Context: an optimization exercise on an open-source flow, tuned for small area. The choices shown serve that exercise and are no tape-out recipe. RTL that was checked went through simulation tests only; none was proved equivalent to the original. Not every run is shown, and edits may drop behaviour that the tests do not exercise. Only the layout flow was run in run 8; the RTL was not checked for function there.

==> design/flow/design.v <==
`timescale 1ns / 1ps
module prbs9(   enable,
                o_bit,
                rst,
                clk
    );
    output  o_bit;
    input enable;
    input   clk;
    input   rst;
    parameter SEED = 9'b110101010;
    reg     [8:0]buffer;
    always@(posedge clk) begin
          if(rst) begin
             buffer <= SEED;
          end
          else begin
            if(enable)begin
                buffer <= {buffer[0]^buffer[4] , buffer[8:1]};
            end
          end
    end
    assign o_bit    = buffer[0];
endmodule
`timescale 1ns / 1ps
module tx(
            i_tx,
            enable,
            o_tx,
            clk,
            rst
    );
    localparam COEF = {8'h0, 8'hfe, 8'hff, 8'h0, 8'h2, 8'h0, 8'hfb, 8'hf5,
                       8'hf9, 8'ha, 8'h25, 8'h3e, 8'h48, 8'h3e, 8'h25, 8'ha,
                       8'hf9, 8'hf5,8'hfb, 8'h0, 8'h2, 8'h0, 8'hff, 8'hfe};
    output reg signed [7:0] o_tx;
    input   i_tx;
    input   clk;
    input   rst;
    input   enable;
    reg [23:0] buffer_in;
    reg signed [7:0] sat;
    reg [1:0] up_count;
    wire signed [7:0] coef [23:0];
    reg signed [10:0] suma; 
    integer i;
    genvar g;
    generate
        for (g=0; g<24; g=g+1) begin : g_coef
            assign coef[g] = COEF[191-(g*8) -:8];
        end
    endgenerate
    always@(posedge clk)
    begin
        if(rst)begin
            up_count <= 0;
            buffer_in <= 0;
            o_tx <= 0;
        end
        else begin
            if (enable)begin
                buffer_in <= {i_tx, buffer_in[23:1]};
                up_count <= up_count + 1;
                o_tx <= sat;
            end
            else begin
                buffer_in <= buffer_in;
                up_count <= up_count;
                o_tx <= o_tx;
            end
        end
    end
    always@*
    begin
        suma = {11{1'b0}};
        for (i=0; i<6; i=i+1)
        begin
            if(buffer_in[(i*4)+up_count] == 1'b1)begin
                suma = suma + coef[(i*4)+up_count];
            end
            else begin
                suma = suma - coef[(i*4)+up_count];
            end
        end
        if(~suma[10]&|suma[9:7])begin
            sat = 8'b01111111;
        end
        else if(suma[10] & ~&suma[9:7])begin
            sat = 8'b10000000;
         end
         else begin
            sat = suma[7:0];
         end
    end
endmodule
`timescale 1ns / 1ps
module rx(
          clk,
          rst,
          enable,
          i_rx,
          i_sw,
          o_rx
);
    input clk;
    input rst;
    input enable;
    input signed [7:0] i_rx;
    input [1:0] i_sw;
    output reg o_rx;
    localparam COEF = {8'h0, 8'hfe, 8'hff, 8'h0, 8'h2, 8'h0, 8'hfb, 8'hf5,
                           8'hf9, 8'ha, 8'h25, 8'h3e, 8'h48, 8'h3e, 8'h25, 8'ha,
                           8'hf9, 8'hf5,8'hfb, 8'h0, 8'h2, 8'h0, 8'hff, 8'hfe};
    wire signed [7:0] coef [23:0];
    wire signed [13:0] mult [23:0]; 
    reg signed [18:0] suma [23:0];  
    reg [1:0] down_counter;
    integer i;
    genvar g;
    generate
        for (g=0; g<24; g=g+1) begin : g_mult
            assign coef[g] = COEF[191-(g*8) -:8];
            assign mult[g] = coef[g]*i_rx;
        end
    endgenerate
    always@(posedge clk)begin
        if(rst)begin
            for(i=0; i<24; i=i+1) begin
                suma[i] <= {19{1'b0}};
            end
            o_rx <= 0;
            down_counter <= 0;
        end
        else begin
            if(enable) begin
                if (down_counter == 3)begin
                    down_counter <= 0;
                end
                else begin
                    down_counter <= down_counter+1;
                end
                suma[0] <= mult[23];
                for (i=1; i<24; i=i+1)begin
                    suma[i] <= mult[23-i] + suma[i-1];
                end
                if (down_counter == i_sw)begin
                    o_rx <= ~suma[23][17];
                end
            end
        end
    end
endmodule
`timescale 1ns / 1ps
module ber( clk,
            rst,
            enable,
            i_prbs,
            i_rx,
            o_err
);
input   clk;
input   rst;
input   enable;
input   i_prbs;
input   i_rx;
output  o_err;
reg [511:0] buffer_in;
reg o_error;
reg [8:0] count;
reg [31:0]error;
reg [8:0] ber_shift;
assign o_err = o_error;
always@(posedge clk)
begin
    if(rst)begin
        buffer_in <= 0;
        o_error <= 0;
        count <= 0;
        error <= 0;
        ber_shift <= 0;
    end
    else begin
        if (enable) begin
            buffer_in <= {i_rx, buffer_in[511:1]};
            error <= error + (buffer_in[511-ber_shift] ^ i_prbs);
            count <= count + 1;
            if (count == 511-ber_shift)begin
                if (error == 0) begin
                    o_error <= 1;
                end
                else begin
                    ber_shift <= ber_shift + 1;
                    error <= 0;
                    o_error <= 0;
                end
            end
        end
    end
end
endmodule
`timescale 1ns / 1ps
module top_level(
                rst,
                CLK100MHZ,
                i_switch,
                o_led,
                o_tx,
                o_rx
                );
    input       rst;
    input       CLK100MHZ;
    input [3:0] i_switch;
    output      o_led;
    output [7:0] o_tx;
    output      o_rx;
    parameter SEED   = 9'b110101010;
    wire        o_prbs;
    wire        reset;
    wire        enable_tx;
    wire        enable_rx;
    reg         enable;
    reg         enable_ber;
    reg [1:0]   clk_count;
    assign reset    = ~rst;
    assign enable_tx = i_switch[0];
    assign enable_rx = i_switch[1];
    always@(posedge CLK100MHZ)
    begin
    if(reset)begin
        clk_count <= 0;
        enable <= 0;
        enable_ber <= 0;
    end
    else begin
        clk_count <= clk_count + 1;
        if (clk_count==0)begin
            enable <= 1;
            enable_ber <= 1;
        end
        else begin
            enable <= 0;
            enable_ber <= 0;
        end
    end
    end
     prbs9
         #(
         .SEED (SEED)
         )
     prbs_r(
         .clk (CLK100MHZ),
         .enable(enable),
         .rst (reset),
         .o_bit (o_prbs)
         );
     tx
     tx_r(
         .clk (CLK100MHZ),
         .rst (reset),
         .enable (enable_tx),
         .i_tx (o_prbs),
         .o_tx (o_tx)
    );
     rx
     rx_r(
     .clk(CLK100MHZ),
     .rst(reset),
     .enable(enable_rx),
     .i_rx(o_tx),
     .i_sw(i_switch[2:1]),
     .o_rx(o_rx)
     );
     ber
     ber_r(
     .clk(CLK100MHZ),
     .rst(reset),
     .enable(enable_ber),
     .i_prbs(o_prbs),
     .i_rx(o_rx),
     .o_err(o_led)
     );
endmodule
==> design/flow/run.sh <==
#!/bin/bash
# synth_recipe.tcl (not shown) runs the flow's synth.tcl, then flattens the netlist and writes it again
# the make line also repeats each setting of config.mk as NAME=value (left out here)
make -C /OpenROAD-flow-scripts/flow DESIGN_CONFIG=/design/flow/config.mk WORK_HOME=/design/flow/orfs CLKGATE_MAP_FILE= SYNTH_SCRIPT=/design/flow/synth_recipe.tcl finish
==> design/flow/config.mk <==
export PLATFORM = sky130hd
export DESIGN_NAME = top_level
export DESIGN_NICKNAME = top_level
export VERILOG_FILES = /design/flow/design.v
export SDC_FILE = /design/flow/constraint.sdc
export NUM_CORES = 4
export LEC_CHECK = 0
export CAP_MARGIN = 20
export CORE_MARGIN = 2
export CORE_UTILIZATION = 40
export SLEW_MARGIN = 20
==> design/flow/constraint.sdc <==
create_clock -name core_clock -period 10.0 [get_ports {CLK100MHZ}]
set_input_delay 2.0000 -clock core_clock [delete_from_list [all_inputs] [get_ports {CLK100MHZ}]]
set_output_delay 2.0000 -clock core_clock [all_outputs]
set_load 0.01 [all_outputs]
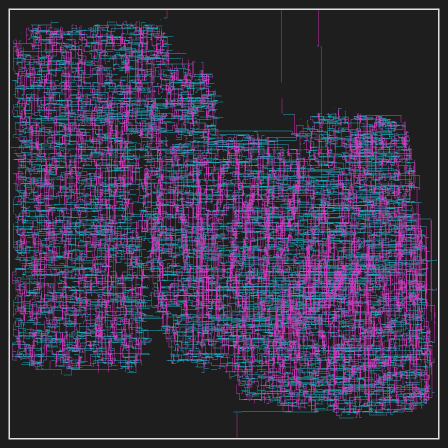
Fig. 1. Routed metal, one colour a layer (run 1).
Only two layers are drawn.
metal 2 -> magenta  # wire length 57.1 mm
metal 1 -> cyan  # wire length 59.8 mm

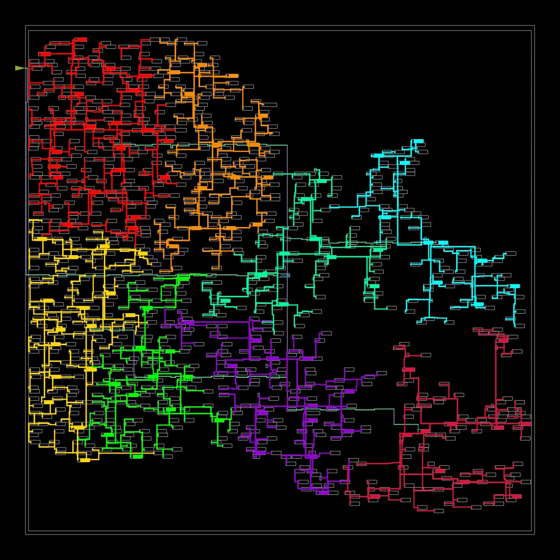
Fig. 2. Clock tree branches (run 1).
Root Driver: clkbuf_16
seq_cells: 993
H-tree depth: 3
clock sink total: 993

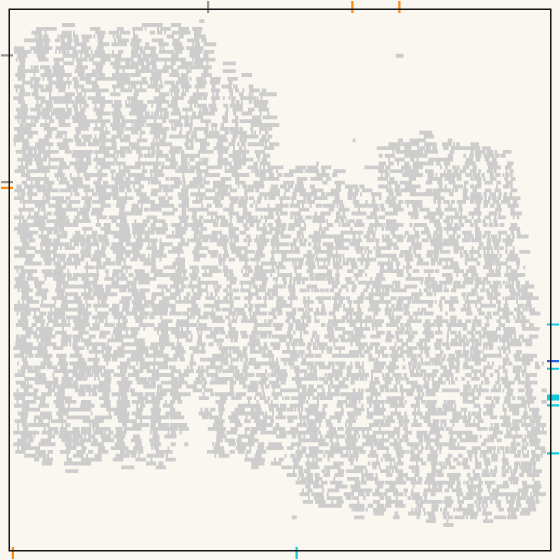
Fig. 3. I/O pins on the die edge (run 1).
Pins as bars across the die edge, other pins in grey.
rst -> blue  # pins 1, direction input, edge right
o_tx -> cyan  # pins 8, direction output, edge 7 right, 1 bottom
i_switch -> orange  # pins 4, direction input, edge 2 top, 1 left, 1 bottom
all pins by edge = 8 right, 3 left, 3 top, 2 bottom

==> flow_summary.toml, run 1 <==
[synthesis]
syn_inst = 6010
synth-simple-area-share_pct = 13.83
yosysMostFrequentCell = "nor2_1"
yosysSeqAreaShare_pct = 34.80
synth-compound-area-share_pct = 8.180
synth_edf_count = 0
yosys-top-cells-area = "dfxtp_1 (35%), mux2i_1 (14%), ha_1 (10%), nor2_1 (7.7%), mux4_2 (6.7%)"
ys_warn_count = 6
synth_commonest_cells = "nor2_1 (1,171), dfxtp_1 (993), mux2i_1 (822), ha_1 (455), xnor2_1 (269)"
synthXorXnorAreaFrac_pct = 6.048

[timing]
max_freq_mhz = 128.3
worst_pin_slew_ns = 1.092
final-setup-viol-count = 0
whs_ns = 0.4103
max_slew_margin_pct = 26.95
hold_viol = 0
layout_setup_ws_ns = 2.205
slew_viol_final = 0
skew_ns = 0.06065

[grt]
top_usage_layer = "met2"
use_met3_pct = 2.345
grt_pass1_vias = 39650
met2_usage_pct = 27.96
overflow = 0
grt_use_total_pct = 16.77

[setup_path]
slowest_delay_ns = 0.74
crit_slowest_cell = "dfxtp_1"
crit_fanout = 13
cpLargestDelayFamily = "adder cells"
cp-end-kind = "register"

[route]
drt-met1-wl_um = 59820
dr.pass1.iters = 7
vias_per_cell = 5.215
dr_wl_met2_um = 57090
route.met3.wl_um = 3659

[placement]
port_buffers = 14
dp_hpwl_um = 83290
pre_cts_ws_ns = 2.165

[floorplanning]
well_tap_count = 1890
die-area_sq_um = 145800
die_height_um = 381.9
fp-row-count = 138
initial_core_util_pct = 40.34
io_pins = 16
coreArea_sq_um = 141600

[clocking]
clk_latency_ns = 0.74
clockBufferDepth = 3
cts-buffers-inserted = 109
path_clk_slew_ns = 0.06

[layout]
final-clk-cell-share_pct = 5.780
nMultiInputCombCells = 4506
final_common_cell = "nor2_1"
multi_input_area_sq_um = 35280
utilization_pct = 44.17
design_area_sq_um = 62540
multi_input_area_share_pct = 56.41
diodes = 0

[run]
cap_viol_max_count = 0

[worst_hold_path]
whs_path_depth = 1

[outcome]
status = "timing/DRC/antenna clean"
-- run 1: registers in the layout, summed over array words and instances, names as in the netlist, 8 cells and up --
| signal | count |
|---|---|
| rx_r.suma | 381 |
| ber_r.error | 32 |
| ber_r.count | 9 |
| ber_r.buffer_in | 512 |
| ber_r.ber_shift | 9 |
| tx_r.buffer_in | 24 |
| tx_r.o_tx | 8 |
| prbs_r.buffer | 9 |
-- run 1: worst max path at each step --
stage / from / endpoint / depth (start not counted)
2_1_floorplan: tx_r.up_count[1] / tx_r.o_tx[1] / 33
3_3_place_gp: tx_r.up_count[0] / tx_r.o_tx[1] / 32
3_5_place_dp: tx_r.up_count[0] / tx_r.o_tx[1] / 31
4_1_cts: tx_r.up_count[0] / tx_r.o_tx[1] / 31
5_1_grt: tx_r.up_count[0] / tx_r.o_tx[1] / 32
6_report: tx_r.up_count[0] / tx_r.o_tx[1] / 32
-- run 1: worst reg2reg max path: cells and delay by family, from the launching register on --
kind | cells | cell delay, ns
buf+inv | 2 | 0.38
compound gates | 10 | 1.57
simple gates | 8 | 1.70
xor+xnor | 6 | 1.19
flops | 1 | 0.74
fa+ha+maj | 6 | 2.11
Fig. 4: run 1, clock distribution
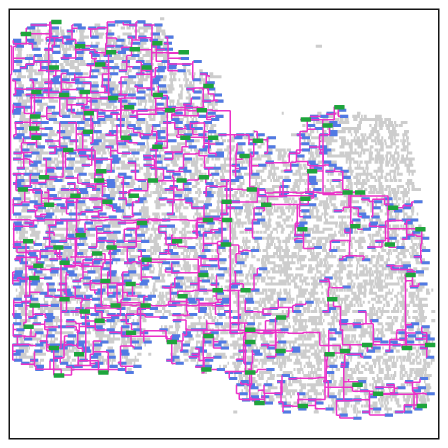

==> run 2: a larger rewrite; changed files in full <==
==> design/flow/design.v <==
`timescale 1ns / 1ps
module prbs9(enable, o_bit, rst, clk);
    output  o_bit;
    input   enable;
    input   clk;
    input   rst;
    parameter SEED = 9'b110101010;
    reg [8:0] buffer;
    always @(posedge clk) begin
        if (rst)
            buffer <= SEED;
        else if (enable)
            buffer <= {buffer[0] ^ buffer[4], buffer[8:1]};
    end
    assign o_bit = buffer[0];
endmodule
`timescale 1ns / 1ps
module tx(i_tx, enable, o_tx, clk, rst);
    output [7:0] o_tx;
    input   i_tx;
    input   clk;
    input   rst;
    input   enable;
    reg [23:0] buffer_in;
    reg [1:0]  phase;
    reg        zero;
    reg signed [7:0] s;
    always @(posedge clk) begin
        if (rst) begin
            buffer_in <= 24'd0;
            phase     <= 2'd3;
            zero      <= 1'b1;
        end else if (enable) begin
            buffer_in <= {i_tx, buffer_in[23:1]};
            phase     <= phase + 2'd1;
            zero      <= 1'b0;
        end
    end
    function signed [7:0] pm;
        input b;
        input signed [7:0] c;
        pm = b ? c : -c;
    endfunction
    always @* begin
        case (phase)
        2'd0: s = pm(buffer_in[3], 8'sd2) + pm(buffer_in[7], -8'sd7) + pm(buffer_in[11], 8'sd72)
                + pm(buffer_in[15], -8'sd7) + pm(buffer_in[19], 8'sd2);
        2'd1: s = pm(buffer_in[0], -8'sd2) + pm(buffer_in[8], 8'sd10) + pm(buffer_in[12], 8'sd62)
                + pm(buffer_in[16], -8'sd11);
        2'd2: s = pm(buffer_in[1], -8'sd1) + pm(buffer_in[5], -8'sd5) + pm(buffer_in[9], 8'sd37)
                + pm(buffer_in[13], 8'sd37) + pm(buffer_in[17], -8'sd5) + pm(buffer_in[21], -8'sd1);
        default: s = pm(buffer_in[6], -8'sd11) + pm(buffer_in[10], 8'sd62) + pm(buffer_in[14], 8'sd10)
                + pm(buffer_in[22], -8'sd2);
        endcase
    end
    assign o_tx = zero ? 8'd0 : s;
endmodule
`timescale 1ns / 1ps
module rx(clk, rst, enable, i_rx, i_sw, o_rx);
    input clk;
    input rst;
    input enable;
    input signed [7:0] i_rx;
    input [1:0] i_sw;
    output reg o_rx;
    reg signed [7:0] h [1:23];
    reg [1:0] down_counter;
    reg sgn;
    integer i;
    wire signed [15:0] acc =
          -16'sd2  * (h[1]  + h[23])
        -            (h[2]  + h[22])
        +  16'sd2  * (h[4]  + h[20])
        -  16'sd5  * (h[6]  + h[18])
        -  16'sd11 * (h[7]  + h[17])
        -  16'sd7  * (h[8]  + h[16])
        +  16'sd10 * (h[9]  + h[15])
        +  16'sd37 * (h[10] + h[14])
        +  16'sd62 * (h[11] + h[13])
        +  16'sd72 *  h[12];
    always @(posedge clk) begin
        if (rst) begin
            for (i = 1; i < 24; i = i + 1)
                h[i] <= 8'd0;
            sgn <= 1'b0;
            o_rx <= 1'b0;
            down_counter <= 2'd0;
        end else if (enable) begin
            h[1] <= i_rx;
            for (i = 2; i < 24; i = i + 1)
                h[i] <= h[i-1];
            sgn <= acc[15];
            down_counter <= down_counter + 2'd1;
            if (down_counter == i_sw)
                o_rx <= ~sgn;
        end
    end
endmodule
`timescale 1ns / 1ps
module ber(clk, rst, enable, clk_count, i_prbs, i_rx, o_err);
    input  clk;
    input  rst;
    input  enable;
    input  [1:0] clk_count;
    input  i_prbs;
    input  i_rx;
    output o_err;
    reg [512:0] ring;
    reg       cap;
    reg       o_error;
    reg [8:0] count;
    reg       full;
    reg       error;
    reg [8:0] ber_shift;
    assign o_err = o_error;
    wire [127:0] taps;
    genvar g;
    generate
        for (g = 0; g < 128; g = g + 1) begin : g_tap
            assign taps[g] = ring[4*g];
        end
    endgenerate
    wire tap   = taps[ber_shift[6:0]];
    wire late  = (ber_shift[8:7] == 2'd3);
    wire hist  = late ? tap : cap;
    wire valid = full | (ber_shift < count);
    wire miss  = (valid & hist) ^ i_prbs;
    wire last  = (ber_shift == ~count);
    always @(posedge clk) begin
        ring <= {ring[511:0], enable ? i_rx : ring[512]};
        if (clk_count == {~ber_shift[8], ber_shift[7]})
            cap <= tap;
    end
    always @(posedge clk) begin
        if (rst) begin
            o_error   <= 1'b0;
            count     <= 9'd0;
            full      <= 1'b0;
            error     <= 1'b0;
            ber_shift <= 9'd0;
        end else if (enable) begin
            count <= count + 9'd1;
            if (count == 9'd511)
                full <= 1'b1;
            error <= error | miss;
            if (last) begin
                if (!error) begin
                    o_error <= 1'b1;
                    error   <= miss;
                end else begin
                    ber_shift <= ber_shift + 9'd1;
                    error     <= 1'b0;
                    o_error   <= 1'b0;
                end
            end
        end
    end
endmodule
`timescale 1ns / 1ps
module top_level(
                rst,
                CLK100MHZ,
                i_switch,
                o_led,
                o_tx,
                o_rx
                );
    input       rst;
    input       CLK100MHZ;
    input [3:0] i_switch;
    output      o_led;
    output [7:0] o_tx;
    output      o_rx;
    parameter SEED   = 9'b110101010;
    wire        o_prbs;
    wire        reset;
    reg [1:0]   clk_count;
    wire        enable;
    assign reset  = ~rst;
    assign enable = (clk_count == 2'd1);
    always @(posedge CLK100MHZ) begin
        if (reset)
            clk_count <= 2'd0;
        else
            clk_count <= clk_count + 2'd1;
    end
    prbs9 #(.SEED(SEED)) prbs_r(
        .clk   (CLK100MHZ),
        .enable(enable),
        .rst   (reset),
        .o_bit (o_prbs)
    );
    tx tx_r(
        .clk   (CLK100MHZ),
        .rst   (reset),
        .enable(i_switch[0]),
        .i_tx  (o_prbs),
        .o_tx  (o_tx)
    );
    rx rx_r(
        .clk   (CLK100MHZ),
        .rst   (reset),
        .enable(i_switch[1]),
        .i_rx  (o_tx),
        .i_sw  (i_switch[2:1]),
        .o_rx  (o_rx)
    );
    ber ber_r(
        .clk      (CLK100MHZ),
        .rst      (reset),
        .enable   (enable),
        .clk_count(clk_count),
        .i_prbs   (o_prbs),
        .i_rx     (o_rx),
        .o_err    (o_led)
    );
endmodule
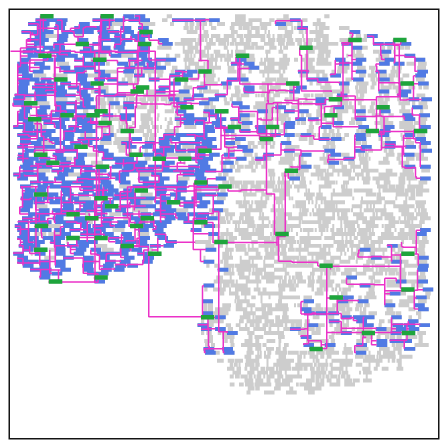
Fig. 5. Clock distribution (run 2).
clock wires -> magenta  # length 8,560 um
flip-flops -> blue  # count 761
clock drivers -> green  # count 75
routed clock nets = 76

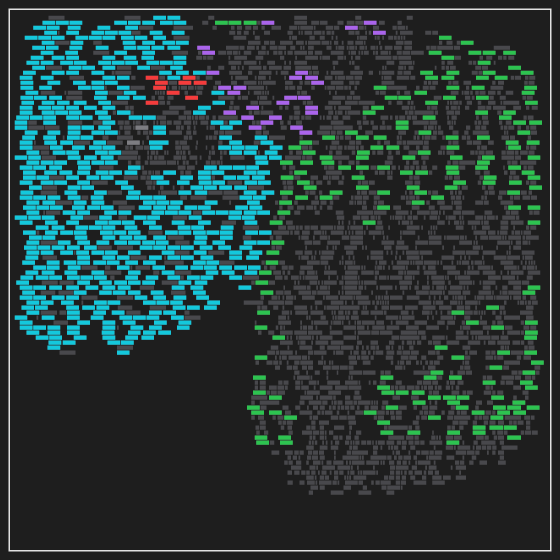
Fig. 6. Hierarchy map of the flops (run 2).
Other sequential cells in the stronger grey, the rest of the logic in the fainter grey.
tx_r -> purple  # sequential cells 27, where top middle
ber_r -> cyan  # sequential cells 535
rx_r -> green  # sequential cells 188
prbs_r -> red  # sequential cells 9

==> flow_summary.toml, run 2 <==
[clocking]
postCtsHoldBufs = 0
cts-buffers-inserted = 75
tritoncts = "done"
clockBufferDepth = 3
htreeDepth = 3
clockRootBuffer = "clkbuf_16"
path_clk_slew_ns = 0.07
cts.sinks = 761
clk_latency_ns = 0.64

[floorplanning]
fp-row-count = 106
io_pins = 16
die_w_um = 293.9
initial_core_util_pct = 40.30
die_height_um = 293.9
die-area_sq_um = 86380
well_tap_count = 1080
coreArea_sq_um = 83420

[layout]
diodes = 0
bufAreaShareNonClock_pct = 1.952
top_register = "ber_r.ring"
nNonClkBuffers = 94
fin_cells = 4051
utilization_pct = 45.87
final_cell_mix = "dfxtp_1 (755), inv_1 (423), ha_1 (282), nor2b_1 (232), fa_1 (230)"
inv_count = 425
nMultiInputCombCells = 1555
ff_latch_area_sq_um = 15250
largestClassByArea = "multi-input gates"
largest_reg_flops = 513
nClkBuffers = 108
fin_nets = 3437
final_common_cell = "dfxtp_1"
syn_to_final_growth_pct = 13.81
layout-drive-gt1-share_pct = 9.929
reg.largest.list = "ber_r.ring x513, rx_r.h x184, tx_r.buffer_in x24"
seq_area_share_pct = 39.86
final-clk-cell-share_pct = 6.844
fillers = 7553
multi_input_area_share_pct = 43.64
seq_cells = 761
design_area_sq_um = 38260
multi_input_area_sq_um = 16700

[placement]
gp_congestion = 0.8358
placed_area_sq_um = 35460
port_buffers = 14
dp_hpwl_um = 44780
pre_cts_ws_ns = -0.7373
dp.cells = 3908

[outcome]
status = "complete, but fails checks"
so.violations = "setup timing"

[timing]
hold_viol = 0
whs_ns = 0.3072
finalCriticalPeriod_ns = 10.43
worst_pin_slew_ns = 1.006
fin_crit_sh_pct = 104.3
max_freq_mhz = 95.91
layout_setup_ws_ns = -0.4260
slew_viol_final = 0
skew_ns = 0.03662
tns_ns = -0.4260
rsz0062_at_grt = "yes"
final-setup-viol-count = 1
max_slew_margin_pct = 32.94

[route]
vias_per_cell = 4.547
route.detailed.drc = 0
dr.pass1.iters = 6
postRouteAntennaNets = 0
dr_wl_met2_um = 29020
post_drt_wl_per_cell_um = 14.94
topRoutingLayerUsed = "met4"
drt-met1-wl_um = 27570
routed-via-count = 18420
drt_iter0_drc = 590
route.met3.wl_um = 1851
drt-total-wl_um = 60540

[grt]
overflow = 0
grt_pass1_vias = 20020
met2_usage_pct = 24.75
grt_max_degree = 130
use_met3_pct = 2.523
top_usage_layer = "met2"
antenna_found_initial = 0
grt.met1_usage_pct = 18.72
grt_pass1_wl_um = 102000
grt_use_total_pct = 14.65

[run]
cap_viol_max_count = 0

[synthesis]
synth-compound-area-share_pct = 4.034
synth_top_area_share_pct = 45.25
synth_top_family_by_area = "adder cells"
synth_adder_area_share_pct = 24.50
synth_fp_nets = 3334
ys_ff_latch = 761
synthesis.area_sq_um = 33620
syn_inst = 2809
ys.flop_type = "dfxtp_1"
synth-simple-area-share_pct = 6.561
yosysMostFrequentCell = "dfxtp_1"
synthArstFlopShare_pct = 0
yosys-top-cells-area = "dfxtp_1 (45%), fa_1 (14%), ha_1 (11%), mux2i_1 (6.7%), inv_1 (4.7%)"
synth_cell_types = 54
synth_top_area_cell = "dfxtp_1"
synthXorXnorAreaFrac_pct = 4.287
synthMuxAreaShare_pct = 9.713
yosysSeqAreaShare_pct = 45.34
avgSynthCellArea_sq_um = 11.97
synth_edf_count = 1
synth_commonest_cells = "dfxtp_1 (760), inv_1 (425), ha_1 (287), fa_1 (232), nor2b_1 (232)"
ys_warn_count = 6

[setup_path]
cp-end-kind = "register"
r2r_start = "rx_r.h[11][1]"
crit_slowest_cell = "fa_1"
crit_path_frequent_cell = "fa_1"
reg2reg_setup_slack_ns = -0.43
arrival_ns = 10.88
critPathLaunch = "rx_r.h[11][1]"
crit_path_start_kind = "register"
slowest_delay_ns = 0.51
worstSetupPathType = "reg -> reg"
required_ns = 10.45
cpLargestDelayFamily = "adder cells"
crit_fanout = 4
rr_worst_depth = 43
crit-reg2reg-capture = "rx_r.sgn"
path_buf_inv = 7

[worst_hold_path]
whs_path_depth = 0
hold_path.startpoint = "ber_r.ring[133]"
worstHoldPathType = "reg -> reg"
hold_path_end = "ber_r.ring[134]"

[pwr]
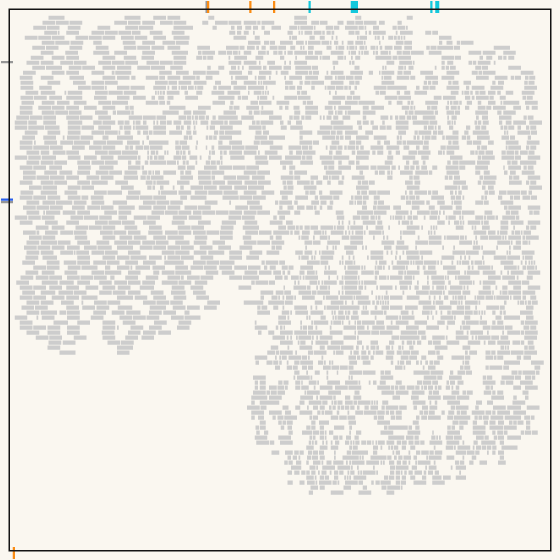
Fig. 7. I/O pins on the die edge (run 2).
Pins as bars across the die edge, other pins in grey.
o_tx -> cyan  # pins 8, direction output, edge top
rst -> blue  # pins 1, direction input, edge left
i_switch -> orange  # pins 4, direction input, edge 3 top, 1 bottom
all pins by edge = 12 top, 3 left, 1 bottom

## run 2: changes by cell type after synthesis, moves of 123 or more
cell	delta
a21oi_1	-173
fa_1	+166
mux4_2	-130
nor2_1	-1132
nor2b_1	+174
ha_1	-168
nor3_1	-123
inv_1	+200
nand2_1	-162
clkbuf_1	-137
mux2i_1	-597
dfxtp_1	-233
xnor2_1	-152
## run 2: timing repair
| item | CTS | global route |
|---|---|---|
| resized for setup | 18 | 12 |
| buffers inserted | 4 | 3 |
| setup endpoints to repair | 1 | 1 |
| pin swaps | 23 | 15 |
| cloned | 0 | 0 |
## run 2: how the worst max path moves through the flow
stage / to / cells past startpoint / slack, ns
5_1_grt: rx_r.sgn / 45 / -0.95
3_3_place_gp: rx_r.sgn / 43 / -0.66
2_1_floorplan: rx_r.sgn / 42 / 0.01
3_5_place_dp: rx_r.sgn / 43 / -0.74
6_report: rx_r.sgn / 43 / -0.43
4_1_cts: rx_r.sgn / 43 / -0.57
Fig. 8: run 2, clock tree branches
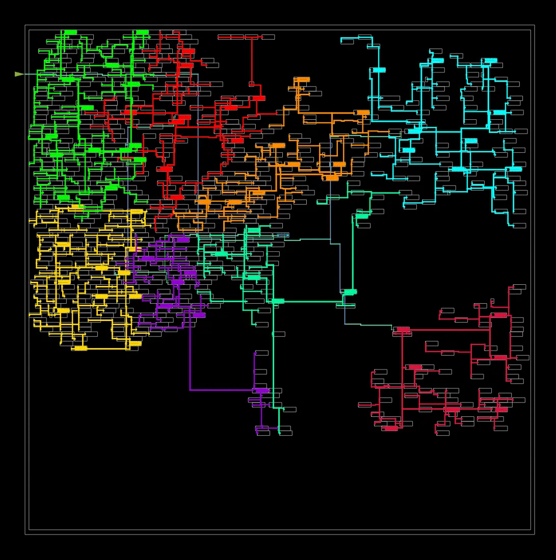

==> run 3: a larger rewrite; changed files in full <==
==> design/flow/design.v <==
`timescale 1ns / 1ps
module prbs9(enable, o_bit, rst, clk);
    output  o_bit;
    input   enable;
    input   clk;
    input   rst;
    parameter SEED = 9'b110101010;
    reg [8:0] buffer;
    always @(posedge clk) begin
        if (rst)
            buffer <= SEED;
        else if (enable)
            buffer <= {buffer[0] ^ buffer[4], buffer[8:1]};
    end
    assign o_bit = buffer[0];
endmodule
`timescale 1ns / 1ps
module tx(i_tx, enable, o_tx, clk, rst);
    output [7:0] o_tx;
    input   i_tx;
    input   clk;
    input   rst;
    input   enable;
    reg [23:0] buffer_in;
    reg [1:0]  phase;
    reg        zero;
    reg signed [7:0] s;
    always @(posedge clk) begin
        if (rst) begin
            buffer_in <= 24'd0;
            phase     <= 2'd3;
            zero      <= 1'b1;
        end else if (enable) begin
            buffer_in <= {i_tx, buffer_in[23:1]};
            phase     <= phase + 2'd1;
            zero      <= 1'b0;
        end
    end
    function signed [7:0] pm;
        input b;
        input signed [7:0] c;
        pm = b ? c : -c;
    endfunction
    always @* begin
        case (phase)
        2'd0: s = pm(buffer_in[3], 8'sd2) + pm(buffer_in[7], -8'sd7) + pm(buffer_in[11], 8'sd72)
                + pm(buffer_in[15], -8'sd7) + pm(buffer_in[19], 8'sd2);
        2'd1: s = pm(buffer_in[0], -8'sd2) + pm(buffer_in[8], 8'sd10) + pm(buffer_in[12], 8'sd62)
                + pm(buffer_in[16], -8'sd11);
        2'd2: s = pm(buffer_in[1], -8'sd1) + pm(buffer_in[5], -8'sd5) + pm(buffer_in[9], 8'sd37)
                + pm(buffer_in[13], 8'sd37) + pm(buffer_in[17], -8'sd5) + pm(buffer_in[21], -8'sd1);
        default: s = pm(buffer_in[6], -8'sd11) + pm(buffer_in[10], 8'sd62) + pm(buffer_in[14], 8'sd10)
                + pm(buffer_in[22], -8'sd2);
        endcase
    end
    assign o_tx = zero ? 8'd0 : s;
endmodule
`timescale 1ns / 1ps
module rx(clk, rst, enable, i_rx, i_sw, o_rx);
    input clk;
    input rst;
    input enable;
    input signed [7:0] i_rx;
    input [1:0] i_sw;
    output reg o_rx;
    reg [1:0] down_counter;
    reg sgn;
    reg [7:0] h1;
    reg [7:0] h2;
    reg [7:0] h3;
    reg [7:0] h4;
    reg [7:0] h5;
    reg [7:0] h6;
    reg [7:0] h7;
    reg [7:0] h8;
    reg [7:0] h9;
    reg [7:0] h10;
    reg [7:0] h11;
    reg [7:0] h12;
    reg [7:0] h13;
    reg [7:0] h14;
    reg [7:0] h15;
    reg [7:0] h16;
    reg [7:0] h17;
    reg [7:0] h18;
    reg [7:0] h19;
    reg [7:0] h20;
    reg [7:0] h21;
    reg [7:0] h22;
    reg [7:0] h23;
    wire n1 = h6[0] ^ h18[0];
    wire n2 = h6[0] & h18[0];
    wire n3 = h6[1] ^ h18[1] ^ n2;
    wire n4 = (h6[1] & h18[1]) | (h6[1] & n2) | (h18[1] & n2);
    wire n5 = h6[2] ^ h18[2] ^ n4;
    wire n6 = (h6[2] & h18[2]) | (h6[2] & n4) | (h18[2] & n4);
    wire n7 = h6[3] ^ h18[3] ^ n6;
    wire n8 = (h6[3] & h18[3]) | (h6[3] & n6) | (h18[3] & n6);
    wire n9 = h6[4] ^ h18[4] ^ n8;
    wire n10 = (h6[4] & h18[4]) | (h6[4] & n8) | (h18[4] & n8);
    wire n11 = h6[5] ^ h18[5] ^ n10;
    wire n12 = (h6[5] & h18[5]) | (h6[5] & n10) | (h18[5] & n10);
    wire n13 = h6[6] ^ h18[6] ^ n12;
    wire n14 = (h6[6] & h18[6]) | (h6[6] & n12) | (h18[6] & n12);
    wire n15 = ~n14;
    wire n16 = h6[7] ^ h18[7] ^ n15;
    wire n17 = (h6[7] & h18[7]) | (h6[7] & n15) | (h18[7] & n15);
    wire n18 = h7[0] ^ h17[0];
    wire n19 = h7[0] & h17[0];
    wire n20 = h7[1] ^ h17[1] ^ n19;
    wire n21 = (h7[1] & h17[1]) | (h7[1] & n19) | (h17[1] & n19);
    wire n22 = h7[2] ^ h17[2] ^ n21;
    wire n23 = (h7[2] & h17[2]) | (h7[2] & n21) | (h17[2] & n21);
    wire n24 = h7[3] ^ h17[3] ^ n23;
    wire n25 = (h7[3] & h17[3]) | (h7[3] & n23) | (h17[3] & n23);
    wire n26 = h7[4] ^ h17[4] ^ n25;
    wire n27 = (h7[4] & h17[4]) | (h7[4] & n25) | (h17[4] & n25);
    wire n28 = h7[5] ^ h17[5] ^ n27;
    wire n29 = (h7[5] & h17[5]) | (h7[5] & n27) | (h17[5] & n27);
    wire n30 = h7[6] ^ h17[6] ^ n29;
    wire n31 = (h7[6] & h17[6]) | (h7[6] & n29) | (h17[6] & n29);
    wire n32 = ~n31;
    wire n33 = h7[7] ^ h17[7] ^ n32;
    wire n34 = (h7[7] & h17[7]) | (h7[7] & n32) | (h17[7] & n32);
    wire n35 = h8[0] ^ h16[0];
    wire n36 = h8[0] & h16[0];
    wire n37 = h8[1] ^ h16[1] ^ n36;
    wire n38 = (h8[1] & h16[1]) | (h8[1] & n36) | (h16[1] & n36);
    wire n39 = h8[2] ^ h16[2] ^ n38;
    wire n40 = (h8[2] & h16[2]) | (h8[2] & n38) | (h16[2] & n38);
    wire n41 = h8[3] ^ h16[3] ^ n40;
    wire n42 = (h8[3] & h16[3]) | (h8[3] & n40) | (h16[3] & n40);
    wire n43 = h8[4] ^ h16[4] ^ n42;
    wire n44 = (h8[4] & h16[4]) | (h8[4] & n42) | (h16[4] & n42);
    wire n45 = h8[5] ^ h16[5] ^ n44;
    wire n46 = (h8[5] & h16[5]) | (h8[5] & n44) | (h16[5] & n44);
    wire n47 = h8[6] ^ h16[6] ^ n46;
    wire n48 = (h8[6] & h16[6]) | (h8[6] & n46) | (h16[6] & n46);
    wire n49 = ~n48;
    wire n50 = h8[7] ^ h16[7] ^ n49;
    wire n51 = (h8[7] & h16[7]) | (h8[7] & n49) | (h16[7] & n49);
    wire n52 = h9[0] ^ h15[0];
    wire n53 = h9[0] & h15[0];
    wire n54 = h9[1] ^ h15[1] ^ n53;
    wire n55 = (h9[1] & h15[1]) | (h9[1] & n53) | (h15[1] & n53);
    wire n56 = h9[2] ^ h15[2] ^ n55;
    wire n57 = (h9[2] & h15[2]) | (h9[2] & n55) | (h15[2] & n55);
    wire n58 = h9[3] ^ h15[3] ^ n57;
    wire n59 = (h9[3] & h15[3]) | (h9[3] & n57) | (h15[3] & n57);
    wire n60 = h9[4] ^ h15[4] ^ n59;
    wire n61 = (h9[4] & h15[4]) | (h9[4] & n59) | (h15[4] & n59);
    wire n62 = h9[5] ^ h15[5] ^ n61;
    wire n63 = (h9[5] & h15[5]) | (h9[5] & n61) | (h15[5] & n61);
    wire n64 = h9[6] ^ h15[6] ^ n63;
    wire n65 = (h9[6] & h15[6]) | (h9[6] & n63) | (h15[6] & n63);
    wire n66 = ~n65;
    wire n67 = h9[7] ^ h15[7] ^ n66;
    wire n68 = (h9[7] & h15[7]) | (h9[7] & n66) | (h15[7] & n66);
    wire n69 = h10[0] ^ h14[0];
    wire n70 = h10[0] & h14[0];
    wire n71 = h10[1] ^ h14[1] ^ n70;
    wire n72 = (h10[1] & h14[1]) | (h10[1] & n70) | (h14[1] & n70);
    wire n73 = h10[2] ^ h14[2] ^ n72;
    wire n74 = (h10[2] & h14[2]) | (h10[2] & n72) | (h14[2] & n72);
    wire n75 = h10[3] ^ h14[3] ^ n74;
    wire n76 = (h10[3] & h14[3]) | (h10[3] & n74) | (h14[3] & n74);
    wire n77 = h10[4] ^ h14[4] ^ n76;
    wire n78 = (h10[4] & h14[4]) | (h10[4] & n76) | (h14[4] & n76);
    wire n79 = h10[5] ^ h14[5] ^ n78;
    wire n80 = (h10[5] & h14[5]) | (h10[5] & n78) | (h14[5] & n78);
    wire n81 = h10[6] ^ h14[6] ^ n80;
    wire n82 = (h10[6] & h14[6]) | (h10[6] & n80) | (h14[6] & n80);
    wire n83 = ~n82;
    wire n84 = h10[7] ^ h14[7] ^ n83;
    wire n85 = (h10[7] & h14[7]) | (h10[7] & n83) | (h14[7] & n83);
    wire n86 = h11[0] ^ h13[0];
    wire n87 = h11[0] & h13[0];
    wire n88 = h11[1] ^ h13[1] ^ n87;
    wire n89 = (h11[1] & h13[1]) | (h11[1] & n87) | (h13[1] & n87);
    wire n90 = h11[2] ^ h13[2] ^ n89;
    wire n91 = (h11[2] & h13[2]) | (h11[2] & n89) | (h13[2] & n89);
    wire n92 = h11[3] ^ h13[3] ^ n91;
    wire n93 = (h11[3] & h13[3]) | (h11[3] & n91) | (h13[3] & n91);
    wire n94 = h11[4] ^ h13[4] ^ n93;
    wire n95 = (h11[4] & h13[4]) | (h11[4] & n93) | (h13[4] & n93);
    wire n96 = h11[5] ^ h13[5] ^ n95;
    wire n97 = (h11[5] & h13[5]) | (h11[5] & n95) | (h13[5] & n95);
    wire n98 = h11[6] ^ h13[6] ^ n97;
    wire n99 = (h11[6] & h13[6]) | (h11[6] & n97) | (h13[6] & n97);
    wire n100 = ~n99;
    wire n101 = h11[7] ^ h13[7] ^ n100;
    wire n102 = (h11[7] & h13[7]) | (h11[7] & n100) | (h13[7] & n100);
    wire n103 = h4[4] ^ h20[4] ^ n28;
    wire n104 = (h4[4] & h20[4]) | (h4[4] & n28) | (h20[4] & n28);
    wire n105 = h4[5] ^ h20[5] ^ n30;
    wire n106 = (h4[5] & h20[5]) | (h4[5] & n30) | (h20[5] & n30);
    wire n107 = n26 ^ n47 ^ n62;
    wire n108 = (n26 & n47) | (n26 & n62) | (n47 & n62);
    wire n109 = h2[7] ^ h22[7] ^ h4[6];
    wire n110 = (h2[7] & h22[7]) | (h2[7] & h4[6]) | (h22[7] & h4[6]);
    wire n111 = h20[6] ^ n16 ^ n28;
    wire n112 = (h20[6] & n16) | (h20[6] & n28) | (n16 & n28);
    wire n113 = h1[6] ^ h23[6];
    wire n114 = h1[6] | h23[6];
    wire n115 = h1[7] ^ h23[7] ^ n17;
    wire n116 = (h1[7] & h23[7]) | (h1[7] & n17) | (h23[7] & n17);
    wire n117 = h4[7] ^ h20[7];
    wire n118 = ~h4[7] | ~h20[7];
    wire n119 = n30 ^ n62;
    wire n120 = n30 & n62;
    wire n121 = h4[1] ^ h20[1] ^ n22;
    wire n122 = (h4[1] & h20[1]) | (h4[1] & n22) | (h20[1] & n22);
    wire n123 = h4[2] ^ h20[2] ^ n24;
    wire n124 = (h4[2] & h20[2]) | (h4[2] & n24) | (h20[2] & n24);
    wire n125 = h1[2] ^ h23[2] ^ h2[3];
    wire n126 = (h1[2] & h23[2]) | (h1[2] & h2[3]) | (h23[2] & h2[3]);
    wire n127 = n20 ^ n41 ^ n56;
    wire n128 = (n20 & n41) | (n20 & n56) | (n41 & n56);
    wire n129 = h22[3] ^ n7;
    wire n130 = h22[3] | n7;
    wire n131 = h4[3] ^ h20[3] ^ n26;
    wire n132 = (h4[3] & h20[3]) | (h4[3] & n26) | (h20[3] & n26);
    wire n133 = h1[3] ^ h23[3] ^ h2[4];
    wire n134 = (h1[3] & h23[3]) | (h1[3] & h2[4]) | (h23[3] & h2[4]);
    wire n135 = n22 ^ n43 ^ n58;
    wire n136 = (n22 & n43) | (n22 & n58) | (n43 & n58);
    wire n137 = h22[4] ^ n9 ^ n5;
    wire n138 = (h22[4] & n9) | (h22[4] & n5) | (n9 & n5);
    wire n139 = n54 ^ n77 ^ n73;
    wire n140 = (n54 & n77) | (n54 & n73) | (n77 & n73);
    wire n141 = h1[4] ^ h23[4];
    wire n142 = ~h1[4] | ~h23[4];
    wire n143 = n103 ^ n24 ^ n45;
    wire n144 = (n103 & n24) | (n103 & n45) | (n24 & n45);
    wire n145 = h2[5] ^ h22[5] ^ n11;
    wire n146 = (h2[5] & h22[5]) | (h2[5] & n11) | (h22[5] & n11);
    wire n147 = n60 ^ n56 ^ n79;
    wire n148 = (n60 & n56) | (n60 & n79) | (n56 & n79);
    wire n149 = n7 ^ n20 ^ n39;
    wire n150 = (n7 & n20) | (n7 & n39) | (n20 & n39);
    wire n151 = n75 ^ n69;
    wire n152 = n75 & n69;
    wire n153 = n104 ^ n105 ^ n107;
    wire n154 = (n104 & n105) | (n104 & n107) | (n105 & n107);
    wire n155 = h1[5] ^ h23[5] ^ h2[6];
    wire n156 = (h1[5] & h23[5]) | (h1[5] & h2[6]) | (h23[5] & h2[6]);
    wire n157 = n58 ^ n81 ^ n77;
    wire n158 = (n58 & n81) | (n58 & n77) | (n81 & n77);
    wire n159 = h22[6] ^ n13 ^ n9;
    wire n160 = (h22[6] & n13) | (h22[6] & n9) | (n13 & n9);
    wire n161 = n71 ^ n86 ^ h12[3];
    wire n162 = (n71 & n86) | (n71 & h12[3]) | (n86 & h12[3]);
    wire n163 = n22 ^ n41 ^ n96;
    wire n164 = (n22 & n41) | (n22 & n96) | (n41 & n96);
    wire n165 = n106 ^ n108 ^ n109;
    wire n166 = (n106 & n108) | (n106 & n109) | (n108 & n109);
    wire n167 = n111 ^ n113 ^ n64;
    wire n168 = (n111 & n113) | (n111 & n64) | (n113 & n64);
    wire n169 = n11 ^ n33 ^ n24;
    wire n170 = (n11 & n33) | (n11 & n24) | (n33 & n24);
    wire n171 = n60 ^ n79 ^ n73;
    wire n172 = (n60 & n79) | (n60 & n73) | (n79 & n73);
    wire n173 = n50 ^ n43 ^ n84;
    wire n174 = (n50 & n43) | (n50 & n84) | (n43 & n84);
    wire n175 = n88 ^ h12[4] ^ h12[1];
    wire n176 = (n88 & h12[4]) | (n88 & h12[1]) | (h12[4] & h12[1]);
    wire n177 = n110 ^ n112 ^ n115;
    wire n178 = (n110 & n112) | (n110 & n115) | (n112 & n115);
    wire n179 = n114 ^ n117 ^ n13;
    wire n180 = (n114 & n117) | (n114 & n13) | (n117 & n13);
    wire n181 = n119 ^ n81 ^ n75;
    wire n182 = (n119 & n81) | (n119 & n75) | (n81 & n75);
    wire n183 = n34 ^ n26 ^ n51;
    wire n184 = (n34 & n26) | (n34 & n51) | (n26 & n51);
    wire n185 = n101 ^ n90 ^ h12[5];
    wire n186 = (n101 & n90) | (n101 & h12[5]) | (n90 & h12[5]);
    wire n187 = n45 ^ n67 ^ n85;
    wire n188 = (n45 & n67) | (n45 & n85) | (n67 & n85);
    wire n189 = n116 ^ n118 ^ n120;
    wire n190 = (n116 & n118) | (n116 & n120) | (n118 & n120);
    wire n191 = n16 ^ n64 ^ n77;
    wire n192 = (n16 & n64) | (n16 & n77) | (n64 & n77);
    wire n193 = n33 ^ n28;
    wire n194 = ~n33 | ~n28;
    wire n195 = n102 ^ n92 ^ h12[6];
    wire n196 = (n102 & n92) | (n102 & h12[6]) | (n92 & h12[6]);
    wire n197 = n47 ^ n68;
    wire n198 = n47 | n68;
    wire n199 = n17 ^ n50 ^ n79;
    wire n200 = (n17 & n50) | (n17 & n79) | (n50 & n79);
    wire n201 = h4[0] ^ h20[0] ^ n20;
    wire n202 = (h4[0] & h20[0]) | (h4[0] & n20) | (h20[0] & n20);
    wire n203 = h1[0] ^ h23[0];
    wire n204 = h1[0] | h23[0];
    wire n205 = n121 ^ h1[1] ^ n18;
    wire n206 = (n121 & h1[1]) | (n121 & n18) | (h1[1] & n18);
    wire n207 = h23[1] ^ h2[2] ^ h22[2];
    wire n208 = (h23[1] & h2[2]) | (h23[1] & h22[2]) | (h2[2] & h22[2]);
    wire n209 = n39 ^ n54 ^ n73;
    wire n210 = (n39 & n54) | (n39 & n73) | (n54 & n73);
    wire n211 = n122 ^ n123 ^ n127;
    wire n212 = (n122 & n123) | (n122 & n127) | (n123 & n127);
    wire n213 = n129 ^ n52 ^ n75;
    wire n214 = (n129 & n52) | (n129 & n75) | (n52 & n75);
    wire n215 = h1[1] ^ n125 ^ n3;
    wire n216 = (h1[1] & n125) | (h1[1] & n3) | (n125 & n3);
    wire n217 = n71 ^ h12[0];
    wire n218 = n71 & h12[0];
    wire n219 = n126 ^ n130 ^ n133;
    wire n220 = (n126 & n130) | (n126 & n133) | (n130 & n133);
    wire n221 = n124 ^ n128 ^ n131;
    wire n222 = (n124 & n128) | (n124 & n131) | (n128 & n131);
    wire n223 = n137 ^ n18 ^ n37;
    wire n224 = (n137 & n18) | (n137 & n37) | (n18 & n37);
    wire n225 = n135 ^ n139 ^ h12[1];
    wire n226 = (n135 & n139) | (n135 & h12[1]) | (n139 & h12[1]);
    wire n227 = n132 ^ n136 ^ n140;
    wire n228 = (n132 & n136) | (n132 & n140) | (n136 & n140);
    wire n229 = n134 ^ n138 ^ n141;
    wire n230 = (n134 & n138) | (n134 & n141) | (n138 & n141);
    wire n231 = n143 ^ n147 ^ n151;
    wire n232 = (n143 & n147) | (n143 & n151) | (n147 & n151);
    wire n233 = n145 ^ n149 ^ n94;
    wire n234 = (n145 & n149) | (n145 & n94) | (n149 & n94);
    wire n235 = n142 ^ n144 ^ n148;
    wire n236 = (n142 & n144) | (n142 & n148) | (n144 & n148);
    wire n237 = n152 ^ n153 ^ n157;
    wire n238 = (n152 & n153) | (n152 & n157) | (n153 & n157);
    wire n239 = n146 ^ n150 ^ n155;
    wire n240 = (n146 & n150) | (n146 & n155) | (n150 & n155);
    wire n241 = ~n161;
    wire n242 = n159 ^ n163 ^ n241;
    wire n243 = (n159 & n163) | (n159 & n241) | (n163 & n241);
    wire n244 = n154 ^ n158 ^ n162;
    wire n245 = (n154 & n158) | (n154 & n162) | (n158 & n162);
    wire n246 = n156 ^ n160 ^ n164;
    wire n247 = (n156 & n160) | (n156 & n164) | (n160 & n164);
    wire n248 = n165 ^ n167 ^ n171;
    wire n249 = (n165 & n167) | (n165 & n171) | (n167 & n171);
    wire n250 = n169 ^ n173 ^ n98;
    wire n251 = (n169 & n173) | (n169 & n98) | (n173 & n98);
    wire n252 = n166 ^ n168 ^ n172;
    wire n253 = (n166 & n168) | (n166 & n172) | (n168 & n172);
    wire n254 = n176 ^ n177 ^ n181;
    wire n255 = (n176 & n177) | (n176 & n181) | (n177 & n181);
    wire n256 = n170 ^ n174 ^ n179;
    wire n257 = (n170 & n174) | (n170 & n179) | (n174 & n179);
    wire n258 = ~n185;
    wire n259 = n183 ^ n187 ^ n258;
    wire n260 = (n183 & n187) | (n183 & n258) | (n187 & n258);
    wire n261 = n178 ^ n182 ^ n186;
    wire n262 = (n178 & n182) | (n178 & n186) | (n182 & n186);
    wire n263 = n189 ^ n191 ^ n195;
    wire n264 = (n189 & n191) | (n189 & n195) | (n191 & n195);
    wire n265 = n180 ^ n184 ^ n188;
    wire n266 = (n180 & n184) | (n180 & n188) | (n184 & n188);
    wire n267 = ~n197;
    wire n268 = n193 ^ n84 ^ n267;
    wire n269 = (n193 & n84) | (n193 & n267) | (n84 & n267);
    wire n270 = n190 ^ n192 ^ n194;
    wire n271 = (n190 & n192) | (n190 & n194) | (n192 & n194);
    wire n272 = n198 ^ n34 ^ n30;
    wire n273 = (n198 & n34) | (n198 & n30) | (n34 & n30);
    wire n274 = n196 ^ n199 ^ n94;
    wire n275 = (n196 & n199) | (n196 & n94) | (n199 & n94);
    wire n276 = n67 ^ n85 ^ h12[7];
    wire n277 = (n67 & n85) | (n67 & h12[7]) | (n85 & h12[7]);
    wire n278 = n200 ^ n33 ^ n51;
    wire n279 = (n200 & n33) | (n200 & n51) | (n33 & n51);
    wire n280 = n201 ^ n203 ^ n37;
    wire n281 = (n201 & n203) | (n201 & n37) | (n203 & n37);
    wire n282 = h2[1] ^ h22[1] ^ n3;
    wire n283 = (h2[1] & h22[1]) | (h2[1] & n3) | (h22[1] & n3);
    wire n284 = n204 ^ n207 ^ n5;
    wire n285 = (n204 & n207) | (n204 & n5) | (n207 & n5);
    wire n286 = n202 ^ n205 ^ n209;
    wire n287 = (n202 & n205) | (n202 & n209) | (n205 & n209);
    wire n288 = n1 ^ n88;
    wire n289 = n1 | n88;
    wire n290 = n206 ^ n210 ^ n211;
    wire n291 = (n206 & n210) | (n206 & n211) | (n210 & n211);
    wire n292 = n208 ^ n215 ^ n35;
    wire n293 = (n208 & n215) | (n208 & n35) | (n215 & n35);
    wire n294 = ~n90;
    wire n295 = n294 ^ n213 ^ n217;
    wire n296 = (n294 & n213) | (n294 & n217) | (n213 & n217);
    wire n297 = n212 ^ n214 ^ n218;
    wire n298 = (n212 & n214) | (n212 & n218) | (n214 & n218);
    wire n299 = n216 ^ n219 ^ n223;
    wire n300 = (n216 & n219) | (n216 & n223) | (n219 & n223);
    wire n301 = ~n92;
    wire n302 = n301 ^ n221 ^ n225;
    wire n303 = (n301 & n221) | (n301 & n225) | (n221 & n225);
    wire n304 = n222 ^ n226 ^ n227;
    wire n305 = (n222 & n226) | (n222 & n227) | (n226 & n227);
    wire n306 = n220 ^ n224 ^ n229;
    wire n307 = (n220 & n224) | (n220 & n229) | (n224 & n229);
    wire n308 = ~n233;
    wire n309 = n308 ^ n231 ^ h12[2];
    wire n310 = (n308 & n231) | (n308 & h12[2]) | (n231 & h12[2]);
    wire n311 = n228 ^ n232 ^ n235;
    wire n312 = (n228 & n232) | (n228 & n235) | (n232 & n235);
    wire n313 = n230 ^ n234 ^ n239;
    wire n314 = (n230 & n234) | (n230 & n239) | (n234 & n239);
    wire n315 = ~n242;
    wire n316 = n315 ^ n237 ^ h12[0];
    wire n317 = (n315 & n237) | (n315 & h12[0]) | (n237 & h12[0]);
    wire n318 = n236 ^ n238 ^ n244;
    wire n319 = (n236 & n238) | (n236 & n244) | (n238 & n244);
    wire n320 = n240 ^ n243 ^ n246;
    wire n321 = (n240 & n243) | (n240 & n246) | (n243 & n246);
    wire n322 = ~n250;
    wire n323 = n322 ^ n248 ^ n175;
    wire n324 = (n322 & n248) | (n322 & n175) | (n248 & n175);
    wire n325 = n245 ^ n249 ^ n252;
    wire n326 = (n245 & n249) | (n245 & n252) | (n249 & n252);
    wire n327 = n247 ^ n251 ^ n256;
    wire n328 = (n247 & n251) | (n247 & n256) | (n251 & n256);
    wire n329 = ~n259;
    wire n330 = n329 ^ n254 ^ h12[2];
    wire n331 = (n329 & n254) | (n329 & h12[2]) | (n254 & h12[2]);
    wire n332 = n253 ^ n255 ^ n261;
    wire n333 = (n253 & n255) | (n253 & n261) | (n255 & n261);
    wire n334 = n257 ^ n260 ^ n265;
    wire n335 = (n257 & n260) | (n257 & n265) | (n260 & n265);
    wire n336 = ~n268;
    wire n337 = n336 ^ n263 ^ h12[3];
    wire n338 = (n336 & n263) | (n336 & h12[3]) | (n263 & h12[3]);
    wire n339 = n262 ^ n264 ^ n270;
    wire n340 = (n262 & n264) | (n262 & n270) | (n264 & n270);
    wire n341 = n266 ^ n269 ^ n272;
    wire n342 = (n266 & n269) | (n266 & n272) | (n269 & n272);
    wire n343 = ~n276;
    wire n344 = n343 ^ n274 ^ h12[4];
    wire n345 = (n343 & n274) | (n343 & h12[4]) | (n274 & h12[4]);
    wire n346 = n271 ^ n275 ^ n278;
    wire n347 = (n271 & n275) | (n271 & n278) | (n275 & n278);
    wire n348 = n81 ^ n96 ^ h12[5];
    wire n349 = (n81 & n96) | (n81 & h12[5]) | (n96 & h12[5]);
    wire n350 = n273 ^ n277 ^ n68;
    wire n351 = (n273 & n277) | (n273 & n68) | (n277 & n68);
    wire n352 = n279 ^ n34 ^ n98;
    wire n353 = (n279 & n34) | (n279 & n98) | (n34 & n98);
    wire n354 = h2[0] ^ n18 ^ n35;
    wire n355 = (h2[0] & n18) | (h2[0] & n35) | (n18 & n35);
    wire n356 = n280 ^ n52 ^ n71;
    wire n357 = (n280 & n52) | (n280 & n71) | (n52 & n71);
    wire n358 = h2[0] ^ n282;
    wire n359 = h2[0] | n282;
    wire n360 = n281 ^ n286 ^ n288;
    wire n361 = (n281 & n286) | (n281 & n288) | (n286 & n288);
    wire n362 = ~n69;
    wire n363 = n362 ^ n283 ^ n284;
    wire n364 = (n362 & n283) | (n362 & n284) | (n283 & n284);
    wire n365 = n287 ^ n290 ^ n295;
    wire n366 = (n287 & n290) | (n287 & n295) | (n290 & n295);
    wire n367 = n285 ^ n289 ^ n292;
    wire n368 = (n285 & n289) | (n285 & n292) | (n289 & n292);
    wire n369 = n291 ^ n296 ^ n297;
    wire n370 = (n291 & n296) | (n291 & n297) | (n296 & n297);
    wire n371 = ~n302;
    wire n372 = n371 ^ n293 ^ n299;
    wire n373 = (n371 & n293) | (n371 & n299) | (n293 & n299);
    wire n374 = n298 ^ n303 ^ n304;
    wire n375 = (n298 & n303) | (n298 & n304) | (n303 & n304);
    wire n376 = ~n309;
    wire n377 = n376 ^ n300 ^ n306;
    wire n378 = (n376 & n300) | (n376 & n306) | (n300 & n306);
    wire n379 = n305 ^ n310 ^ n311;
    wire n380 = (n305 & n310) | (n305 & n311) | (n310 & n311);
    wire n381 = ~n316;
    wire n382 = n381 ^ n307 ^ n313;
    wire n383 = (n381 & n307) | (n381 & n313) | (n307 & n313);
    wire n384 = n312 ^ n317 ^ n318;
    wire n385 = (n312 & n317) | (n312 & n318) | (n317 & n318);
    wire n386 = ~n323;
    wire n387 = n386 ^ n314 ^ n320;
    wire n388 = (n386 & n314) | (n386 & n320) | (n314 & n320);
    wire n389 = n319 ^ n324 ^ n325;
    wire n390 = (n319 & n324) | (n319 & n325) | (n324 & n325);
    wire n391 = ~n330;
    wire n392 = n391 ^ n321 ^ n327;
    wire n393 = (n391 & n321) | (n391 & n327) | (n321 & n327);
    wire n394 = n326 ^ n331 ^ n332;
    wire n395 = (n326 & n331) | (n326 & n332) | (n331 & n332);
    wire n396 = ~n337;
    wire n397 = n396 ^ n328 ^ n334;
    wire n398 = (n396 & n328) | (n396 & n334) | (n328 & n334);
    wire n399 = n333 ^ n338 ^ n339;
    wire n400 = (n333 & n338) | (n333 & n339) | (n338 & n339);
    wire n401 = ~n344;
    wire n402 = n401 ^ n335 ^ n341;
    wire n403 = (n401 & n335) | (n401 & n341) | (n335 & n341);
    wire n404 = n340 ^ n345 ^ n346;
    wire n405 = (n340 & n345) | (n340 & n346) | (n345 & n346);
    wire n406 = ~n348;
    wire n407 = n406 ^ n342 ^ n350;
    wire n408 = (n406 & n342) | (n406 & n350) | (n342 & n350);
    wire n409 = n347 ^ n349 ^ n352;
    wire n410 = (n347 & n349) | (n347 & n352) | (n349 & n352);
    wire n411 = ~h12[6];
    wire n412 = n411 ^ n351 ^ n84;
    wire n413 = (n411 & n351) | (n411 & n84) | (n351 & n84);
    wire n414 = n85 ^ n101 ^ h12[7];
    wire n415 = (n85 & n101) | (n85 & h12[7]) | (n101 & h12[7]);
    wire n416 = n354 ^ n69;
    wire n417 = n354 & n69;
    wire n418 = n355 ^ n356 ^ n358;
    wire n419 = (n355 & n356) | (n355 & n358) | (n356 & n358);
    wire n420 = ~n357;
    wire n421 = n359 ^ n363 ^ n420;
    wire n422 = (n359 & n363) | (n359 & n420) | (n363 & n420);
    wire n423 = ~n361;
    wire n424 = n364 ^ n367 ^ n423;
    wire n425 = (n364 & n367) | (n364 & n423) | (n367 & n423);
    wire n426 = ~n366;
    wire n427 = n368 ^ n372 ^ n426;
    wire n428 = (n368 & n372) | (n368 & n426) | (n372 & n426);
    wire n429 = ~n370;
    wire n430 = n373 ^ n377 ^ n429;
    wire n431 = (n373 & n377) | (n373 & n429) | (n377 & n429);
    wire n432 = ~n375;
    wire n433 = n378 ^ n382 ^ n432;
    wire n434 = (n378 & n382) | (n378 & n432) | (n382 & n432);
    wire n435 = ~n380;
    wire n436 = n383 ^ n387 ^ n435;
    wire n437 = (n383 & n387) | (n383 & n435) | (n387 & n435);
    wire n438 = ~n385;
    wire n439 = n388 ^ n392 ^ n438;
    wire n440 = (n388 & n392) | (n388 & n438) | (n392 & n438);
    wire n441 = ~n390;
    wire n442 = n393 ^ n397 ^ n441;
    wire n443 = (n393 & n397) | (n393 & n441) | (n397 & n441);
    wire n444 = ~n395;
    wire n445 = n398 ^ n402 ^ n444;
    wire n446 = (n398 & n402) | (n398 & n444) | (n402 & n444);
    wire n447 = ~n400;
    wire n448 = n403 ^ n407 ^ n447;
    wire n449 = (n403 & n407) | (n403 & n447) | (n407 & n447);
    wire n450 = ~n405;
    wire n451 = n408 ^ n412 ^ n450;
    wire n452 = (n408 & n412) | (n408 & n450) | (n412 & n450);
    wire n453 = ~n410;
    wire n454 = n413 ^ n414 ^ n453;
    wire n455 = (n413 & n414) | (n413 & n453) | (n414 & n453);
    wire n456 = h22[0] ^ n1;
    wire n457 = h22[0] | n1;
    wire n458 = ~n86;
    wire n459 = n458 ^ n417 ^ n418;
    wire n460 = (n458 & n417) | (n458 & n418) | (n417 & n418);
    wire n461 = ~n421;
    wire n462 = n461 ^ n419 ^ n360;
    wire n463 = (n461 & n419) | (n461 & n360) | (n419 & n360);
    wire n464 = ~n365;
    wire n465 = n464 ^ n422 ^ n424;
    wire n466 = (n464 & n422) | (n464 & n424) | (n422 & n424);
    wire n467 = ~n369;
    wire n468 = n467 ^ n425 ^ n427;
    wire n469 = (n467 & n425) | (n467 & n427) | (n425 & n427);
    wire n470 = ~n374;
    wire n471 = n470 ^ n428 ^ n430;
    wire n472 = (n470 & n428) | (n470 & n430) | (n428 & n430);
    wire n473 = ~n379;
    wire n474 = n473 ^ n431 ^ n433;
    wire n475 = (n473 & n431) | (n473 & n433) | (n431 & n433);
    wire n476 = ~n384;
    wire n477 = n476 ^ n434 ^ n436;
    wire n478 = (n476 & n434) | (n476 & n436) | (n434 & n436);
    wire n479 = ~n389;
    wire n480 = n479 ^ n437 ^ n439;
    wire n481 = (n479 & n437) | (n479 & n439) | (n437 & n439);
    wire n482 = ~n394;
    wire n483 = n482 ^ n440 ^ n442;
    wire n484 = (n482 & n440) | (n482 & n442) | (n440 & n442);
    wire n485 = ~n399;
    wire n486 = n485 ^ n443 ^ n445;
    wire n487 = (n485 & n443) | (n485 & n445) | (n443 & n445);
    wire n488 = ~n404;
    wire n489 = n488 ^ n446 ^ n448;
    wire n490 = (n488 & n446) | (n488 & n448) | (n446 & n448);
    wire n491 = ~n409;
    wire n492 = n491 ^ n449 ^ n451;
    wire n493 = (n491 & n449) | (n491 & n451) | (n449 & n451);
    wire n494 = ~n353;
    wire n495 = n494 ^ n452 ^ n454;
    wire n496 = (n494 & n452) | (n494 & n454) | (n452 & n454);
    wire n497 = ~n415;
    wire n498 = n497 ^ n455 ^ n102;
    wire n499 = (n497 & n455) | (n497 & n102) | (n455 & n102);
    wire n500 = n456 ^ n416;
    wire n501 = n456 & n416;
    wire n502 = ~n457;
    wire n503 = n502 ^ n459 ^ n501;
    wire n504 = (n502 & n459) | (n502 & n501) | (n459 & n501);
    wire n505 = n460 ^ n462 ^ n504;
    wire n506 = (n460 & n462) | (n460 & n504) | (n462 & n504);
    wire n507 = ~n465;
    wire n508 = n463 ^ n507 ^ n506;
    wire n509 = (n463 & n507) | (n463 & n506) | (n507 & n506);
    wire n510 = ~n509;
    wire n511 = n466 ^ n468 ^ n510;
    wire n512 = (n466 & n468) | (n466 & n510) | (n468 & n510);
    wire n513 = n469 ^ n471 ^ n512;
    wire n514 = (n469 & n471) | (n469 & n512) | (n471 & n512);
    wire n515 = n472 ^ n474 ^ n514;
    wire n516 = (n472 & n474) | (n472 & n514) | (n474 & n514);
    wire n517 = n475 ^ n477 ^ n516;
    wire n518 = (n475 & n477) | (n475 & n516) | (n477 & n516);
    wire n519 = n478 ^ n480 ^ n518;
    wire n520 = (n478 & n480) | (n478 & n518) | (n480 & n518);
    wire n521 = n481 ^ n483 ^ n520;
    wire n522 = (n481 & n483) | (n481 & n520) | (n483 & n520);
    wire n523 = n484 ^ n486 ^ n522;
    wire n524 = (n484 & n486) | (n484 & n522) | (n486 & n522);
    wire n525 = n487 ^ n489 ^ n524;
    wire n526 = (n487 & n489) | (n487 & n524) | (n489 & n524);
    wire n527 = n490 ^ n492 ^ n526;
    wire n528 = (n490 & n492) | (n490 & n526) | (n492 & n526);
    wire n529 = n493 ^ n495 ^ n528;
    wire n530 = (n493 & n495) | (n493 & n528) | (n495 & n528);
    wire n531 = n496 ^ n498 ^ n530;
    wire n532 = (n496 & n498) | (n496 & n530) | (n498 & n530);
    wire neg = ~(n415 ^ n499 ^ n532);
    always @(posedge clk) begin
        if (rst) begin
            h1 <= 8'd0;
            h2 <= 8'd0;
            h3 <= 8'd0;
            h4 <= 8'd0;
            h5 <= 8'd0;
            h6 <= 8'd0;
            h7 <= 8'd0;
            h8 <= 8'd0;
            h9 <= 8'd0;
            h10 <= 8'd0;
            h11 <= 8'd0;
            h12 <= 8'd0;
            h13 <= 8'd0;
            h14 <= 8'd0;
            h15 <= 8'd0;
            h16 <= 8'd0;
            h17 <= 8'd0;
            h18 <= 8'd0;
            h19 <= 8'd0;
            h20 <= 8'd0;
            h21 <= 8'd0;
            h22 <= 8'd0;
            h23 <= 8'd0;
            sgn <= 1'b0;
            o_rx <= 1'b0;
            down_counter <= 2'd0;
        end else if (enable) begin
            h1 <= i_rx;
            h2 <= h1;
            h3 <= h2;
            h4 <= h3;
            h5 <= h4;
            h6 <= h5;
            h7 <= h6;
            h8 <= h7;
            h9 <= h8;
            h10 <= h9;
            h11 <= h10;
            h12 <= h11;
            h13 <= h12;
            h14 <= h13;
            h15 <= h14;
            h16 <= h15;
            h17 <= h16;
            h18 <= h17;
            h19 <= h18;
            h20 <= h19;
            h21 <= h20;
            h22 <= h21;
            h23 <= h22;
            sgn <= neg;
            down_counter <= down_counter + 2'd1;
            if (down_counter == i_sw)
                o_rx <= ~sgn;
        end
    end
endmodule
`timescale 1ns / 1ps
module ber(clk, rst, enable, clk_count, i_prbs, i_rx, o_err);
    input  clk;
    input  rst;
    input  enable;
    input  [1:0] clk_count;
    input  i_prbs;
    input  i_rx;
    output o_err;
    reg [512:0] ring;
    reg       cap;
    reg       o_error;
    reg [8:0] count;
    reg       full;
    reg       error;
    reg [8:0] ber_shift;
    assign o_err = o_error;
    wire [127:0] taps;
    genvar g;
    generate
        for (g = 0; g < 128; g = g + 1) begin : g_tap
            assign taps[g] = ring[4*g];
        end
    endgenerate
    wire tap   = taps[ber_shift[6:0]];
    wire late  = (ber_shift[8:7] == 2'd3);
    wire hist  = late ? tap : cap;
    wire valid = full | (ber_shift < count);
    wire miss  = (valid & hist) ^ i_prbs;
    wire last  = (ber_shift == ~count);
    always @(posedge clk) begin
        ring <= {ring[511:0], enable ? i_rx : ring[512]};
        if (clk_count == {~ber_shift[8], ber_shift[7]})
            cap <= tap;
    end
    always @(posedge clk) begin
        if (rst) begin
            o_error   <= 1'b0;
            count     <= 9'd0;
            full      <= 1'b0;
            error     <= 1'b0;
            ber_shift <= 9'd0;
        end else if (enable) begin
            count <= count + 9'd1;
            if (count == 9'd511)
                full <= 1'b1;
            error <= error | miss;
            if (last) begin
                if (!error) begin
                    o_error <= 1'b1;
                    error   <= miss;
                end else begin
                    ber_shift <= ber_shift + 9'd1;
                    error     <= 1'b0;
                    o_error   <= 1'b0;
                end
            end
        end
    end
endmodule
`timescale 1ns / 1ps
module top_level(
                rst,
                CLK100MHZ,
                i_switch,
                o_led,
                o_tx,
                o_rx
                );
    input       rst;
    input       CLK100MHZ;
    input [3:0] i_switch;
    output      o_led;
    output [7:0] o_tx;
    output      o_rx;
    parameter SEED   = 9'b110101010;
    wire        o_prbs;
    wire        reset;
    reg [1:0]   clk_count;
    wire        enable;
    assign reset  = ~rst;
    assign enable = (clk_count == 2'd1);
    always @(posedge CLK100MHZ) begin
        if (reset)
            clk_count <= 2'd0;
        else
            clk_count <= clk_count + 2'd1;
    end
    prbs9 #(.SEED(SEED)) prbs_r(
        .clk   (CLK100MHZ),
        .enable(enable),
        .rst   (reset),
        .o_bit (o_prbs)
    );
    tx tx_r(
        .clk   (CLK100MHZ),
        .rst   (reset),
        .enable(i_switch[0]),
        .i_tx  (o_prbs),
        .o_tx  (o_tx)
    );
    rx rx_r(
        .clk   (CLK100MHZ),
        .rst   (reset),
        .enable(i_switch[1]),
        .i_rx  (o_tx),
        .i_sw  (i_switch[2:1]),
        .o_rx  (o_rx)
    );
    ber ber_r(
        .clk      (CLK100MHZ),
        .rst      (reset),
        .enable   (enable),
        .clk_count(clk_count),
        .i_prbs   (o_prbs),
        .i_rx     (o_rx),
        .o_err    (o_led)
    );
endmodule
==> design/flow/config.mk <==
export PLATFORM = sky130hd
export DESIGN_NAME = top_level
export DESIGN_NICKNAME = top_level
export VERILOG_FILES = /design/flow/design.v
export SDC_FILE = /design/flow/constraint.sdc
export NUM_CORES = 4
export LEC_CHECK = 0
export CAP_MARGIN = 20
export CORE_MARGIN = 2
export CORE_UTILIZATION = 40
export CTS_BUF_LIST = sky130_fd_sc_hd__clkbuf_4
export CTS_CLUSTER_SIZE = 20
export SLEW_MARGIN = 20
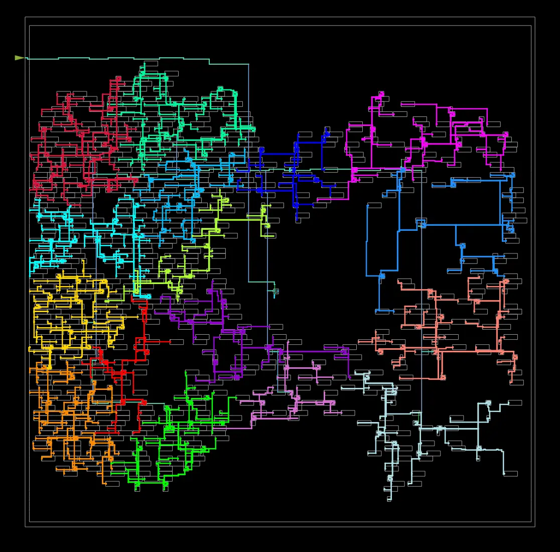
Fig. 9. Clock tree branches (run 3).
clock sink total: 761
Num CTS Buffers: 184
H-tree depth: 4
Root Driver: clkbuf_4

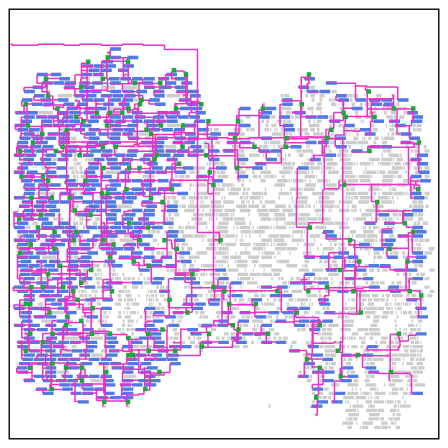
Fig. 10. Clock distribution (run 3).
clock drivers -> green  # count 184
clock wires -> magenta  # length 9,500 um
flip-flops -> blue  # count 761
routed clock nets = 185

==> flow_summary.toml, run 3 <==
[outcome]
status = "timing/DRC/antenna clean"

[synthesis]
synth_top_area_cell = "dfxtp_1"
yosysSeqAreaShare_pct = 52.33
synthArstFlopShare_pct = 0
avgSynthCellArea_sq_um = 12.74
synthesis.area_sq_um = 29130
ys.flop_type = "dfxtp_1"
yosysMostFrequentCell = "dfxtp_1"
synth-simple-area-share_pct = 6.717
synth_edf_count = 1
synth_adder_area_share_pct = 20.51
synth_commonest_cells = "dfxtp_1 (760), inv_1 (369), fa_1 (245), mux2i_1 (243), nor2b_1 (222)"
synth_cell_types = 58

[layout]
nMultiInputCombCells = 1086
final_cell_mix = "dfxtp_1 (757), inv_1 (369), clkbuf_4 (259), fa_1 (245), mux2i_1 (243)"
reg.largest.list = "ber_r.ring x513, tx_r.buffer_in x24"
design_area_sq_um = 32550
multi_input_area_share_pct = 37.46
top_register = "ber_r.ring"
inv_count = 369
fin_cells = 3504
fillers = 6684
seq_area_share_pct = 46.85
nNonClkBuffers = 20
utilization_pct = 45.29
ff_latch_area_sq_um = 15250
final_common_cell = "dfxtp_1"
multi_input_area_sq_um = 12190
bufAreaShareNonClock_pct = 0.5728
largestClassByArea = "registers"
layout-drive-gt1-share_pct = 12.43
largest_reg_flops = 513

[clocking]
post_cts_buffers = 0
postCtsHoldBufs = 0
clk_latency_ns = 0.99
path_clk_slew_ns = 0.07
tritoncts = "done"

[setup_path]
arrival_ns = 10.12
worstSetupPathType = "reg -> reg"
cp-end-kind = "register"
crit_slowest_cell = "fa_1"
crit_path_start_kind = "register"
crit_path_frequent_cell = "fa_1"
r2r_start = "rx_r.h18[0]"
reg2reg_setup_slack_ns = 0.68
crit_end = "rx_r.sgn"
required_ns = 10.80
crit-reg2reg-capture = "rx_r.sgn"
critPathLaunch = "rx_r.h18[0]"
slowest_delay_ns = 0.55

[timing]
max_slew_margin_pct = 33.22
slew_viol_final = 0
finalCriticalPeriod_ns = 9.318
hold_viol = 0
fin_crit_sh_pct = 93.18

[grt]
grt.met1_usage_pct = 18.28
top_usage_layer = "met2"
overflow = 0
grt_use_total_pct = 14.06
grt_max_degree = 158
use_met3_pct = 3.538
grt_pass1_wl_um = 84180

[worst_hold_path]
hold_path.startpoint = "ber_r.ring[125]"
whs_path_depth = 0
hold_path_end = "ber_r.ring[126]"
worstHoldPathType = "reg -> reg"

[placement]
dp_hpwl_um = 34180
gp_congestion = 0.8284
placed_area_sq_um = 30200
dp.cells = 3186
pre_cts_ws_ns = 0.7045
port_buffers = 14

[route]
drt-met1-wl_um = 23770
drt_iter0_drc = 630
dr_wl_met2_um = 22970
drt-total-wl_um = 49640
postRouteAntennaNets = 0
vias_per_cell = 4.378
route.met3.wl_um = 1704
routed-via-count = 15340

[floorplanning]
io_pins = 16
coreArea_sq_um = 71850
initial_core_util_pct = 40.55
well_tap_count = 950
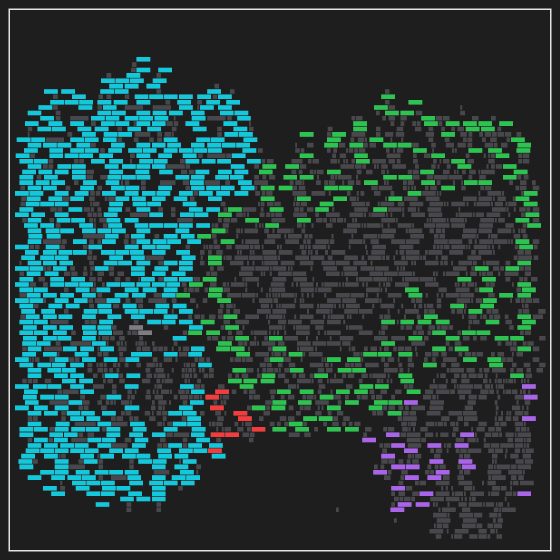
Fig. 11. Hierarchy map of the flops (run 3).
Other sequential cells in the stronger grey, the rest of the logic in the fainter grey.
ber_r -> cyan  # sequential cells 535
prbs_r -> red  # sequential cells 9, where bottom middle
rx_r -> green  # sequential cells 188
tx_r -> purple  # sequential cells 27, where bottom right
not coloured = 2

## run 3: cell types whose count changed in the layout (fill, tap and decap cells not counted), moves of 20 or more
| cell | before | now |
|---|---|---|
| a21o_1 | 33 | 9 |
| a21oi_1 | 70 | 20 |
| buf_4 | 80 | 6 |
| clkbuf_1 | 20 | 0 |
| clkbuf_16 | 75 | 0 |
| clkbuf_4 | 0 | 259 |
| clkinv_1 | 0 | 34 |
| ha_1 | 282 | 84 |
| inv_1 | 423 | 369 |
| mux4_2 | 41 | 12 |
| o21ai_0 | 31 | 11 |
| o21bai_1 | 24 | 2 |
| xnor2_1 | 113 | 43 |
| xor2_1 | 42 | 11 |
## run 3: worst register-to-register path, delay by kind of cell (launching register included)
kind / cells / cell delay [ns]
DFF: 1 / 0.36
and+or+nand+nor: 1 / 0.10
adders and majority gates: 15 / 6.76
buffers and inverters: 6 / 0.36
AOI/OAI and AO/OA: 5 / 1.41
xor gates and xnor gates: 1 / 0.17
## run 3: cell families after synthesis
kind of cell,Yosys count
AO/OA/AOI/OAI,95
flip-flops,761
AND/OR/NAND/NOR,334
buffers and inverters,440
multiplexers,272
adder cells (fa/ha/maj),331
XOR/XNOR,54
Fig. 12: run 3, I/O pins on the die edge
Pins as bars across the die edge, other pins in grey.
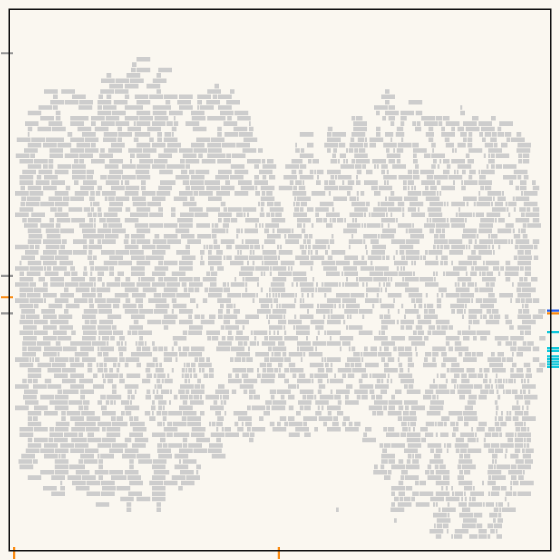

--- run 4 (diff from run 3) ---
--- a/design/flow/config.mk
+++ b/design/flow/config.mk
@@ -8,6 +8,4 @@
 export CAP_MARGIN = 20
 export CORE_MARGIN = 2
 export CORE_UTILIZATION = 40
-export CTS_BUF_LIST = sky130_fd_sc_hd__clkbuf_4
-export CTS_CLUSTER_SIZE = 20
 export SLEW_MARGIN = 20
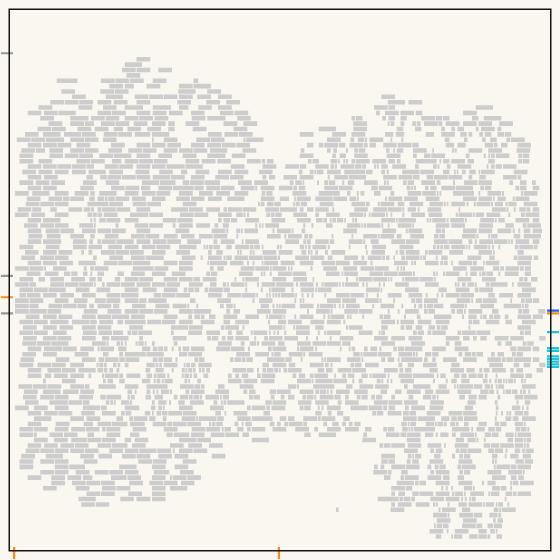
Fig. 13. I/O pins on the die edge (run 4).
Pins as bars across the die edge, other pins in grey.
i_switch -> orange  # pins 4, direction input, edge 2 bottom, 1 right, 1 left
o_tx -> cyan  # pins 8, direction output, edge right
rst -> blue  # pins 1, direction input, edge right
all pins by edge = 10 right, 4 left, 2 bottom

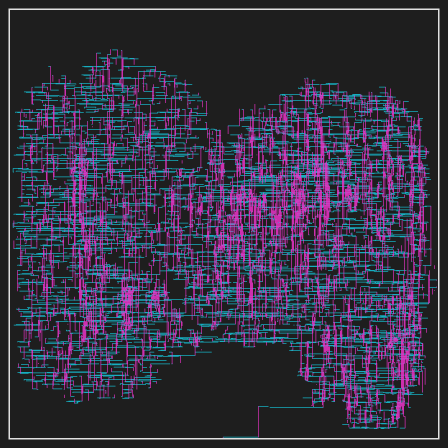
Fig. 14. Routed metal, one colour a layer (run 4).
Only two layers are drawn.
metal 1 -> cyan  # wire length 23.7 mm
metal 2 -> magenta  # wire length 22.6 mm

==> flow_summary.toml, run 4 <==
[clocking]
postCtsHoldBufs = 0
cts.sinks = 761
clockRootBuffer = "clkbuf_16"
post_cts_buffers = 0
tritoncts = "done"
clk_latency_ns = 0.64
cts-buffers-inserted = 73
htreeDepth = 3
path_clk_slew_ns = 0.06
cts_resized = 0
clockBufferDepth = 3

[synthesis]
synthArstFlopShare_pct = 0
yosysSeqAreaShare_pct = 52.33
yosysMostFrequentCell = "dfxtp_1"
synth_fp_nets = 2622
synth_cell_types = 58
yosys-top-cells-area = "dfxtp_1 (52%), fa_1 (17%), mux2i_1 (8.3%), nor2b_1 (4.8%), inv_1 (4.8%)"
synth_commonest_cells = "dfxtp_1 (760), inv_1 (369), fa_1 (245), mux2i_1 (243), nor2b_1 (222)"
ys_ff_latch = 761
synth_top_area_share_pct = 52.22
ys.flop_type = "dfxtp_1"
synth_edf_count = 1
synth_top_area_cell = "dfxtp_1"
synthesis.area_sq_um = 29130
avgSynthCellArea_sq_um = 12.74
ys_warn_count = 5
syn_inst = 2287

[route]
vias_per_cell = 4.407
drt_iter0_drc = 698
postRouteAntennaNets = 0
route.detailed.drc = 0
post_drt_wl_per_cell_um = 14.71
dr_wl_met2_um = 22650
topRoutingLayerUsed = "met4"
drt-total-wl_um = 48810
routed-via-count = 14630
dr.pass1.iters = 5
drt-met1-wl_um = 23660
route.met3.wl_um = 1444

[placement]
dp.cells = 3186
dp_hpwl_um = 34180
gp_congestion = 0.8284
pre_cts_ws_ns = 0.7045
port_buffers = 14
placed_area_sq_um = 30200

[setup_path]
arrival_ns = 9.76
required_ns = 10.45
crit_slowest_cell = "fa_1"
path_buf_inv = 6
crit_path_frequent_cell = "fa_1"
reg2reg_setup_slack_ns = 0.69
slowest_delay_ns = 0.55
worstSetupPathType = "reg -> reg"
crit_path_start_kind = "register"
cp-end-kind = "register"
crit_fanout = 3
r2r_start = "rx_r.h18[0]"
crit-reg2reg-capture = "rx_r.sgn"
rr_worst_depth = 28

[timing]
worst_pin_slew_ns = 1.028
max_slew_margin_pct = 31.46
skew_ns = 0.03980
whs_ns = 0.3043
finalCriticalPeriod_ns = 9.311
rsz0062_at_grt = "no"
fin_crit_sh_pct = 93.11
tns_ns = 0
max_freq_mhz = 107.4
hold_viol = 0
final-setup-viol-count = 0
slew_viol_final = 0

[layout]
multi_input_area_share_pct = 37.05
syn_to_final_growth_pct = 12.94
final-clk-cell-share_pct = 8.214
final_cell_mix = "dfxtp_1 (757), inv_1 (369), fa_1 (245), mux2i_1 (243), nor2b_1 (222)"
seq_area_share_pct = 46.34
design_area_sq_um = 32900
fillers = 6534
fin_nets = 2646
ff_latch_area_sq_um = 15250
largest_reg_flops = 513
fin_cells = 3319
layout-drive-gt1-share_pct = 6.754
largestClassByArea = "registers"
final_common_cell = "dfxtp_1"
diodes = 0
nNonClkBuffers = 20
multi_input_area_sq_um = 12190
nMultiInputCombCells = 1086
seq_cells = 761
bufAreaShareNonClock_pct = 0.5666
utilization_pct = 45.79
reg.largest.list = "ber_r.ring x513, tx_r.buffer_in x24"
top_register = "ber_r.ring"
nClkBuffers = 101
inv_count = 369

[grt]
grt_max_degree = 158
met2_usage_pct = 22.34
grt.met1_usage_pct = 18.61
overflow = 0
grt_use_total_pct = 13.71
top_usage_layer = "met2"
use_met3_pct = 2.724
grt_pass1_wl_um = 82660
grt_pass1_vias = 15830

[floorplanning]
die-area_sq_um = 75010
coreArea_sq_um = 71850
fp-row-count = 98
die_height_um = 273.9
initial_core_util_pct = 40.55
io_pins = 16
well_tap_count = 950
die_w_um = 273.9

[worst_hold_path]
hold_path_end = "ber_r.ring[312]"
whs_path_depth = 0
worstHoldPathType = "reg -> reg"
hold_path.startpoint = "ber_r.ring[311]"

[outcome]
status = "timing/DRC/antenna clean"

[run]
cap_viol_max_count = 0
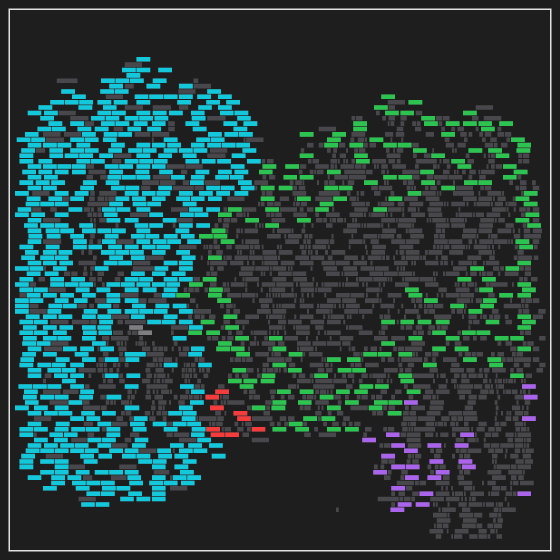
Fig. 15. Hierarchy map of the flops (run 4).
Other sequential cells in the stronger grey, the rest of the logic in the fainter grey.
rx_r -> green  # sequential cells 188
tx_r -> purple  # sequential cells 27, where bottom right
prbs_r -> red  # sequential cells 9, where bottom middle
ber_r -> cyan  # sequential cells 535
not coloured = 2

==> run 4: cell counts after synthesis <==
Identical to the previous run, type by type.
==> run 4: cell families (layout without fill, tap and decap cells) <==
family	Yosys count	count (layout)	synth area share, %
simple gates	334	334	6.717
buf+inv	440	522	5.828
xor+xnor	54	54	1.623
fa+ha+maj	331	331	20.51
compound gates	95	95	2.341
mux	272	272	10.65
flops	761	761	52.33
==> run 4: how the worst max path moves through the flow <==
stage | from | end | slack, ns | cells past startpoint
2_1_floorplan | rx_r.h18[0] | rx_r.sgn | 1.59 | 29
3_3_place_gp | rx_r.h18[0] | rx_r.sgn | 0.77 | 28
3_5_place_dp | rx_r.h6[0] | rx_r.sgn | 0.70 | 28
4_1_cts | rx_r.h6[0] | rx_r.sgn | 0.65 | 28
5_1_grt | rx_r.h6[0] | rx_r.sgn | 0.32 | 28
6_report | rx_r.h18[0] | rx_r.sgn | 0.69 | 28
Fig. 16: run 4, clock distribution
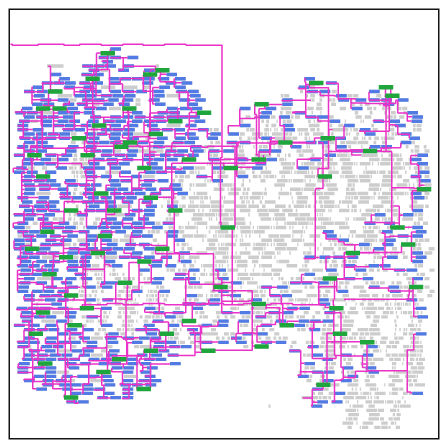

--- run 5: outline of the changes from run 4 ---
design/flow/design.v: 801 -> 790 lines; modules unchanged: 2
  tx: edited, 40 -> 27 lines
  rx: edited, 624 -> 624 lines
  top_level: edited, 58 -> 60 lines
==> module tx as of run 5 <==
module tx(i_tx, enable, o_tx, clk, rst);
    output [7:0] o_tx;
    input   i_tx;
    input   clk;
    input   rst;
    input   enable;
    reg [23:0] buffer_in;
    reg [1:0]  phase;
    reg        zero;
    always @(posedge clk) begin
        if (rst) begin
            buffer_in <= 24'd0;
            phase     <= 2'd3;
            zero      <= 1'b1;
        end else if (enable) begin
            buffer_in <= {i_tx, buffer_in[23:1]};
            phase     <= phase + 2'd1;
            zero      <= 1'b0;
        end
    end
    wire [7:0] t0 = (buffer_in[3] ? (buffer_in[7] ? (buffer_in[11] ? (buffer_in[15] ? (buffer_in[19] ? 8'h3e : 8'h3a) : (buffer_in[19] ? 8'h4c : 8'h48)) : (buffer_in[15] ? (buffer_in[19] ? 8'hae : 8'haa) : (buffer_in[19] ? 8'hbc : 8'hb8))) : (buffer_in[11] ? (buffer_in[15] ? (buffer_in[19] ? 8'h4c : 8'h48) : (buffer_in[19] ? 8'h5a : 8'h56)) : (buffer_in[15] ? (buffer_in[19] ? 8'hbc : 8'hb8) : (buffer_in[19] ? 8'hca : 8'hc6)))) : (buffer_in[7] ? (buffer_in[11] ? (buffer_in[15] ? (buffer_in[19] ? 8'h3a : 8'h36) : (buffer_in[19] ? 8'h48 : 8'h44)) : (buffer_in[15] ? (buffer_in[19] ? 8'haa : 8'ha6) : (buffer_in[19] ? 8'hb8 : 8'hb4))) : (buffer_in[11] ? (buffer_in[15] ? (buffer_in[19] ? 8'h48 : 8'h44) : (buffer_in[19] ? 8'h56 : 8'h52)) : (buffer_in[15] ? (buffer_in[19] ? 8'hb8 : 8'hb4) : (buffer_in[19] ? 8'hc6 : 8'hc2)))));
    wire [7:0] t1 = (buffer_in[0] ? (buffer_in[8] ? (buffer_in[12] ? (buffer_in[16] ? 8'h3b : 8'h51) : (buffer_in[16] ? 8'hbf : 8'hd5)) : (buffer_in[12] ? (buffer_in[16] ? 8'h27 : 8'h3d) : (buffer_in[16] ? 8'hab : 8'hc1))) : (buffer_in[8] ? (buffer_in[12] ? (buffer_in[16] ? 8'h3f : 8'h55) : (buffer_in[16] ? 8'hc3 : 8'hd9)) : (buffer_in[12] ? (buffer_in[16] ? 8'h2b : 8'h41) : (buffer_in[16] ? 8'haf : 8'hc5))));
    wire [7:0] t2 = (buffer_in[1] ? (buffer_in[5] ? (buffer_in[9] ? (buffer_in[13] ? (buffer_in[17] ? (buffer_in[21] ? 8'h3e : 8'h40) : (buffer_in[21] ? 8'h48 : 8'h4a)) : (buffer_in[17] ? (buffer_in[21] ? 8'hf4 : 8'hf6) : (buffer_in[21] ? 8'hfe : 8'h00))) : (buffer_in[13] ? (buffer_in[17] ? (buffer_in[21] ? 8'hf4 : 8'hf6) : (buffer_in[21] ? 8'hfe : 8'h00)) : (buffer_in[17] ? (buffer_in[21] ? 8'haa : 8'hac) : (buffer_in[21] ? 8'hb4 : 8'hb6)))) : (buffer_in[9] ? (buffer_in[13] ? (buffer_in[17] ? (buffer_in[21] ? 8'h48 : 8'h4a) : (buffer_in[21] ? 8'h52 : 8'h54)) : (buffer_in[17] ? (buffer_in[21] ? 8'hfe : 8'h00) : (buffer_in[21] ? 8'h08 : 8'h0a))) : (buffer_in[13] ? (buffer_in[17] ? (buffer_in[21] ? 8'hfe : 8'h00) : (buffer_in[21] ? 8'h08 : 8'h0a)) : (buffer_in[17] ? (buffer_in[21] ? 8'hb4 : 8'hb6) : (buffer_in[21] ? 8'hbe : 8'hc0))))) : (buffer_in[5] ? (buffer_in[9] ? (buffer_in[13] ? (buffer_in[17] ? (buffer_in[21] ? 8'h40 : 8'h42) : (buffer_in[21] ? 8'h4a : 8'h4c)) : (buffer_in[17] ? (buffer_in[21] ? 8'hf6 : 8'hf8) : (buffer_in[21] ? 8'h00 : 8'h02))) : (buffer_in[13] ? (buffer_in[17] ? (buffer_in[21] ? 8'hf6 : 8'hf8) : (buffer_in[21] ? 8'h00 : 8'h02)) : (buffer_in[17] ? (buffer_in[21] ? 8'hac : 8'hae) : (buffer_in[21] ? 8'hb6 : 8'hb8)))) : (buffer_in[9] ? (buffer_in[13] ? (buffer_in[17] ? (buffer_in[21] ? 8'h4a : 8'h4c) : (buffer_in[21] ? 8'h54 : 8'h56)) : (buffer_in[17] ? (buffer_in[21] ? 8'h00 : 8'h02) : (buffer_in[21] ? 8'h0a : 8'h0c))) : (buffer_in[13] ? (buffer_in[17] ? (buffer_in[21] ? 8'h00 : 8'h02) : (buffer_in[21] ? 8'h0a : 8'h0c)) : (buffer_in[17] ? (buffer_in[21] ? 8'hb6 : 8'hb8) : (buffer_in[21] ? 8'hc0 : 8'hc2))))));
    wire [7:0] t3 = (buffer_in[6] ? (buffer_in[10] ? (buffer_in[14] ? (buffer_in[22] ? 8'h3b : 8'h3f) : (buffer_in[22] ? 8'h27 : 8'h2b)) : (buffer_in[14] ? (buffer_in[22] ? 8'hbf : 8'hc3) : (buffer_in[22] ? 8'hab : 8'haf))) : (buffer_in[10] ? (buffer_in[14] ? (buffer_in[22] ? 8'h51 : 8'h55) : (buffer_in[22] ? 8'h3d : 8'h41)) : (buffer_in[14] ? (buffer_in[22] ? 8'hd5 : 8'hd9) : (buffer_in[22] ? 8'hc1 : 8'hc5))));
    wire [7:0] s = phase[1] ? (phase[0] ? t3 : t2) : (phase[0] ? t1 : t0);
    assign o_tx = zero ? 8'd0 : s;
endmodule
==> module top_level as of run 5 <==
module top_level(
                rst,
                CLK100MHZ,
                i_switch,
                o_led,
                o_tx,
                o_rx
                );
    input       rst;
    input       CLK100MHZ;
    input [3:0] i_switch;
    output      o_led;
    output [7:0] o_tx;
    output      o_rx;
    parameter SEED   = 9'b110101010;
    wire        o_prbs;
    wire        reset;
    reg [1:0]   clk_count;
    reg         enable;
    assign reset  = ~rst;
    always @(posedge CLK100MHZ) begin
        if (reset) begin
            clk_count <= 2'd0;
            enable    <= 1'b0;
        end else begin
            clk_count <= clk_count + 2'd1;
            enable    <= (clk_count == 2'd0);
        end
    end
    prbs9 #(.SEED(SEED)) prbs_r(
        .clk   (CLK100MHZ),
        .enable(enable),
        .rst   (reset),
        .o_bit (o_prbs)
    );
    tx tx_r(
        .clk   (CLK100MHZ),
        .rst   (reset),
        .enable(i_switch[0]),
        .i_tx  (o_prbs),
        .o_tx  (o_tx)
    );
    rx rx_r(
        .clk   (CLK100MHZ),
        .rst   (reset),
        .enable(i_switch[1]),
        .i_rx  (o_tx),
        .i_sw  (i_switch[2:1]),
        .o_rx  (o_rx)
    );
    ber ber_r(
        .clk      (CLK100MHZ),
        .rst      (reset),
        .enable   (enable),
        .clk_count(clk_count),
        .i_prbs   (o_prbs),
        .i_rx     (o_rx),
        .o_err    (o_led)
    );
endmodule
==> design/flow/flow/run.sh (new file) <==
#!/bin/bash
# Layout flow: the standard flow, except that synthesis skips the quick
# "abc -fast" pass at the end of Yosys's fine stage, so that extract_fa sees
# the full adders of the RTL as written (abc -fast restructures them and
# extract_fa then surrounds the adders it finds with inverters). Everything
# else, including the naming and flattening of synth_recipe.tcl, is unchanged.
set -euo pipefail
W=$PWD
sed 's/synth -top \$::env(DESIGN_NAME) -run fine: {\*}\$synth_full_args/synth -top $::env(DESIGN_NAME) -run fine: -noabc {*}$synth_full_args/' \
    "$FLOW_HOME/scripts/synth.tcl" > "$W/synth_noabc.tcl"
grep -q -- '-run fine: -noabc' "$W/synth_noabc.tcl" || { echo "could not patch synth.tcl" >&2; exit 1; }
sed "s#source \$::env(SCRIPTS_DIR)/synth.tcl#source $W/synth_noabc.tcl#" synth_recipe.tcl > "$W/synth_recipe_noabc.tcl"
grep -q "synth_noabc.tcl" "$W/synth_recipe_noabc.tcl" || { echo "could not patch synth_recipe.tcl" >&2; exit 1; }
bash standard.sh SYNTH_SCRIPT="$W/synth_recipe_noabc.tcl" finish > "$W/flow_make.log" 2>&1
==> design/flow/standard.sh (new file) <==
#!/bin/bash
# synth_recipe.tcl (not shown) runs the flow's synth.tcl, then flattens the netlist and writes it again
# the make line also repeats each setting of config.mk as NAME=value (left out here)
make -C /OpenROAD-flow-scripts/flow DESIGN_CONFIG=/design/flow/config.mk WORK_HOME=/design/flow/orfs CLKGATE_MAP_FILE= SYNTH_SCRIPT=/design/flow/synth_recipe.tcl "${@:-finish}"
--- a/design/flow/config.mk
+++ b/design/flow/config.mk
@@ -6,4 +6,5 @@
 export NUM_CORES = 4
 export LEC_CHECK = 0
+export ABC_AREA = 1
 export CAP_MARGIN = 20
 export CORE_MARGIN = 2
removed: design/flow/run.sh
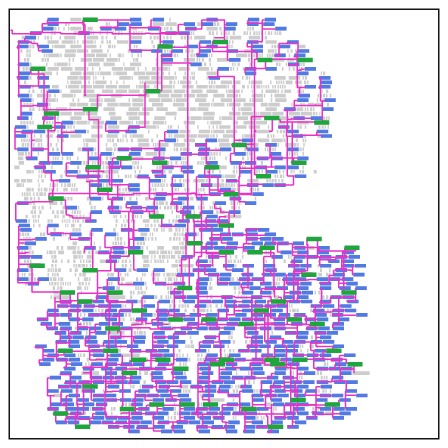
Fig. 17. Clock distribution (run 5).
Clk Latency, worst-skew pair: 0.63 ns

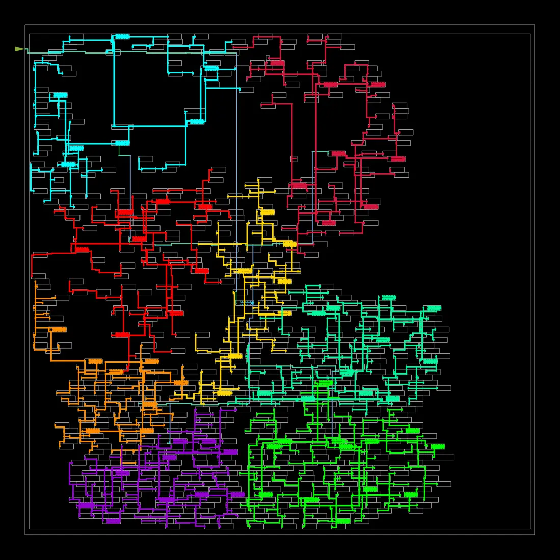
Fig. 18. Clock tree branches (run 5).
seq_cells: 762
Root Driver: clkbuf_16
clock sink total: 762
Num CTS Buffers: 73

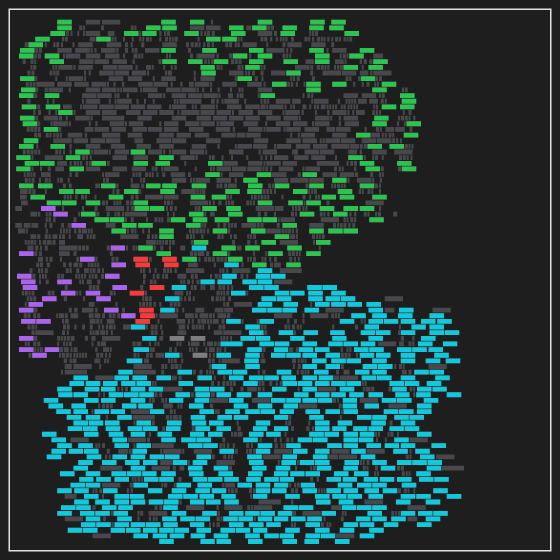
Fig. 19. Hierarchy map of the flops (run 5).
Other sequential cells in the stronger grey, the rest of the logic in the fainter grey.
final std cells w/o fill: 3,377
die area: 67,700 sq um
Finished Core Util: 45.78%

==> flow_summary.toml, run 5 <==
[layout]
final_common_cell = "dfxtp_1"
seq_area_share_pct = 51.54
final-clk-cell-share_pct = 8.630
nClkBuffers = 95
multi_input_area_sq_um = 9714
fin_nets = 2715
nMultiInputCombCells = 1399
layout-drive-gt1-share_pct = 6.106
top_register = "ber_r.ring"
multi_input_area_share_pct = 32.80
reg.largest.list = "ber_r.ring x513, tx_r.buffer_in x24"
largest_reg_flops = 513
diodes = 0
fillers = 6005
syn_to_final_growth_pct = 12.83
final_cell_mix = "dfxtp_1 (759), nor2_1 (453), o21ai_0 (272), inv_1 (203), fa_1 (203)"
largestClassByArea = "registers"
inv_count = 214
ff_latch_area_sq_um = 15270
nNonClkBuffers = 23

[timing]
max_slew_margin_pct = 31.48
finalCriticalPeriod_ns = 8.961
fin_crit_sh_pct = 89.61
worst_pin_slew_ns = 1.025
max_freq_mhz = 111.6
rsz0062_at_grt = "no"
final-setup-viol-count = 0
slew_viol_final = 0
tns_ns = 0
skew_ns = 0.01818
hold_viol = 0

[run]
cap_viol_max_count = 0

[floorplanning]
io_pins = 16
initial_core_util_pct = 40.58
well_tap_count = 855
coreArea_sq_um = 64700
die_w_um = 260.2
fp-row-count = 93
die_height_um = 260.2

[outcome]
status = "timing/DRC/antenna clean"

[grt]
grt_pass1_wl_um = 83900
grt_pass1_vias = 16100
overflow = 0
grt_max_degree = 127
grt.met1_usage_pct = 22.01
met2_usage_pct = 24.00
use_met3_pct = 2.710
top_usage_layer = "met2"
grt_use_total_pct = 15.51

[synthesis]
ys_ff_latch = 762
synthesis.area_sq_um = 26250
yosysSeqAreaShare_pct = 58.15
yosys-top-cells-area = "dfxtp_1 (58%), fa_1 (15%), nor2_1 (6.5%), o21ai_0 (5.2%), inv_1 (2.9%)"
syn_inst = 2476
synth_commonest_cells = "dfxtp_1 (761), nor2_1 (453), o21ai_0 (272), fa_1 (203), inv_1 (203)"
synth_top_area_share_pct = 58.03
ys.flop_type = "dfxtp_1"
synth_edf_count = 1
avgSynthCellArea_sq_um = 10.60
synth_top_area_cell = "dfxtp_1"
synthArstFlopShare_pct = 0
synth_fp_nets = 2718
ys_warn_count = 5
synth_cell_types = 40

[route]
vias_per_cell = 4.720
drt-total-wl_um = 50900
dr.pass1.iters = 5
routed-via-count = 15940
route.detailed.drc = 0
postRouteAntennaNets = 0
post_drt_wl_per_cell_um = 15.07
drt-met1-wl_um = 24930
route.met3.wl_um = 1925
topRoutingLayerUsed = "met4"
drt_iter0_drc = 1093
dr_wl_met2_um = 22880

[clocking]
post_cts_buffers = 0
cts_resized = 0
path_clk_slew_ns = 0.06
tritoncts = "done"
clockBufferDepth = 3
htreeDepth = 3
postCtsHoldBufs = 0

[setup_path]
cp-end-kind = "register"
crit_fanout = 3
rr_worst_depth = 33
crit_slowest_cell = "fa_1"
path_buf_inv = 6
crit_end = "rx_r.sgn"
r2r_start = "rx_r.h18[0]"
crit-reg2reg-capture = "rx_r.sgn"
critPathLaunch = "rx_r.h18[0]"
slowest_delay_ns = 0.54
crit_path_frequent_cell = "fa_1"
arrival_ns = 9.48
worstSetupPathType = "reg -> reg"
reg2reg_setup_slack_ns = 1.04
worst-path-stages = 33

[placement]
gp_congestion = 0.8500
dp_hpwl_um = 33510
port_buffers = 14

[worst_hold_path]
hold_path_end = "ber_r.ring[4]"
hold_path.startpoint = "ber_r.ring[3]"
whs_path_depth = 0
worstHoldPathType = "reg -> reg"
## run 5: cell types whose count changed after synthesis, moves of 51 or more
cell and delta:
nor2_1 +431, nand2_1 +130, mux2i_1 -243, a21oi_1 +80, ha_1 -51, o21ai_0 +261
nor2b_1 -222, nand3_1 +51, inv_1 -166
## run 5: through the flow
stage | setup WS, ns | utilization [%] | hold WS, ns | cell area, sq um
after floorplan | 1.651 | - | 0.3096 | 26250
after global placement | 0.9174 | 41.83 | 0.3108 | 27060
after detailed placement | 0.9498 | 41.83 | 0.3121 | 27060
after CTS | 0.9457 | 45.78 | 0.3114 | 29620
after global routing | 0.5938 | 45.78 | 0.3125 | 29620
final | 1.039 | 45.78 | 0.3140 | 29620
## run 5: cells by family (layout without fill, tap and decap cells)
group	Yosys count	after routing	synth area share (%)
flops	762	762	58.15
simple gates	706	706	10.69
compound gates	448	448	8.931
buf+inv	315	361	4.852
fa+ha+maj	236	236	17.05
xor+xnor	9	9	0.3289
Fig. 20: run 5, routed metal, one colour a layer
Only two layers are drawn.
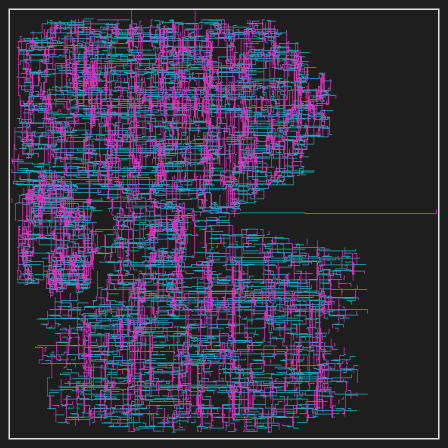

--- run 6 (diff from run 5) ---
--- a/design/flow/config.mk
+++ b/design/flow/config.mk
@@ -9,4 +9,7 @@
 export CAP_MARGIN = 20
 export CORE_MARGIN = 2
 export CORE_UTILIZATION = 40
+export CTS_BUF_LIST = sky130_fd_sc_hd__clkbuf_16
+export CTS_CLUSTER_DIAMETER = 80
+export CTS_CLUSTER_SIZE = 35
 export SLEW_MARGIN = 20
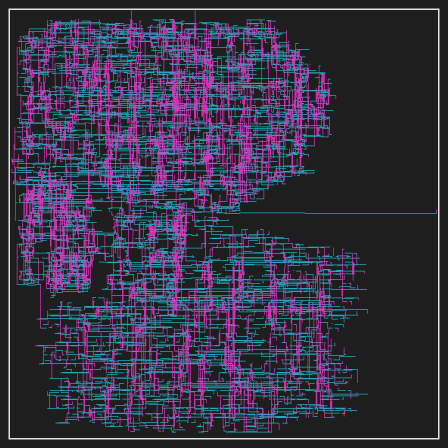
Fig. 21. Routed metal, one colour a layer (run 6).
Only two layers are drawn.
gr usage total: 14.76%
total via count in the routed design: 15,460
Detailed Route WL: 48,960 um
Routed WL per cell: 14.84 um

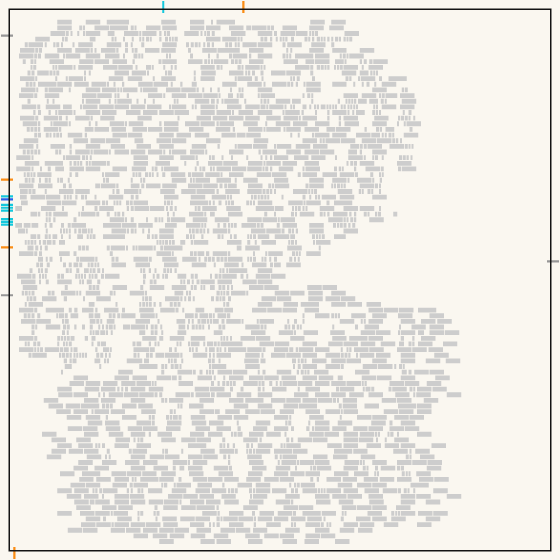
Fig. 22. I/O pins on the die edge (run 6).
Pins as bars across the die edge, other pins in grey.
i_switch -> orange  # pins 4, direction input, edge 2 left, 1 top, 1 bottom
o_tx -> cyan  # pins 8, direction output, edge 7 left, 1 top
rst -> blue  # pins 1, direction input, edge left

==> flow_summary.toml, run 6 <==
[outcome]
status = "timing/DRC/antenna clean"

[clocking]
clk_latency_ns = 0.65
postCtsHoldBufs = 0
cts_resized = 0
post_cts_buffers = 0
cts.sinks = 762
clockRootBuffer = "clkbuf_16"
cts-buffers-inserted = 31
path_clk_slew_ns = 0.12
tritoncts = "done"

[synthesis]
synth_top_area_share_pct = 58.03
synth-simple-area-share_pct = 10.69
synth_top_family_by_area = "adder cells"
synth_adder_area_share_pct = 17.05
avgSynthCellArea_sq_um = 10.60
ys_ff_latch = 762
synth_edf_count = 1
synth-compound-area-share_pct = 8.931
synthXorXnorAreaFrac_pct = 0.3289
synth_fp_nets = 2718
ys_warn_count = 5
synth_commonest_cells = "dfxtp_1 (761), nor2_1 (453), o21ai_0 (272), fa_1 (203), inv_1 (203)"
ys.flop_type = "dfxtp_1"
yosysSeqAreaShare_pct = 58.15
synthArstFlopShare_pct = 0
synthesis.area_sq_um = 26250
synth_cell_types = 40
synth_top_area_cell = "dfxtp_1"
yosys-top-cells-area = "dfxtp_1 (58%), fa_1 (15%), nor2_1 (6.5%), o21ai_0 (5.2%), inv_1 (2.9%)"
synthMuxAreaShare_pct = 0

[grt]
grt_pass1_wl_um = 81050
overflow = 0
grt_max_degree = 127
grt_pass1_vias = 15470

[route]
vias_per_cell = 4.685
dr_wl_met2_um = 21760
route.met3.wl_um = 1443
drt-met1-wl_um = 24680
route.detailed.drc = 0
dr.pass1.iters = 5
postRouteAntennaNets = 0

[timing]
slew_viol_final = 0
final-setup-viol-count = 0
hold_viol = 0
max_slew_margin_pct = 31.00
worst_pin_slew_ns = 1.032
skew_ns = 0.01985
layout_setup_ws_ns = 1.031
finalCriticalPeriod_ns = 8.969
max_freq_mhz = 111.5
whs_ns = 0.3344
tns_ns = 0

[layout]
utilization_pct = 43.48
diodes = 0
design_area_sq_um = 28130
ff_latch_area_sq_um = 15270
fin_cells = 3300
layout-drive-gt1-share_pct = 3.395
multi_input_area_sq_um = 9714
final_cell_mix = "dfxtp_1 (759), nor2_1 (453), o21ai_0 (272), inv_1 (203), fa_1 (203)"
syn_to_final_growth_pct = 7.144
fin_nets = 2673
fillers = 6152
largest_reg_flops = 513
final_common_cell = "dfxtp_1"
top_register = "ber_r.ring"
reg.largest.list = "ber_r.ring x513, tx_r.buffer_in x24"

[worst_hold_path]
worstHoldPathType = "reg -> reg"

[placement]
port_buffers = 14
placed_area_sq_um = 27060
dp_hpwl_um = 33510
gp_congestion = 0.8500
pre_cts_ws_ns = 0.9498

[setup_path]
worstSetupPathType = "reg -> reg"
cp-end-kind = "register"
crit_fanout = 3
slowest_delay_ns = 0.54
crit_path_frequent_cell = "fa_1"
path_buf_inv = 6
crit_slowest_cell = "fa_1"
arrival_ns = 9.52

[floorplanning]
fp-row-count = 93
die-area_sq_um = 67700
io_pins = 16
die_w_um = 260.2
die_height_um = 260.2
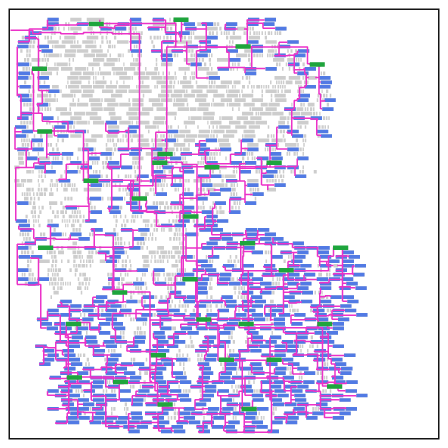
Fig. 23. Clock distribution (run 6).
clock wires -> magenta  # length 6,950 um
flip-flops -> blue  # count 762
clock drivers -> green  # count 31
routed clock nets = 32

-- run 6: final timing paths --
check / startpoint / to / slack [ns] / depth (start not counted)
worst min register to register: ber_r.ring[290] / ber_r.ring[291] / 0.33 / 0
worst min-delay path: ber_r.ring[290] / ber_r.ring[291] / 0.33 / 0
worst max register to register: rx_r.h18[0] / rx_r.sgn / 1.03 / 33
worst max-delay path: rx_r.h18[0] / rx_r.sgn / 1.03 / 33
-- run 6: cells by family (layout without fill, tap and decap cells) --
| kind of cell | Yosys count | count (layout) |
|---|---|---|
| AOI/OAI and AO/OA | 448 | 448 |
| xor gates and xnor gates | 9 | 9 |
| DFF | 762 | 762 |
| buffers and inverters | 315 | 284 |
| adders and majority gates | 236 | 236 |
| and+or+nand+nor | 706 | 706 |
-- run 6: layer usage --
| layer | vias up | global-route usage, % |
|---|---|---|
| met1 | 7502 | 21.79 |
| met5 | - | 0 |
| met2 | 168 | 23.12 |
| met4 | 0 | 3.730 |
| met3 | 68 | 1.628 |
| li1 | 7721 | - |
-- run 6: cell type report --
cell class,count,area share (%)
clock buffers,31,2.758
well taps,855,3.803
flip-flops and latches,762,54.28
inverters,214,2.865
multi-input cells,1399,34.54
clock inverters,16,1.028
repair buffers,23,0.7340
Fig. 24: run 6, hierarchy map of the flops
Other sequential cells in the stronger grey, the rest of the logic in the fainter grey.
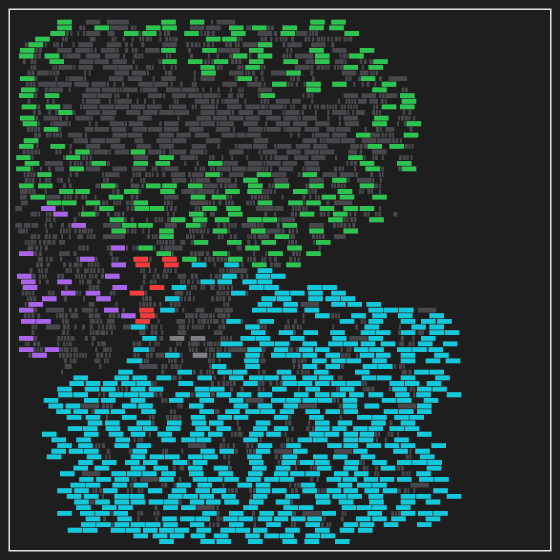

--- run 7 (diff from run 6) ---
--- a/design/flow/config.mk
+++ b/design/flow/config.mk
@@ -9,7 +9,7 @@
 export CAP_MARGIN = 20
 export CORE_MARGIN = 2
 export CORE_UTILIZATION = 40
-export CTS_BUF_LIST = sky130_fd_sc_hd__clkbuf_16
-export CTS_CLUSTER_DIAMETER = 80
-export CTS_CLUSTER_SIZE = 35
+export CTS_BUF_LIST = sky130_fd_sc_hd__clkbuf_8
+export CTS_CLUSTER_DIAMETER = 60
+export CTS_CLUSTER_SIZE = 18
 export SLEW_MARGIN = 20
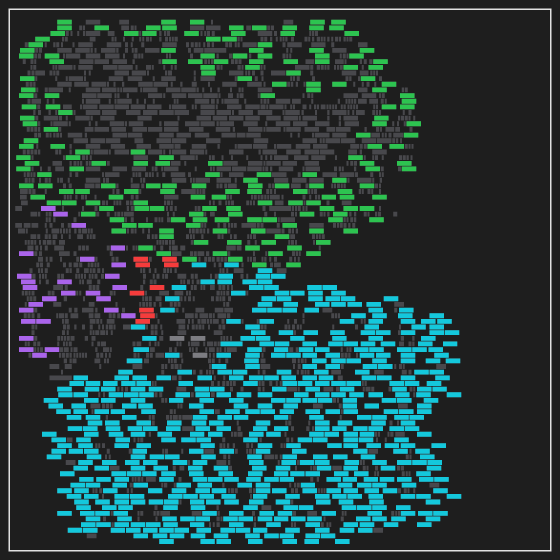
Fig. 25. Hierarchy map of the flops (run 7).
Other sequential cells in the stronger grey, the rest of the logic in the fainter grey.
Finished Core Util: 43.34%
final std cells w/o fill: 3,324

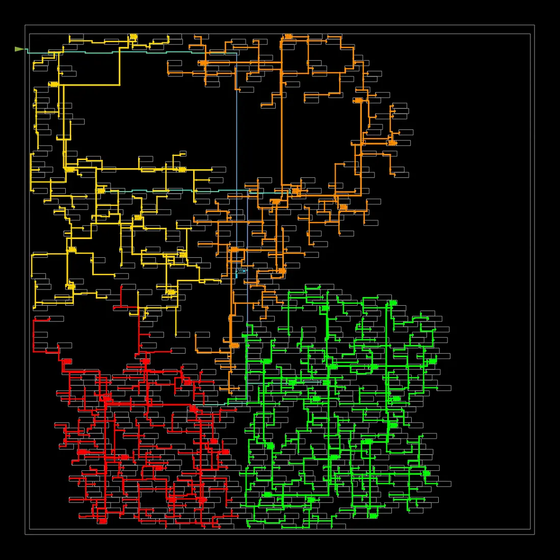
Fig. 26. Clock tree branches (run 7).
H-tree depth: 2
Num CTS Buffers: 52
Root Driver: clkbuf_8

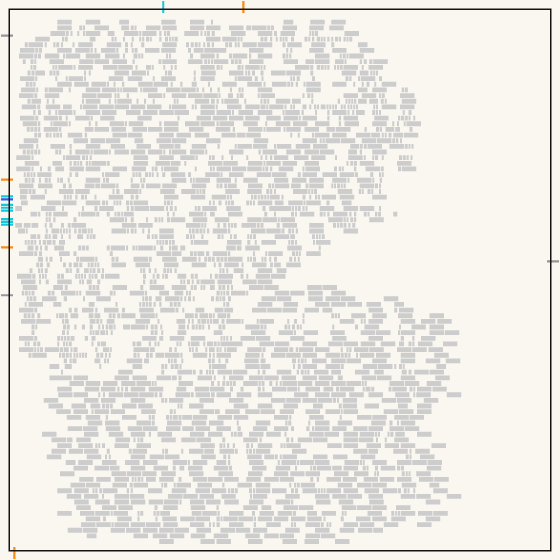
Fig. 27. I/O pins on the die edge (run 7).
Pins as bars across the die edge, other pins in grey.
rst -> blue  # pins 1, direction input, edge left
i_switch -> orange  # pins 4, direction input, edge 2 left, 1 top, 1 bottom
o_tx -> cyan  # pins 8, direction output, edge 7 left, 1 top

==> flow_summary.toml, run 7 <==
[layout]
inv_count = 214
seq_cells = 762
largest_reg_flops = 513
diodes = 1
final_common_cell = "dfxtp_1"
bufAreaShareNonClock_pct = 0.7362
top_register = "ber_r.ring"
fin_nets = 2694
design_area_sq_um = 28040
reg.largest.list = "ber_r.ring x513, tx_r.buffer_in x24"
syn_to_final_growth_pct = 6.815
final_cell_mix = "dfxtp_1 (759), nor2_1 (453), o21ai_0 (272), inv_1 (203), fa_1 (203)"
final-clk-cell-share_pct = 3.480
nNonClkBuffers = 23
fillers = 6183
layout-drive-gt1-share_pct = 4.295
largestClassByArea = "registers"
multi_input_area_share_pct = 34.64
ff_latch_area_sq_um = 15270
nMultiInputCombCells = 1399
seq_area_share_pct = 54.44
nClkBuffers = 54

[floorplanning]
well_tap_count = 855
fp-row-count = 93
die-area_sq_um = 67700
die_height_um = 260.2
io_pins = 16

[outcome]
status = "timing/DRC/antenna clean"

[clocking]
clk_latency_ns = 0.70
clockBufferDepth = 3
postCtsHoldBufs = 0
tritoncts = "done"
post_cts_buffers = 0

[timing]
slew_viol_final = 0
tns_ns = 0
worst_pin_slew_ns = 1.019
max_freq_mhz = 111.5
skew_ns = 0.03165
whs_ns = 0.3091
hold_viol = 0

[setup_path]
worstSetupPathType = "reg -> reg"
crit_slowest_cell = "fa_1"
slowest_delay_ns = 0.54
crit_fanout = 3
cp-end-kind = "register"
crit_path_frequent_cell = "fa_1"
arrival_ns = 9.56

[synthesis]
ys_warn_count = 5
synthArstFlopShare_pct = 0
synth_edf_count = 1
ys_ff_latch = 762
synth_cell_types = 40
yosysSeqAreaShare_pct = 58.15
synth_top_area_cell = "dfxtp_1"
ys.flop_type = "dfxtp_1"
synth_fp_nets = 2718
synth_top_area_share_pct = 58.03
synthesis.area_sq_um = 26250

[route]
postRouteAntennaNets = 0
route.met3.wl_um = 1753
vias_per_cell = 4.705
routed-via-count = 15640
route.detailed.drc = 0
post_drt_wl_per_cell_um = 14.91
dr.pass1.iters = 5
drt-total-wl_um = 49550
dr_wl_met2_um = 21820

[grt]
overflow = 0
grt_max_degree = 127
top_usage_layer = "met2"
grt.met1_usage_pct = 21.88
grt_use_total_pct = 15.02
grt_pass1_wl_um = 81950
met2_usage_pct = 23.19
use_met3_pct = 2.203
grt_pass1_vias = 15660

[placement]
pre_cts_ws_ns = 0.9498
gp_congestion = 0.8500
dp_hpwl_um = 33510
placed_area_sq_um = 27060
port_buffers = 14
-- run 7: changes by cell type in the layout (fill, tap and decap cells not counted), sizes merged --
cell / change
clkinv: -3
clkbuf: +23
diode: +1
bufinv: +3
-- run 7: worst paths after layout --
| path | startpoint | end | slack, ns | depth (start not counted) |
|---|---|---|---|---|
| setup / recovery | rx_r.h18[0] | rx_r.sgn | 1.03 | 33 |
| setup reg to reg | rx_r.h18[0] | rx_r.sgn | 1.03 | 33 |
| hold reg to reg | ber_r.ring[175] | ber_r.ring[176] | 0.31 | 0 |
| hold / removal | ber_r.ring[175] | ber_r.ring[176] | 0.31 | 0 |
-- run 7: cell families (layout without fill, tap and decap cells) --
| family | count (synthesis) | in the layout | synth area share [%] |
|---|---|---|---|
| flops | 762 | 762 | 58.15 |
| simple gates | 706 | 706 | 10.69 |
| compound gates | 448 | 448 | 8.931 |
| buf+inv | 315 | 307 | 4.852 |
| fa+ha+maj | 236 | 236 | 17.05 |
| xor+xnor | 9 | 9 | 0.3289 |
| other cells | 0 | 1 | 0 |
Fig. 28: run 7, routed metal, one colour a layer
Only two layers are drawn.
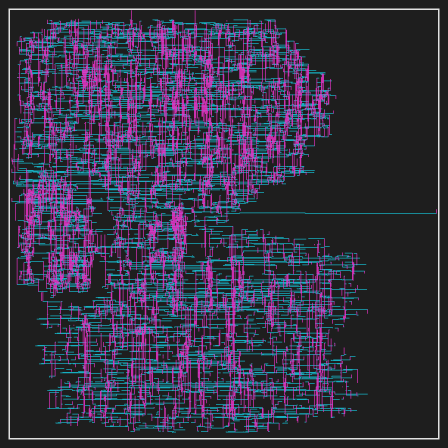

--- run 8 (diff from run 7) ---
--- a/design/flow/design.v
+++ b/design/flow/design.v
@@ -677,30 +677,32 @@
     input  i_rx;
     output o_err;
     reg [512:0] ring;
-    reg       cap;
+    reg [3:0] cap;
     reg       o_error;
     reg [8:0] count;
     reg       full;
     reg       error;
     reg [8:0] ber_shift;
     assign o_err = o_error;
-    wire [127:0] taps;
+    wire [31:0] taps;
     genvar g;
     generate
-        for (g = 0; g < 128; g = g + 1) begin : g_tap
-            assign taps[g] = ring[4*g];
+        for (g = 0; g < 32; g = g + 1) begin : g_tap
+            assign taps[g] = ring[16*g];
         end
     endgenerate
-    wire tap   = taps[ber_shift[6:0]];
-    wire late  = (ber_shift[8:7] == 2'd3);
-    wire hist  = late ? tap : cap;
-    wire valid = full | (ber_shift < count);
-    wire miss  = (valid & hist) ^ i_prbs;
-    wire last  = (ber_shift == ~count);
+    wire       tap    = taps[ber_shift[6:2]];
+    wire [1:0] wslot  = count[1:0] - 2'd1;
+    wire [1:0] rslot  = count[1:0] - ber_shift[1:0] - 2'd1;
+    wire       now    = (ber_shift[1:0] == 2'd0) & (ber_shift[8:7] == 2'd3);
+    wire       hist   = now ? tap : cap[rslot];
+    wire       valid  = full | (ber_shift < count);
+    wire       miss   = (valid & hist) ^ i_prbs;
+    wire       last   = (ber_shift == ~count);
     always @(posedge clk) begin
         ring <= {ring[511:0], enable ? i_rx : ring[512]};
         if (clk_count == {~ber_shift[8], ber_shift[7]})
-            cap <= tap;
+            cap[wslot] <= tap;
     end
     always @(posedge clk) begin
         if (rst) begin
--- a/design/flow/config.mk
+++ b/design/flow/config.mk
@@ -8,7 +8,7 @@
 export ABC_AREA = 1
 export CAP_MARGIN = 20
 export CORE_MARGIN = 2
-export CORE_UTILIZATION = 40
+export CORE_UTILIZATION = 65
 export CTS_BUF_LIST = sky130_fd_sc_hd__clkbuf_8
 export CTS_CLUSTER_DIAMETER = 60
 export CTS_CLUSTER_SIZE = 18
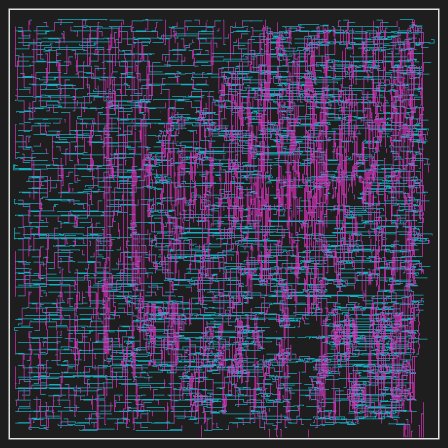
Fig. 29. Routed metal, one colour a layer (run 8).
Only two layers are drawn.
total via count in the routed design: 14,340
Detailed Route WL: 43,680 um
Routed WL per cell: 15.58 um

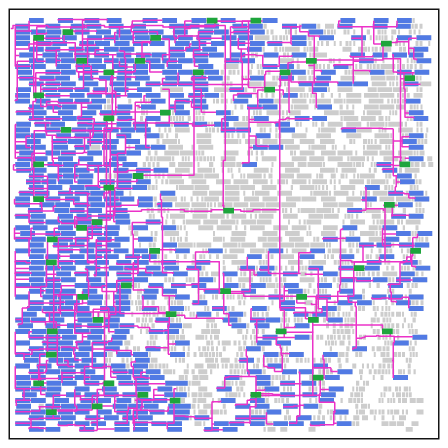
Fig. 30. Clock distribution (run 8).
clock drivers -> green  # count 51
flip-flops -> blue  # count 765
clock wires -> magenta  # length 7,040 um
flops lie = spread over the die

==> flow_summary.toml, run 8 <==
[setup_path]
crit-reg2reg-capture = "rx_r.sgn"
slowest_delay_ns = 0.55
crit_fanout = 3
critPathLaunch = "rx_r.h18[0]"
arrival_ns = 9.50
rr_worst_depth = 33
crit_end = "rx_r.sgn"
reg2reg_setup_slack_ns = 1.09
r2r_start = "rx_r.h18[0]"
crit_path_frequent_cell = "fa_1"

[floorplanning]
die-area_sq_um = 40870
fp-row-count = 72
io_pins = 16

[route]
vias_per_cell = 5.114
dr_wl_met2_um = 20740

[synthesis]
synthMuxAreaShare_pct = 0
synth_edf_count = 4
ys_warn_count = 5
synth-compound-area-share_pct = 8.475
synth_top_area_share_pct = 59.68
synth_adder_area_share_pct = 18.03
synthXorXnorAreaFrac_pct = 0.3431
synth_fp_nets = 2538
synthesis.area_sq_um = 25530
yosysSeqAreaShare_pct = 60.15
synth-simple-area-share_pct = 8.465
synthArstFlopShare_pct = 0

[timing]
worst_pin_slew_ns = 0.9631
tns_ns = 0
skew_ns = 0.02513
whs_ns = 0.3120
hold_viol = 0
slew_viol_final = 0
max_freq_mhz = 112.3

[outcome]
status = "timing/DRC/antenna clean"

[placement]
gp_congestion = 0.8875
dp_hpwl_um = 30300

[layout]
layout-drive-gt1-share_pct = 3.412
top_register = "ber_r.ring"
reg.largest.list = "ber_r.ring x513, tx_r.buffer_in x24"
fin_nets = 2524
diodes = 0
final_cell_mix = "dfxtp_1 (761), nor2_1 (378), o21ai_0 (269), inv_1 (218), fa_1 (203)"

[grt]
met2_usage_pct = 36.45
grt_pass1_vias = 14470
overflow = 0
top_usage_layer = "met2"
grt_pass1_wl_um = 73730
grt_max_degree = 126
grt.met1_usage_pct = 31.27
use_met3_pct = 3.386

[clocking]
clockBufferDepth = 3
htreeDepth = 2
post_cts_buffers = 0
clockRootBuffer = "clkbuf_8"
tritoncts = "done"
postCtsHoldBufs = 0

[worst_hold_path]
hold_path.startpoint = "ber_r.ring[495]"
whs_path_depth = 0

[pwr]
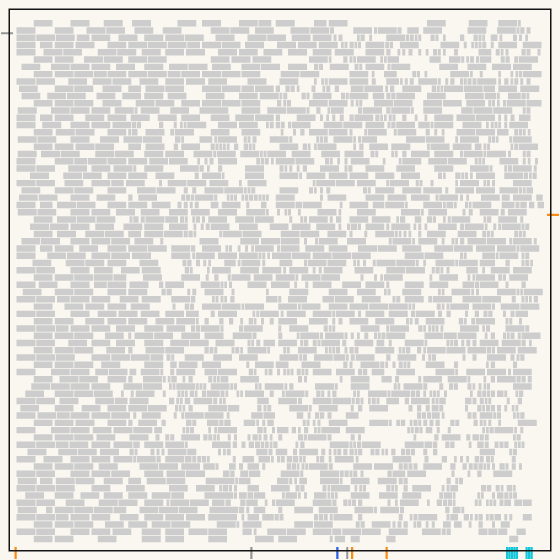
Fig. 31. I/O pins on the die edge (run 8).
Pins as bars across the die edge, other pins in grey.
PortBufs: 14
DIE WIDTH: 202.2 um
Die Y: 202.2 um

run 8: stage by stage:
stage | util, % | cells | setup slack (ns) | instance area (sq um)
after floorplan | - | 2286 | 1.702 | 25530
after global placement | 67.16 | 2737 | 1.049 | 26020
after detailed placement | 67.16 | 2737 | 1.045 | 26020
after CTS | 69.45 | 2804 | 1.034 | 26900
after global routing | 69.45 | 2804 | 0.6322 | 26900
final | 69.45 | 2804 | 1.095 | 26900
run 8: layout make-up:
type	count	share of cell area, %
Clock buffer	54	2.762
Clock inverter	13	0.5441
Inverter	220	3.083
Multi-Input combinational cell	1216	33.50
Sequential cell	765	57.07
Tap cell	518	2.409
Timing Repair Buffer	18	0.6278
run 8: critical path: cells and delay by family, from the launching register on:
family                     cells  cell delay [ns]
adders and majority gates     15             7.21
and+or+nand+nor               11             0.82
DFF                            1             0.34
buffers and inverters          6             0.32
AOI/OAI and AO/OA              1             0.11

-- separate check: timing with driven ports --
The results above use ideal ports. As a check the final layouts listed here were re-extracted and re-timed, cells and wires unchanged. Step 1 assumes that a clkbuf_16 drives the clock port and a buf_2 every other input. Step 2 times the ports against the registers' clock, not the clock port: input delays grow and output delays shrink by t, the midpoint of the rising clock arrivals with the driver on. a / b / c = no drivers / after step 1 / after step 2; a / b = the first two.
run	t (ns)	slack for setup (ns)	worst setup path at the end	pins driven straight from the clock port
run 1	0.800	2.205 / 2.205 / 2.205	register to register	1
run 2	0.685	-0.426 / -0.426 / -0.426	register to register	1
run 3	1.006	0.682 / 0.682 / 0.682	register to register	1
run 4	0.677	0.689 / 0.690 / 0.690	register to register	1
run 5	0.677	1.039 / 1.039 / 1.039	register to register	1
run 6	0.701	1.031 / 1.031 / 1.031	register to register	1
run 7	0.741	1.028 / 1.028 / 1.028	register to register	1
run 8	0.718	1.095 / 1.095 / 1.095	register to register	1
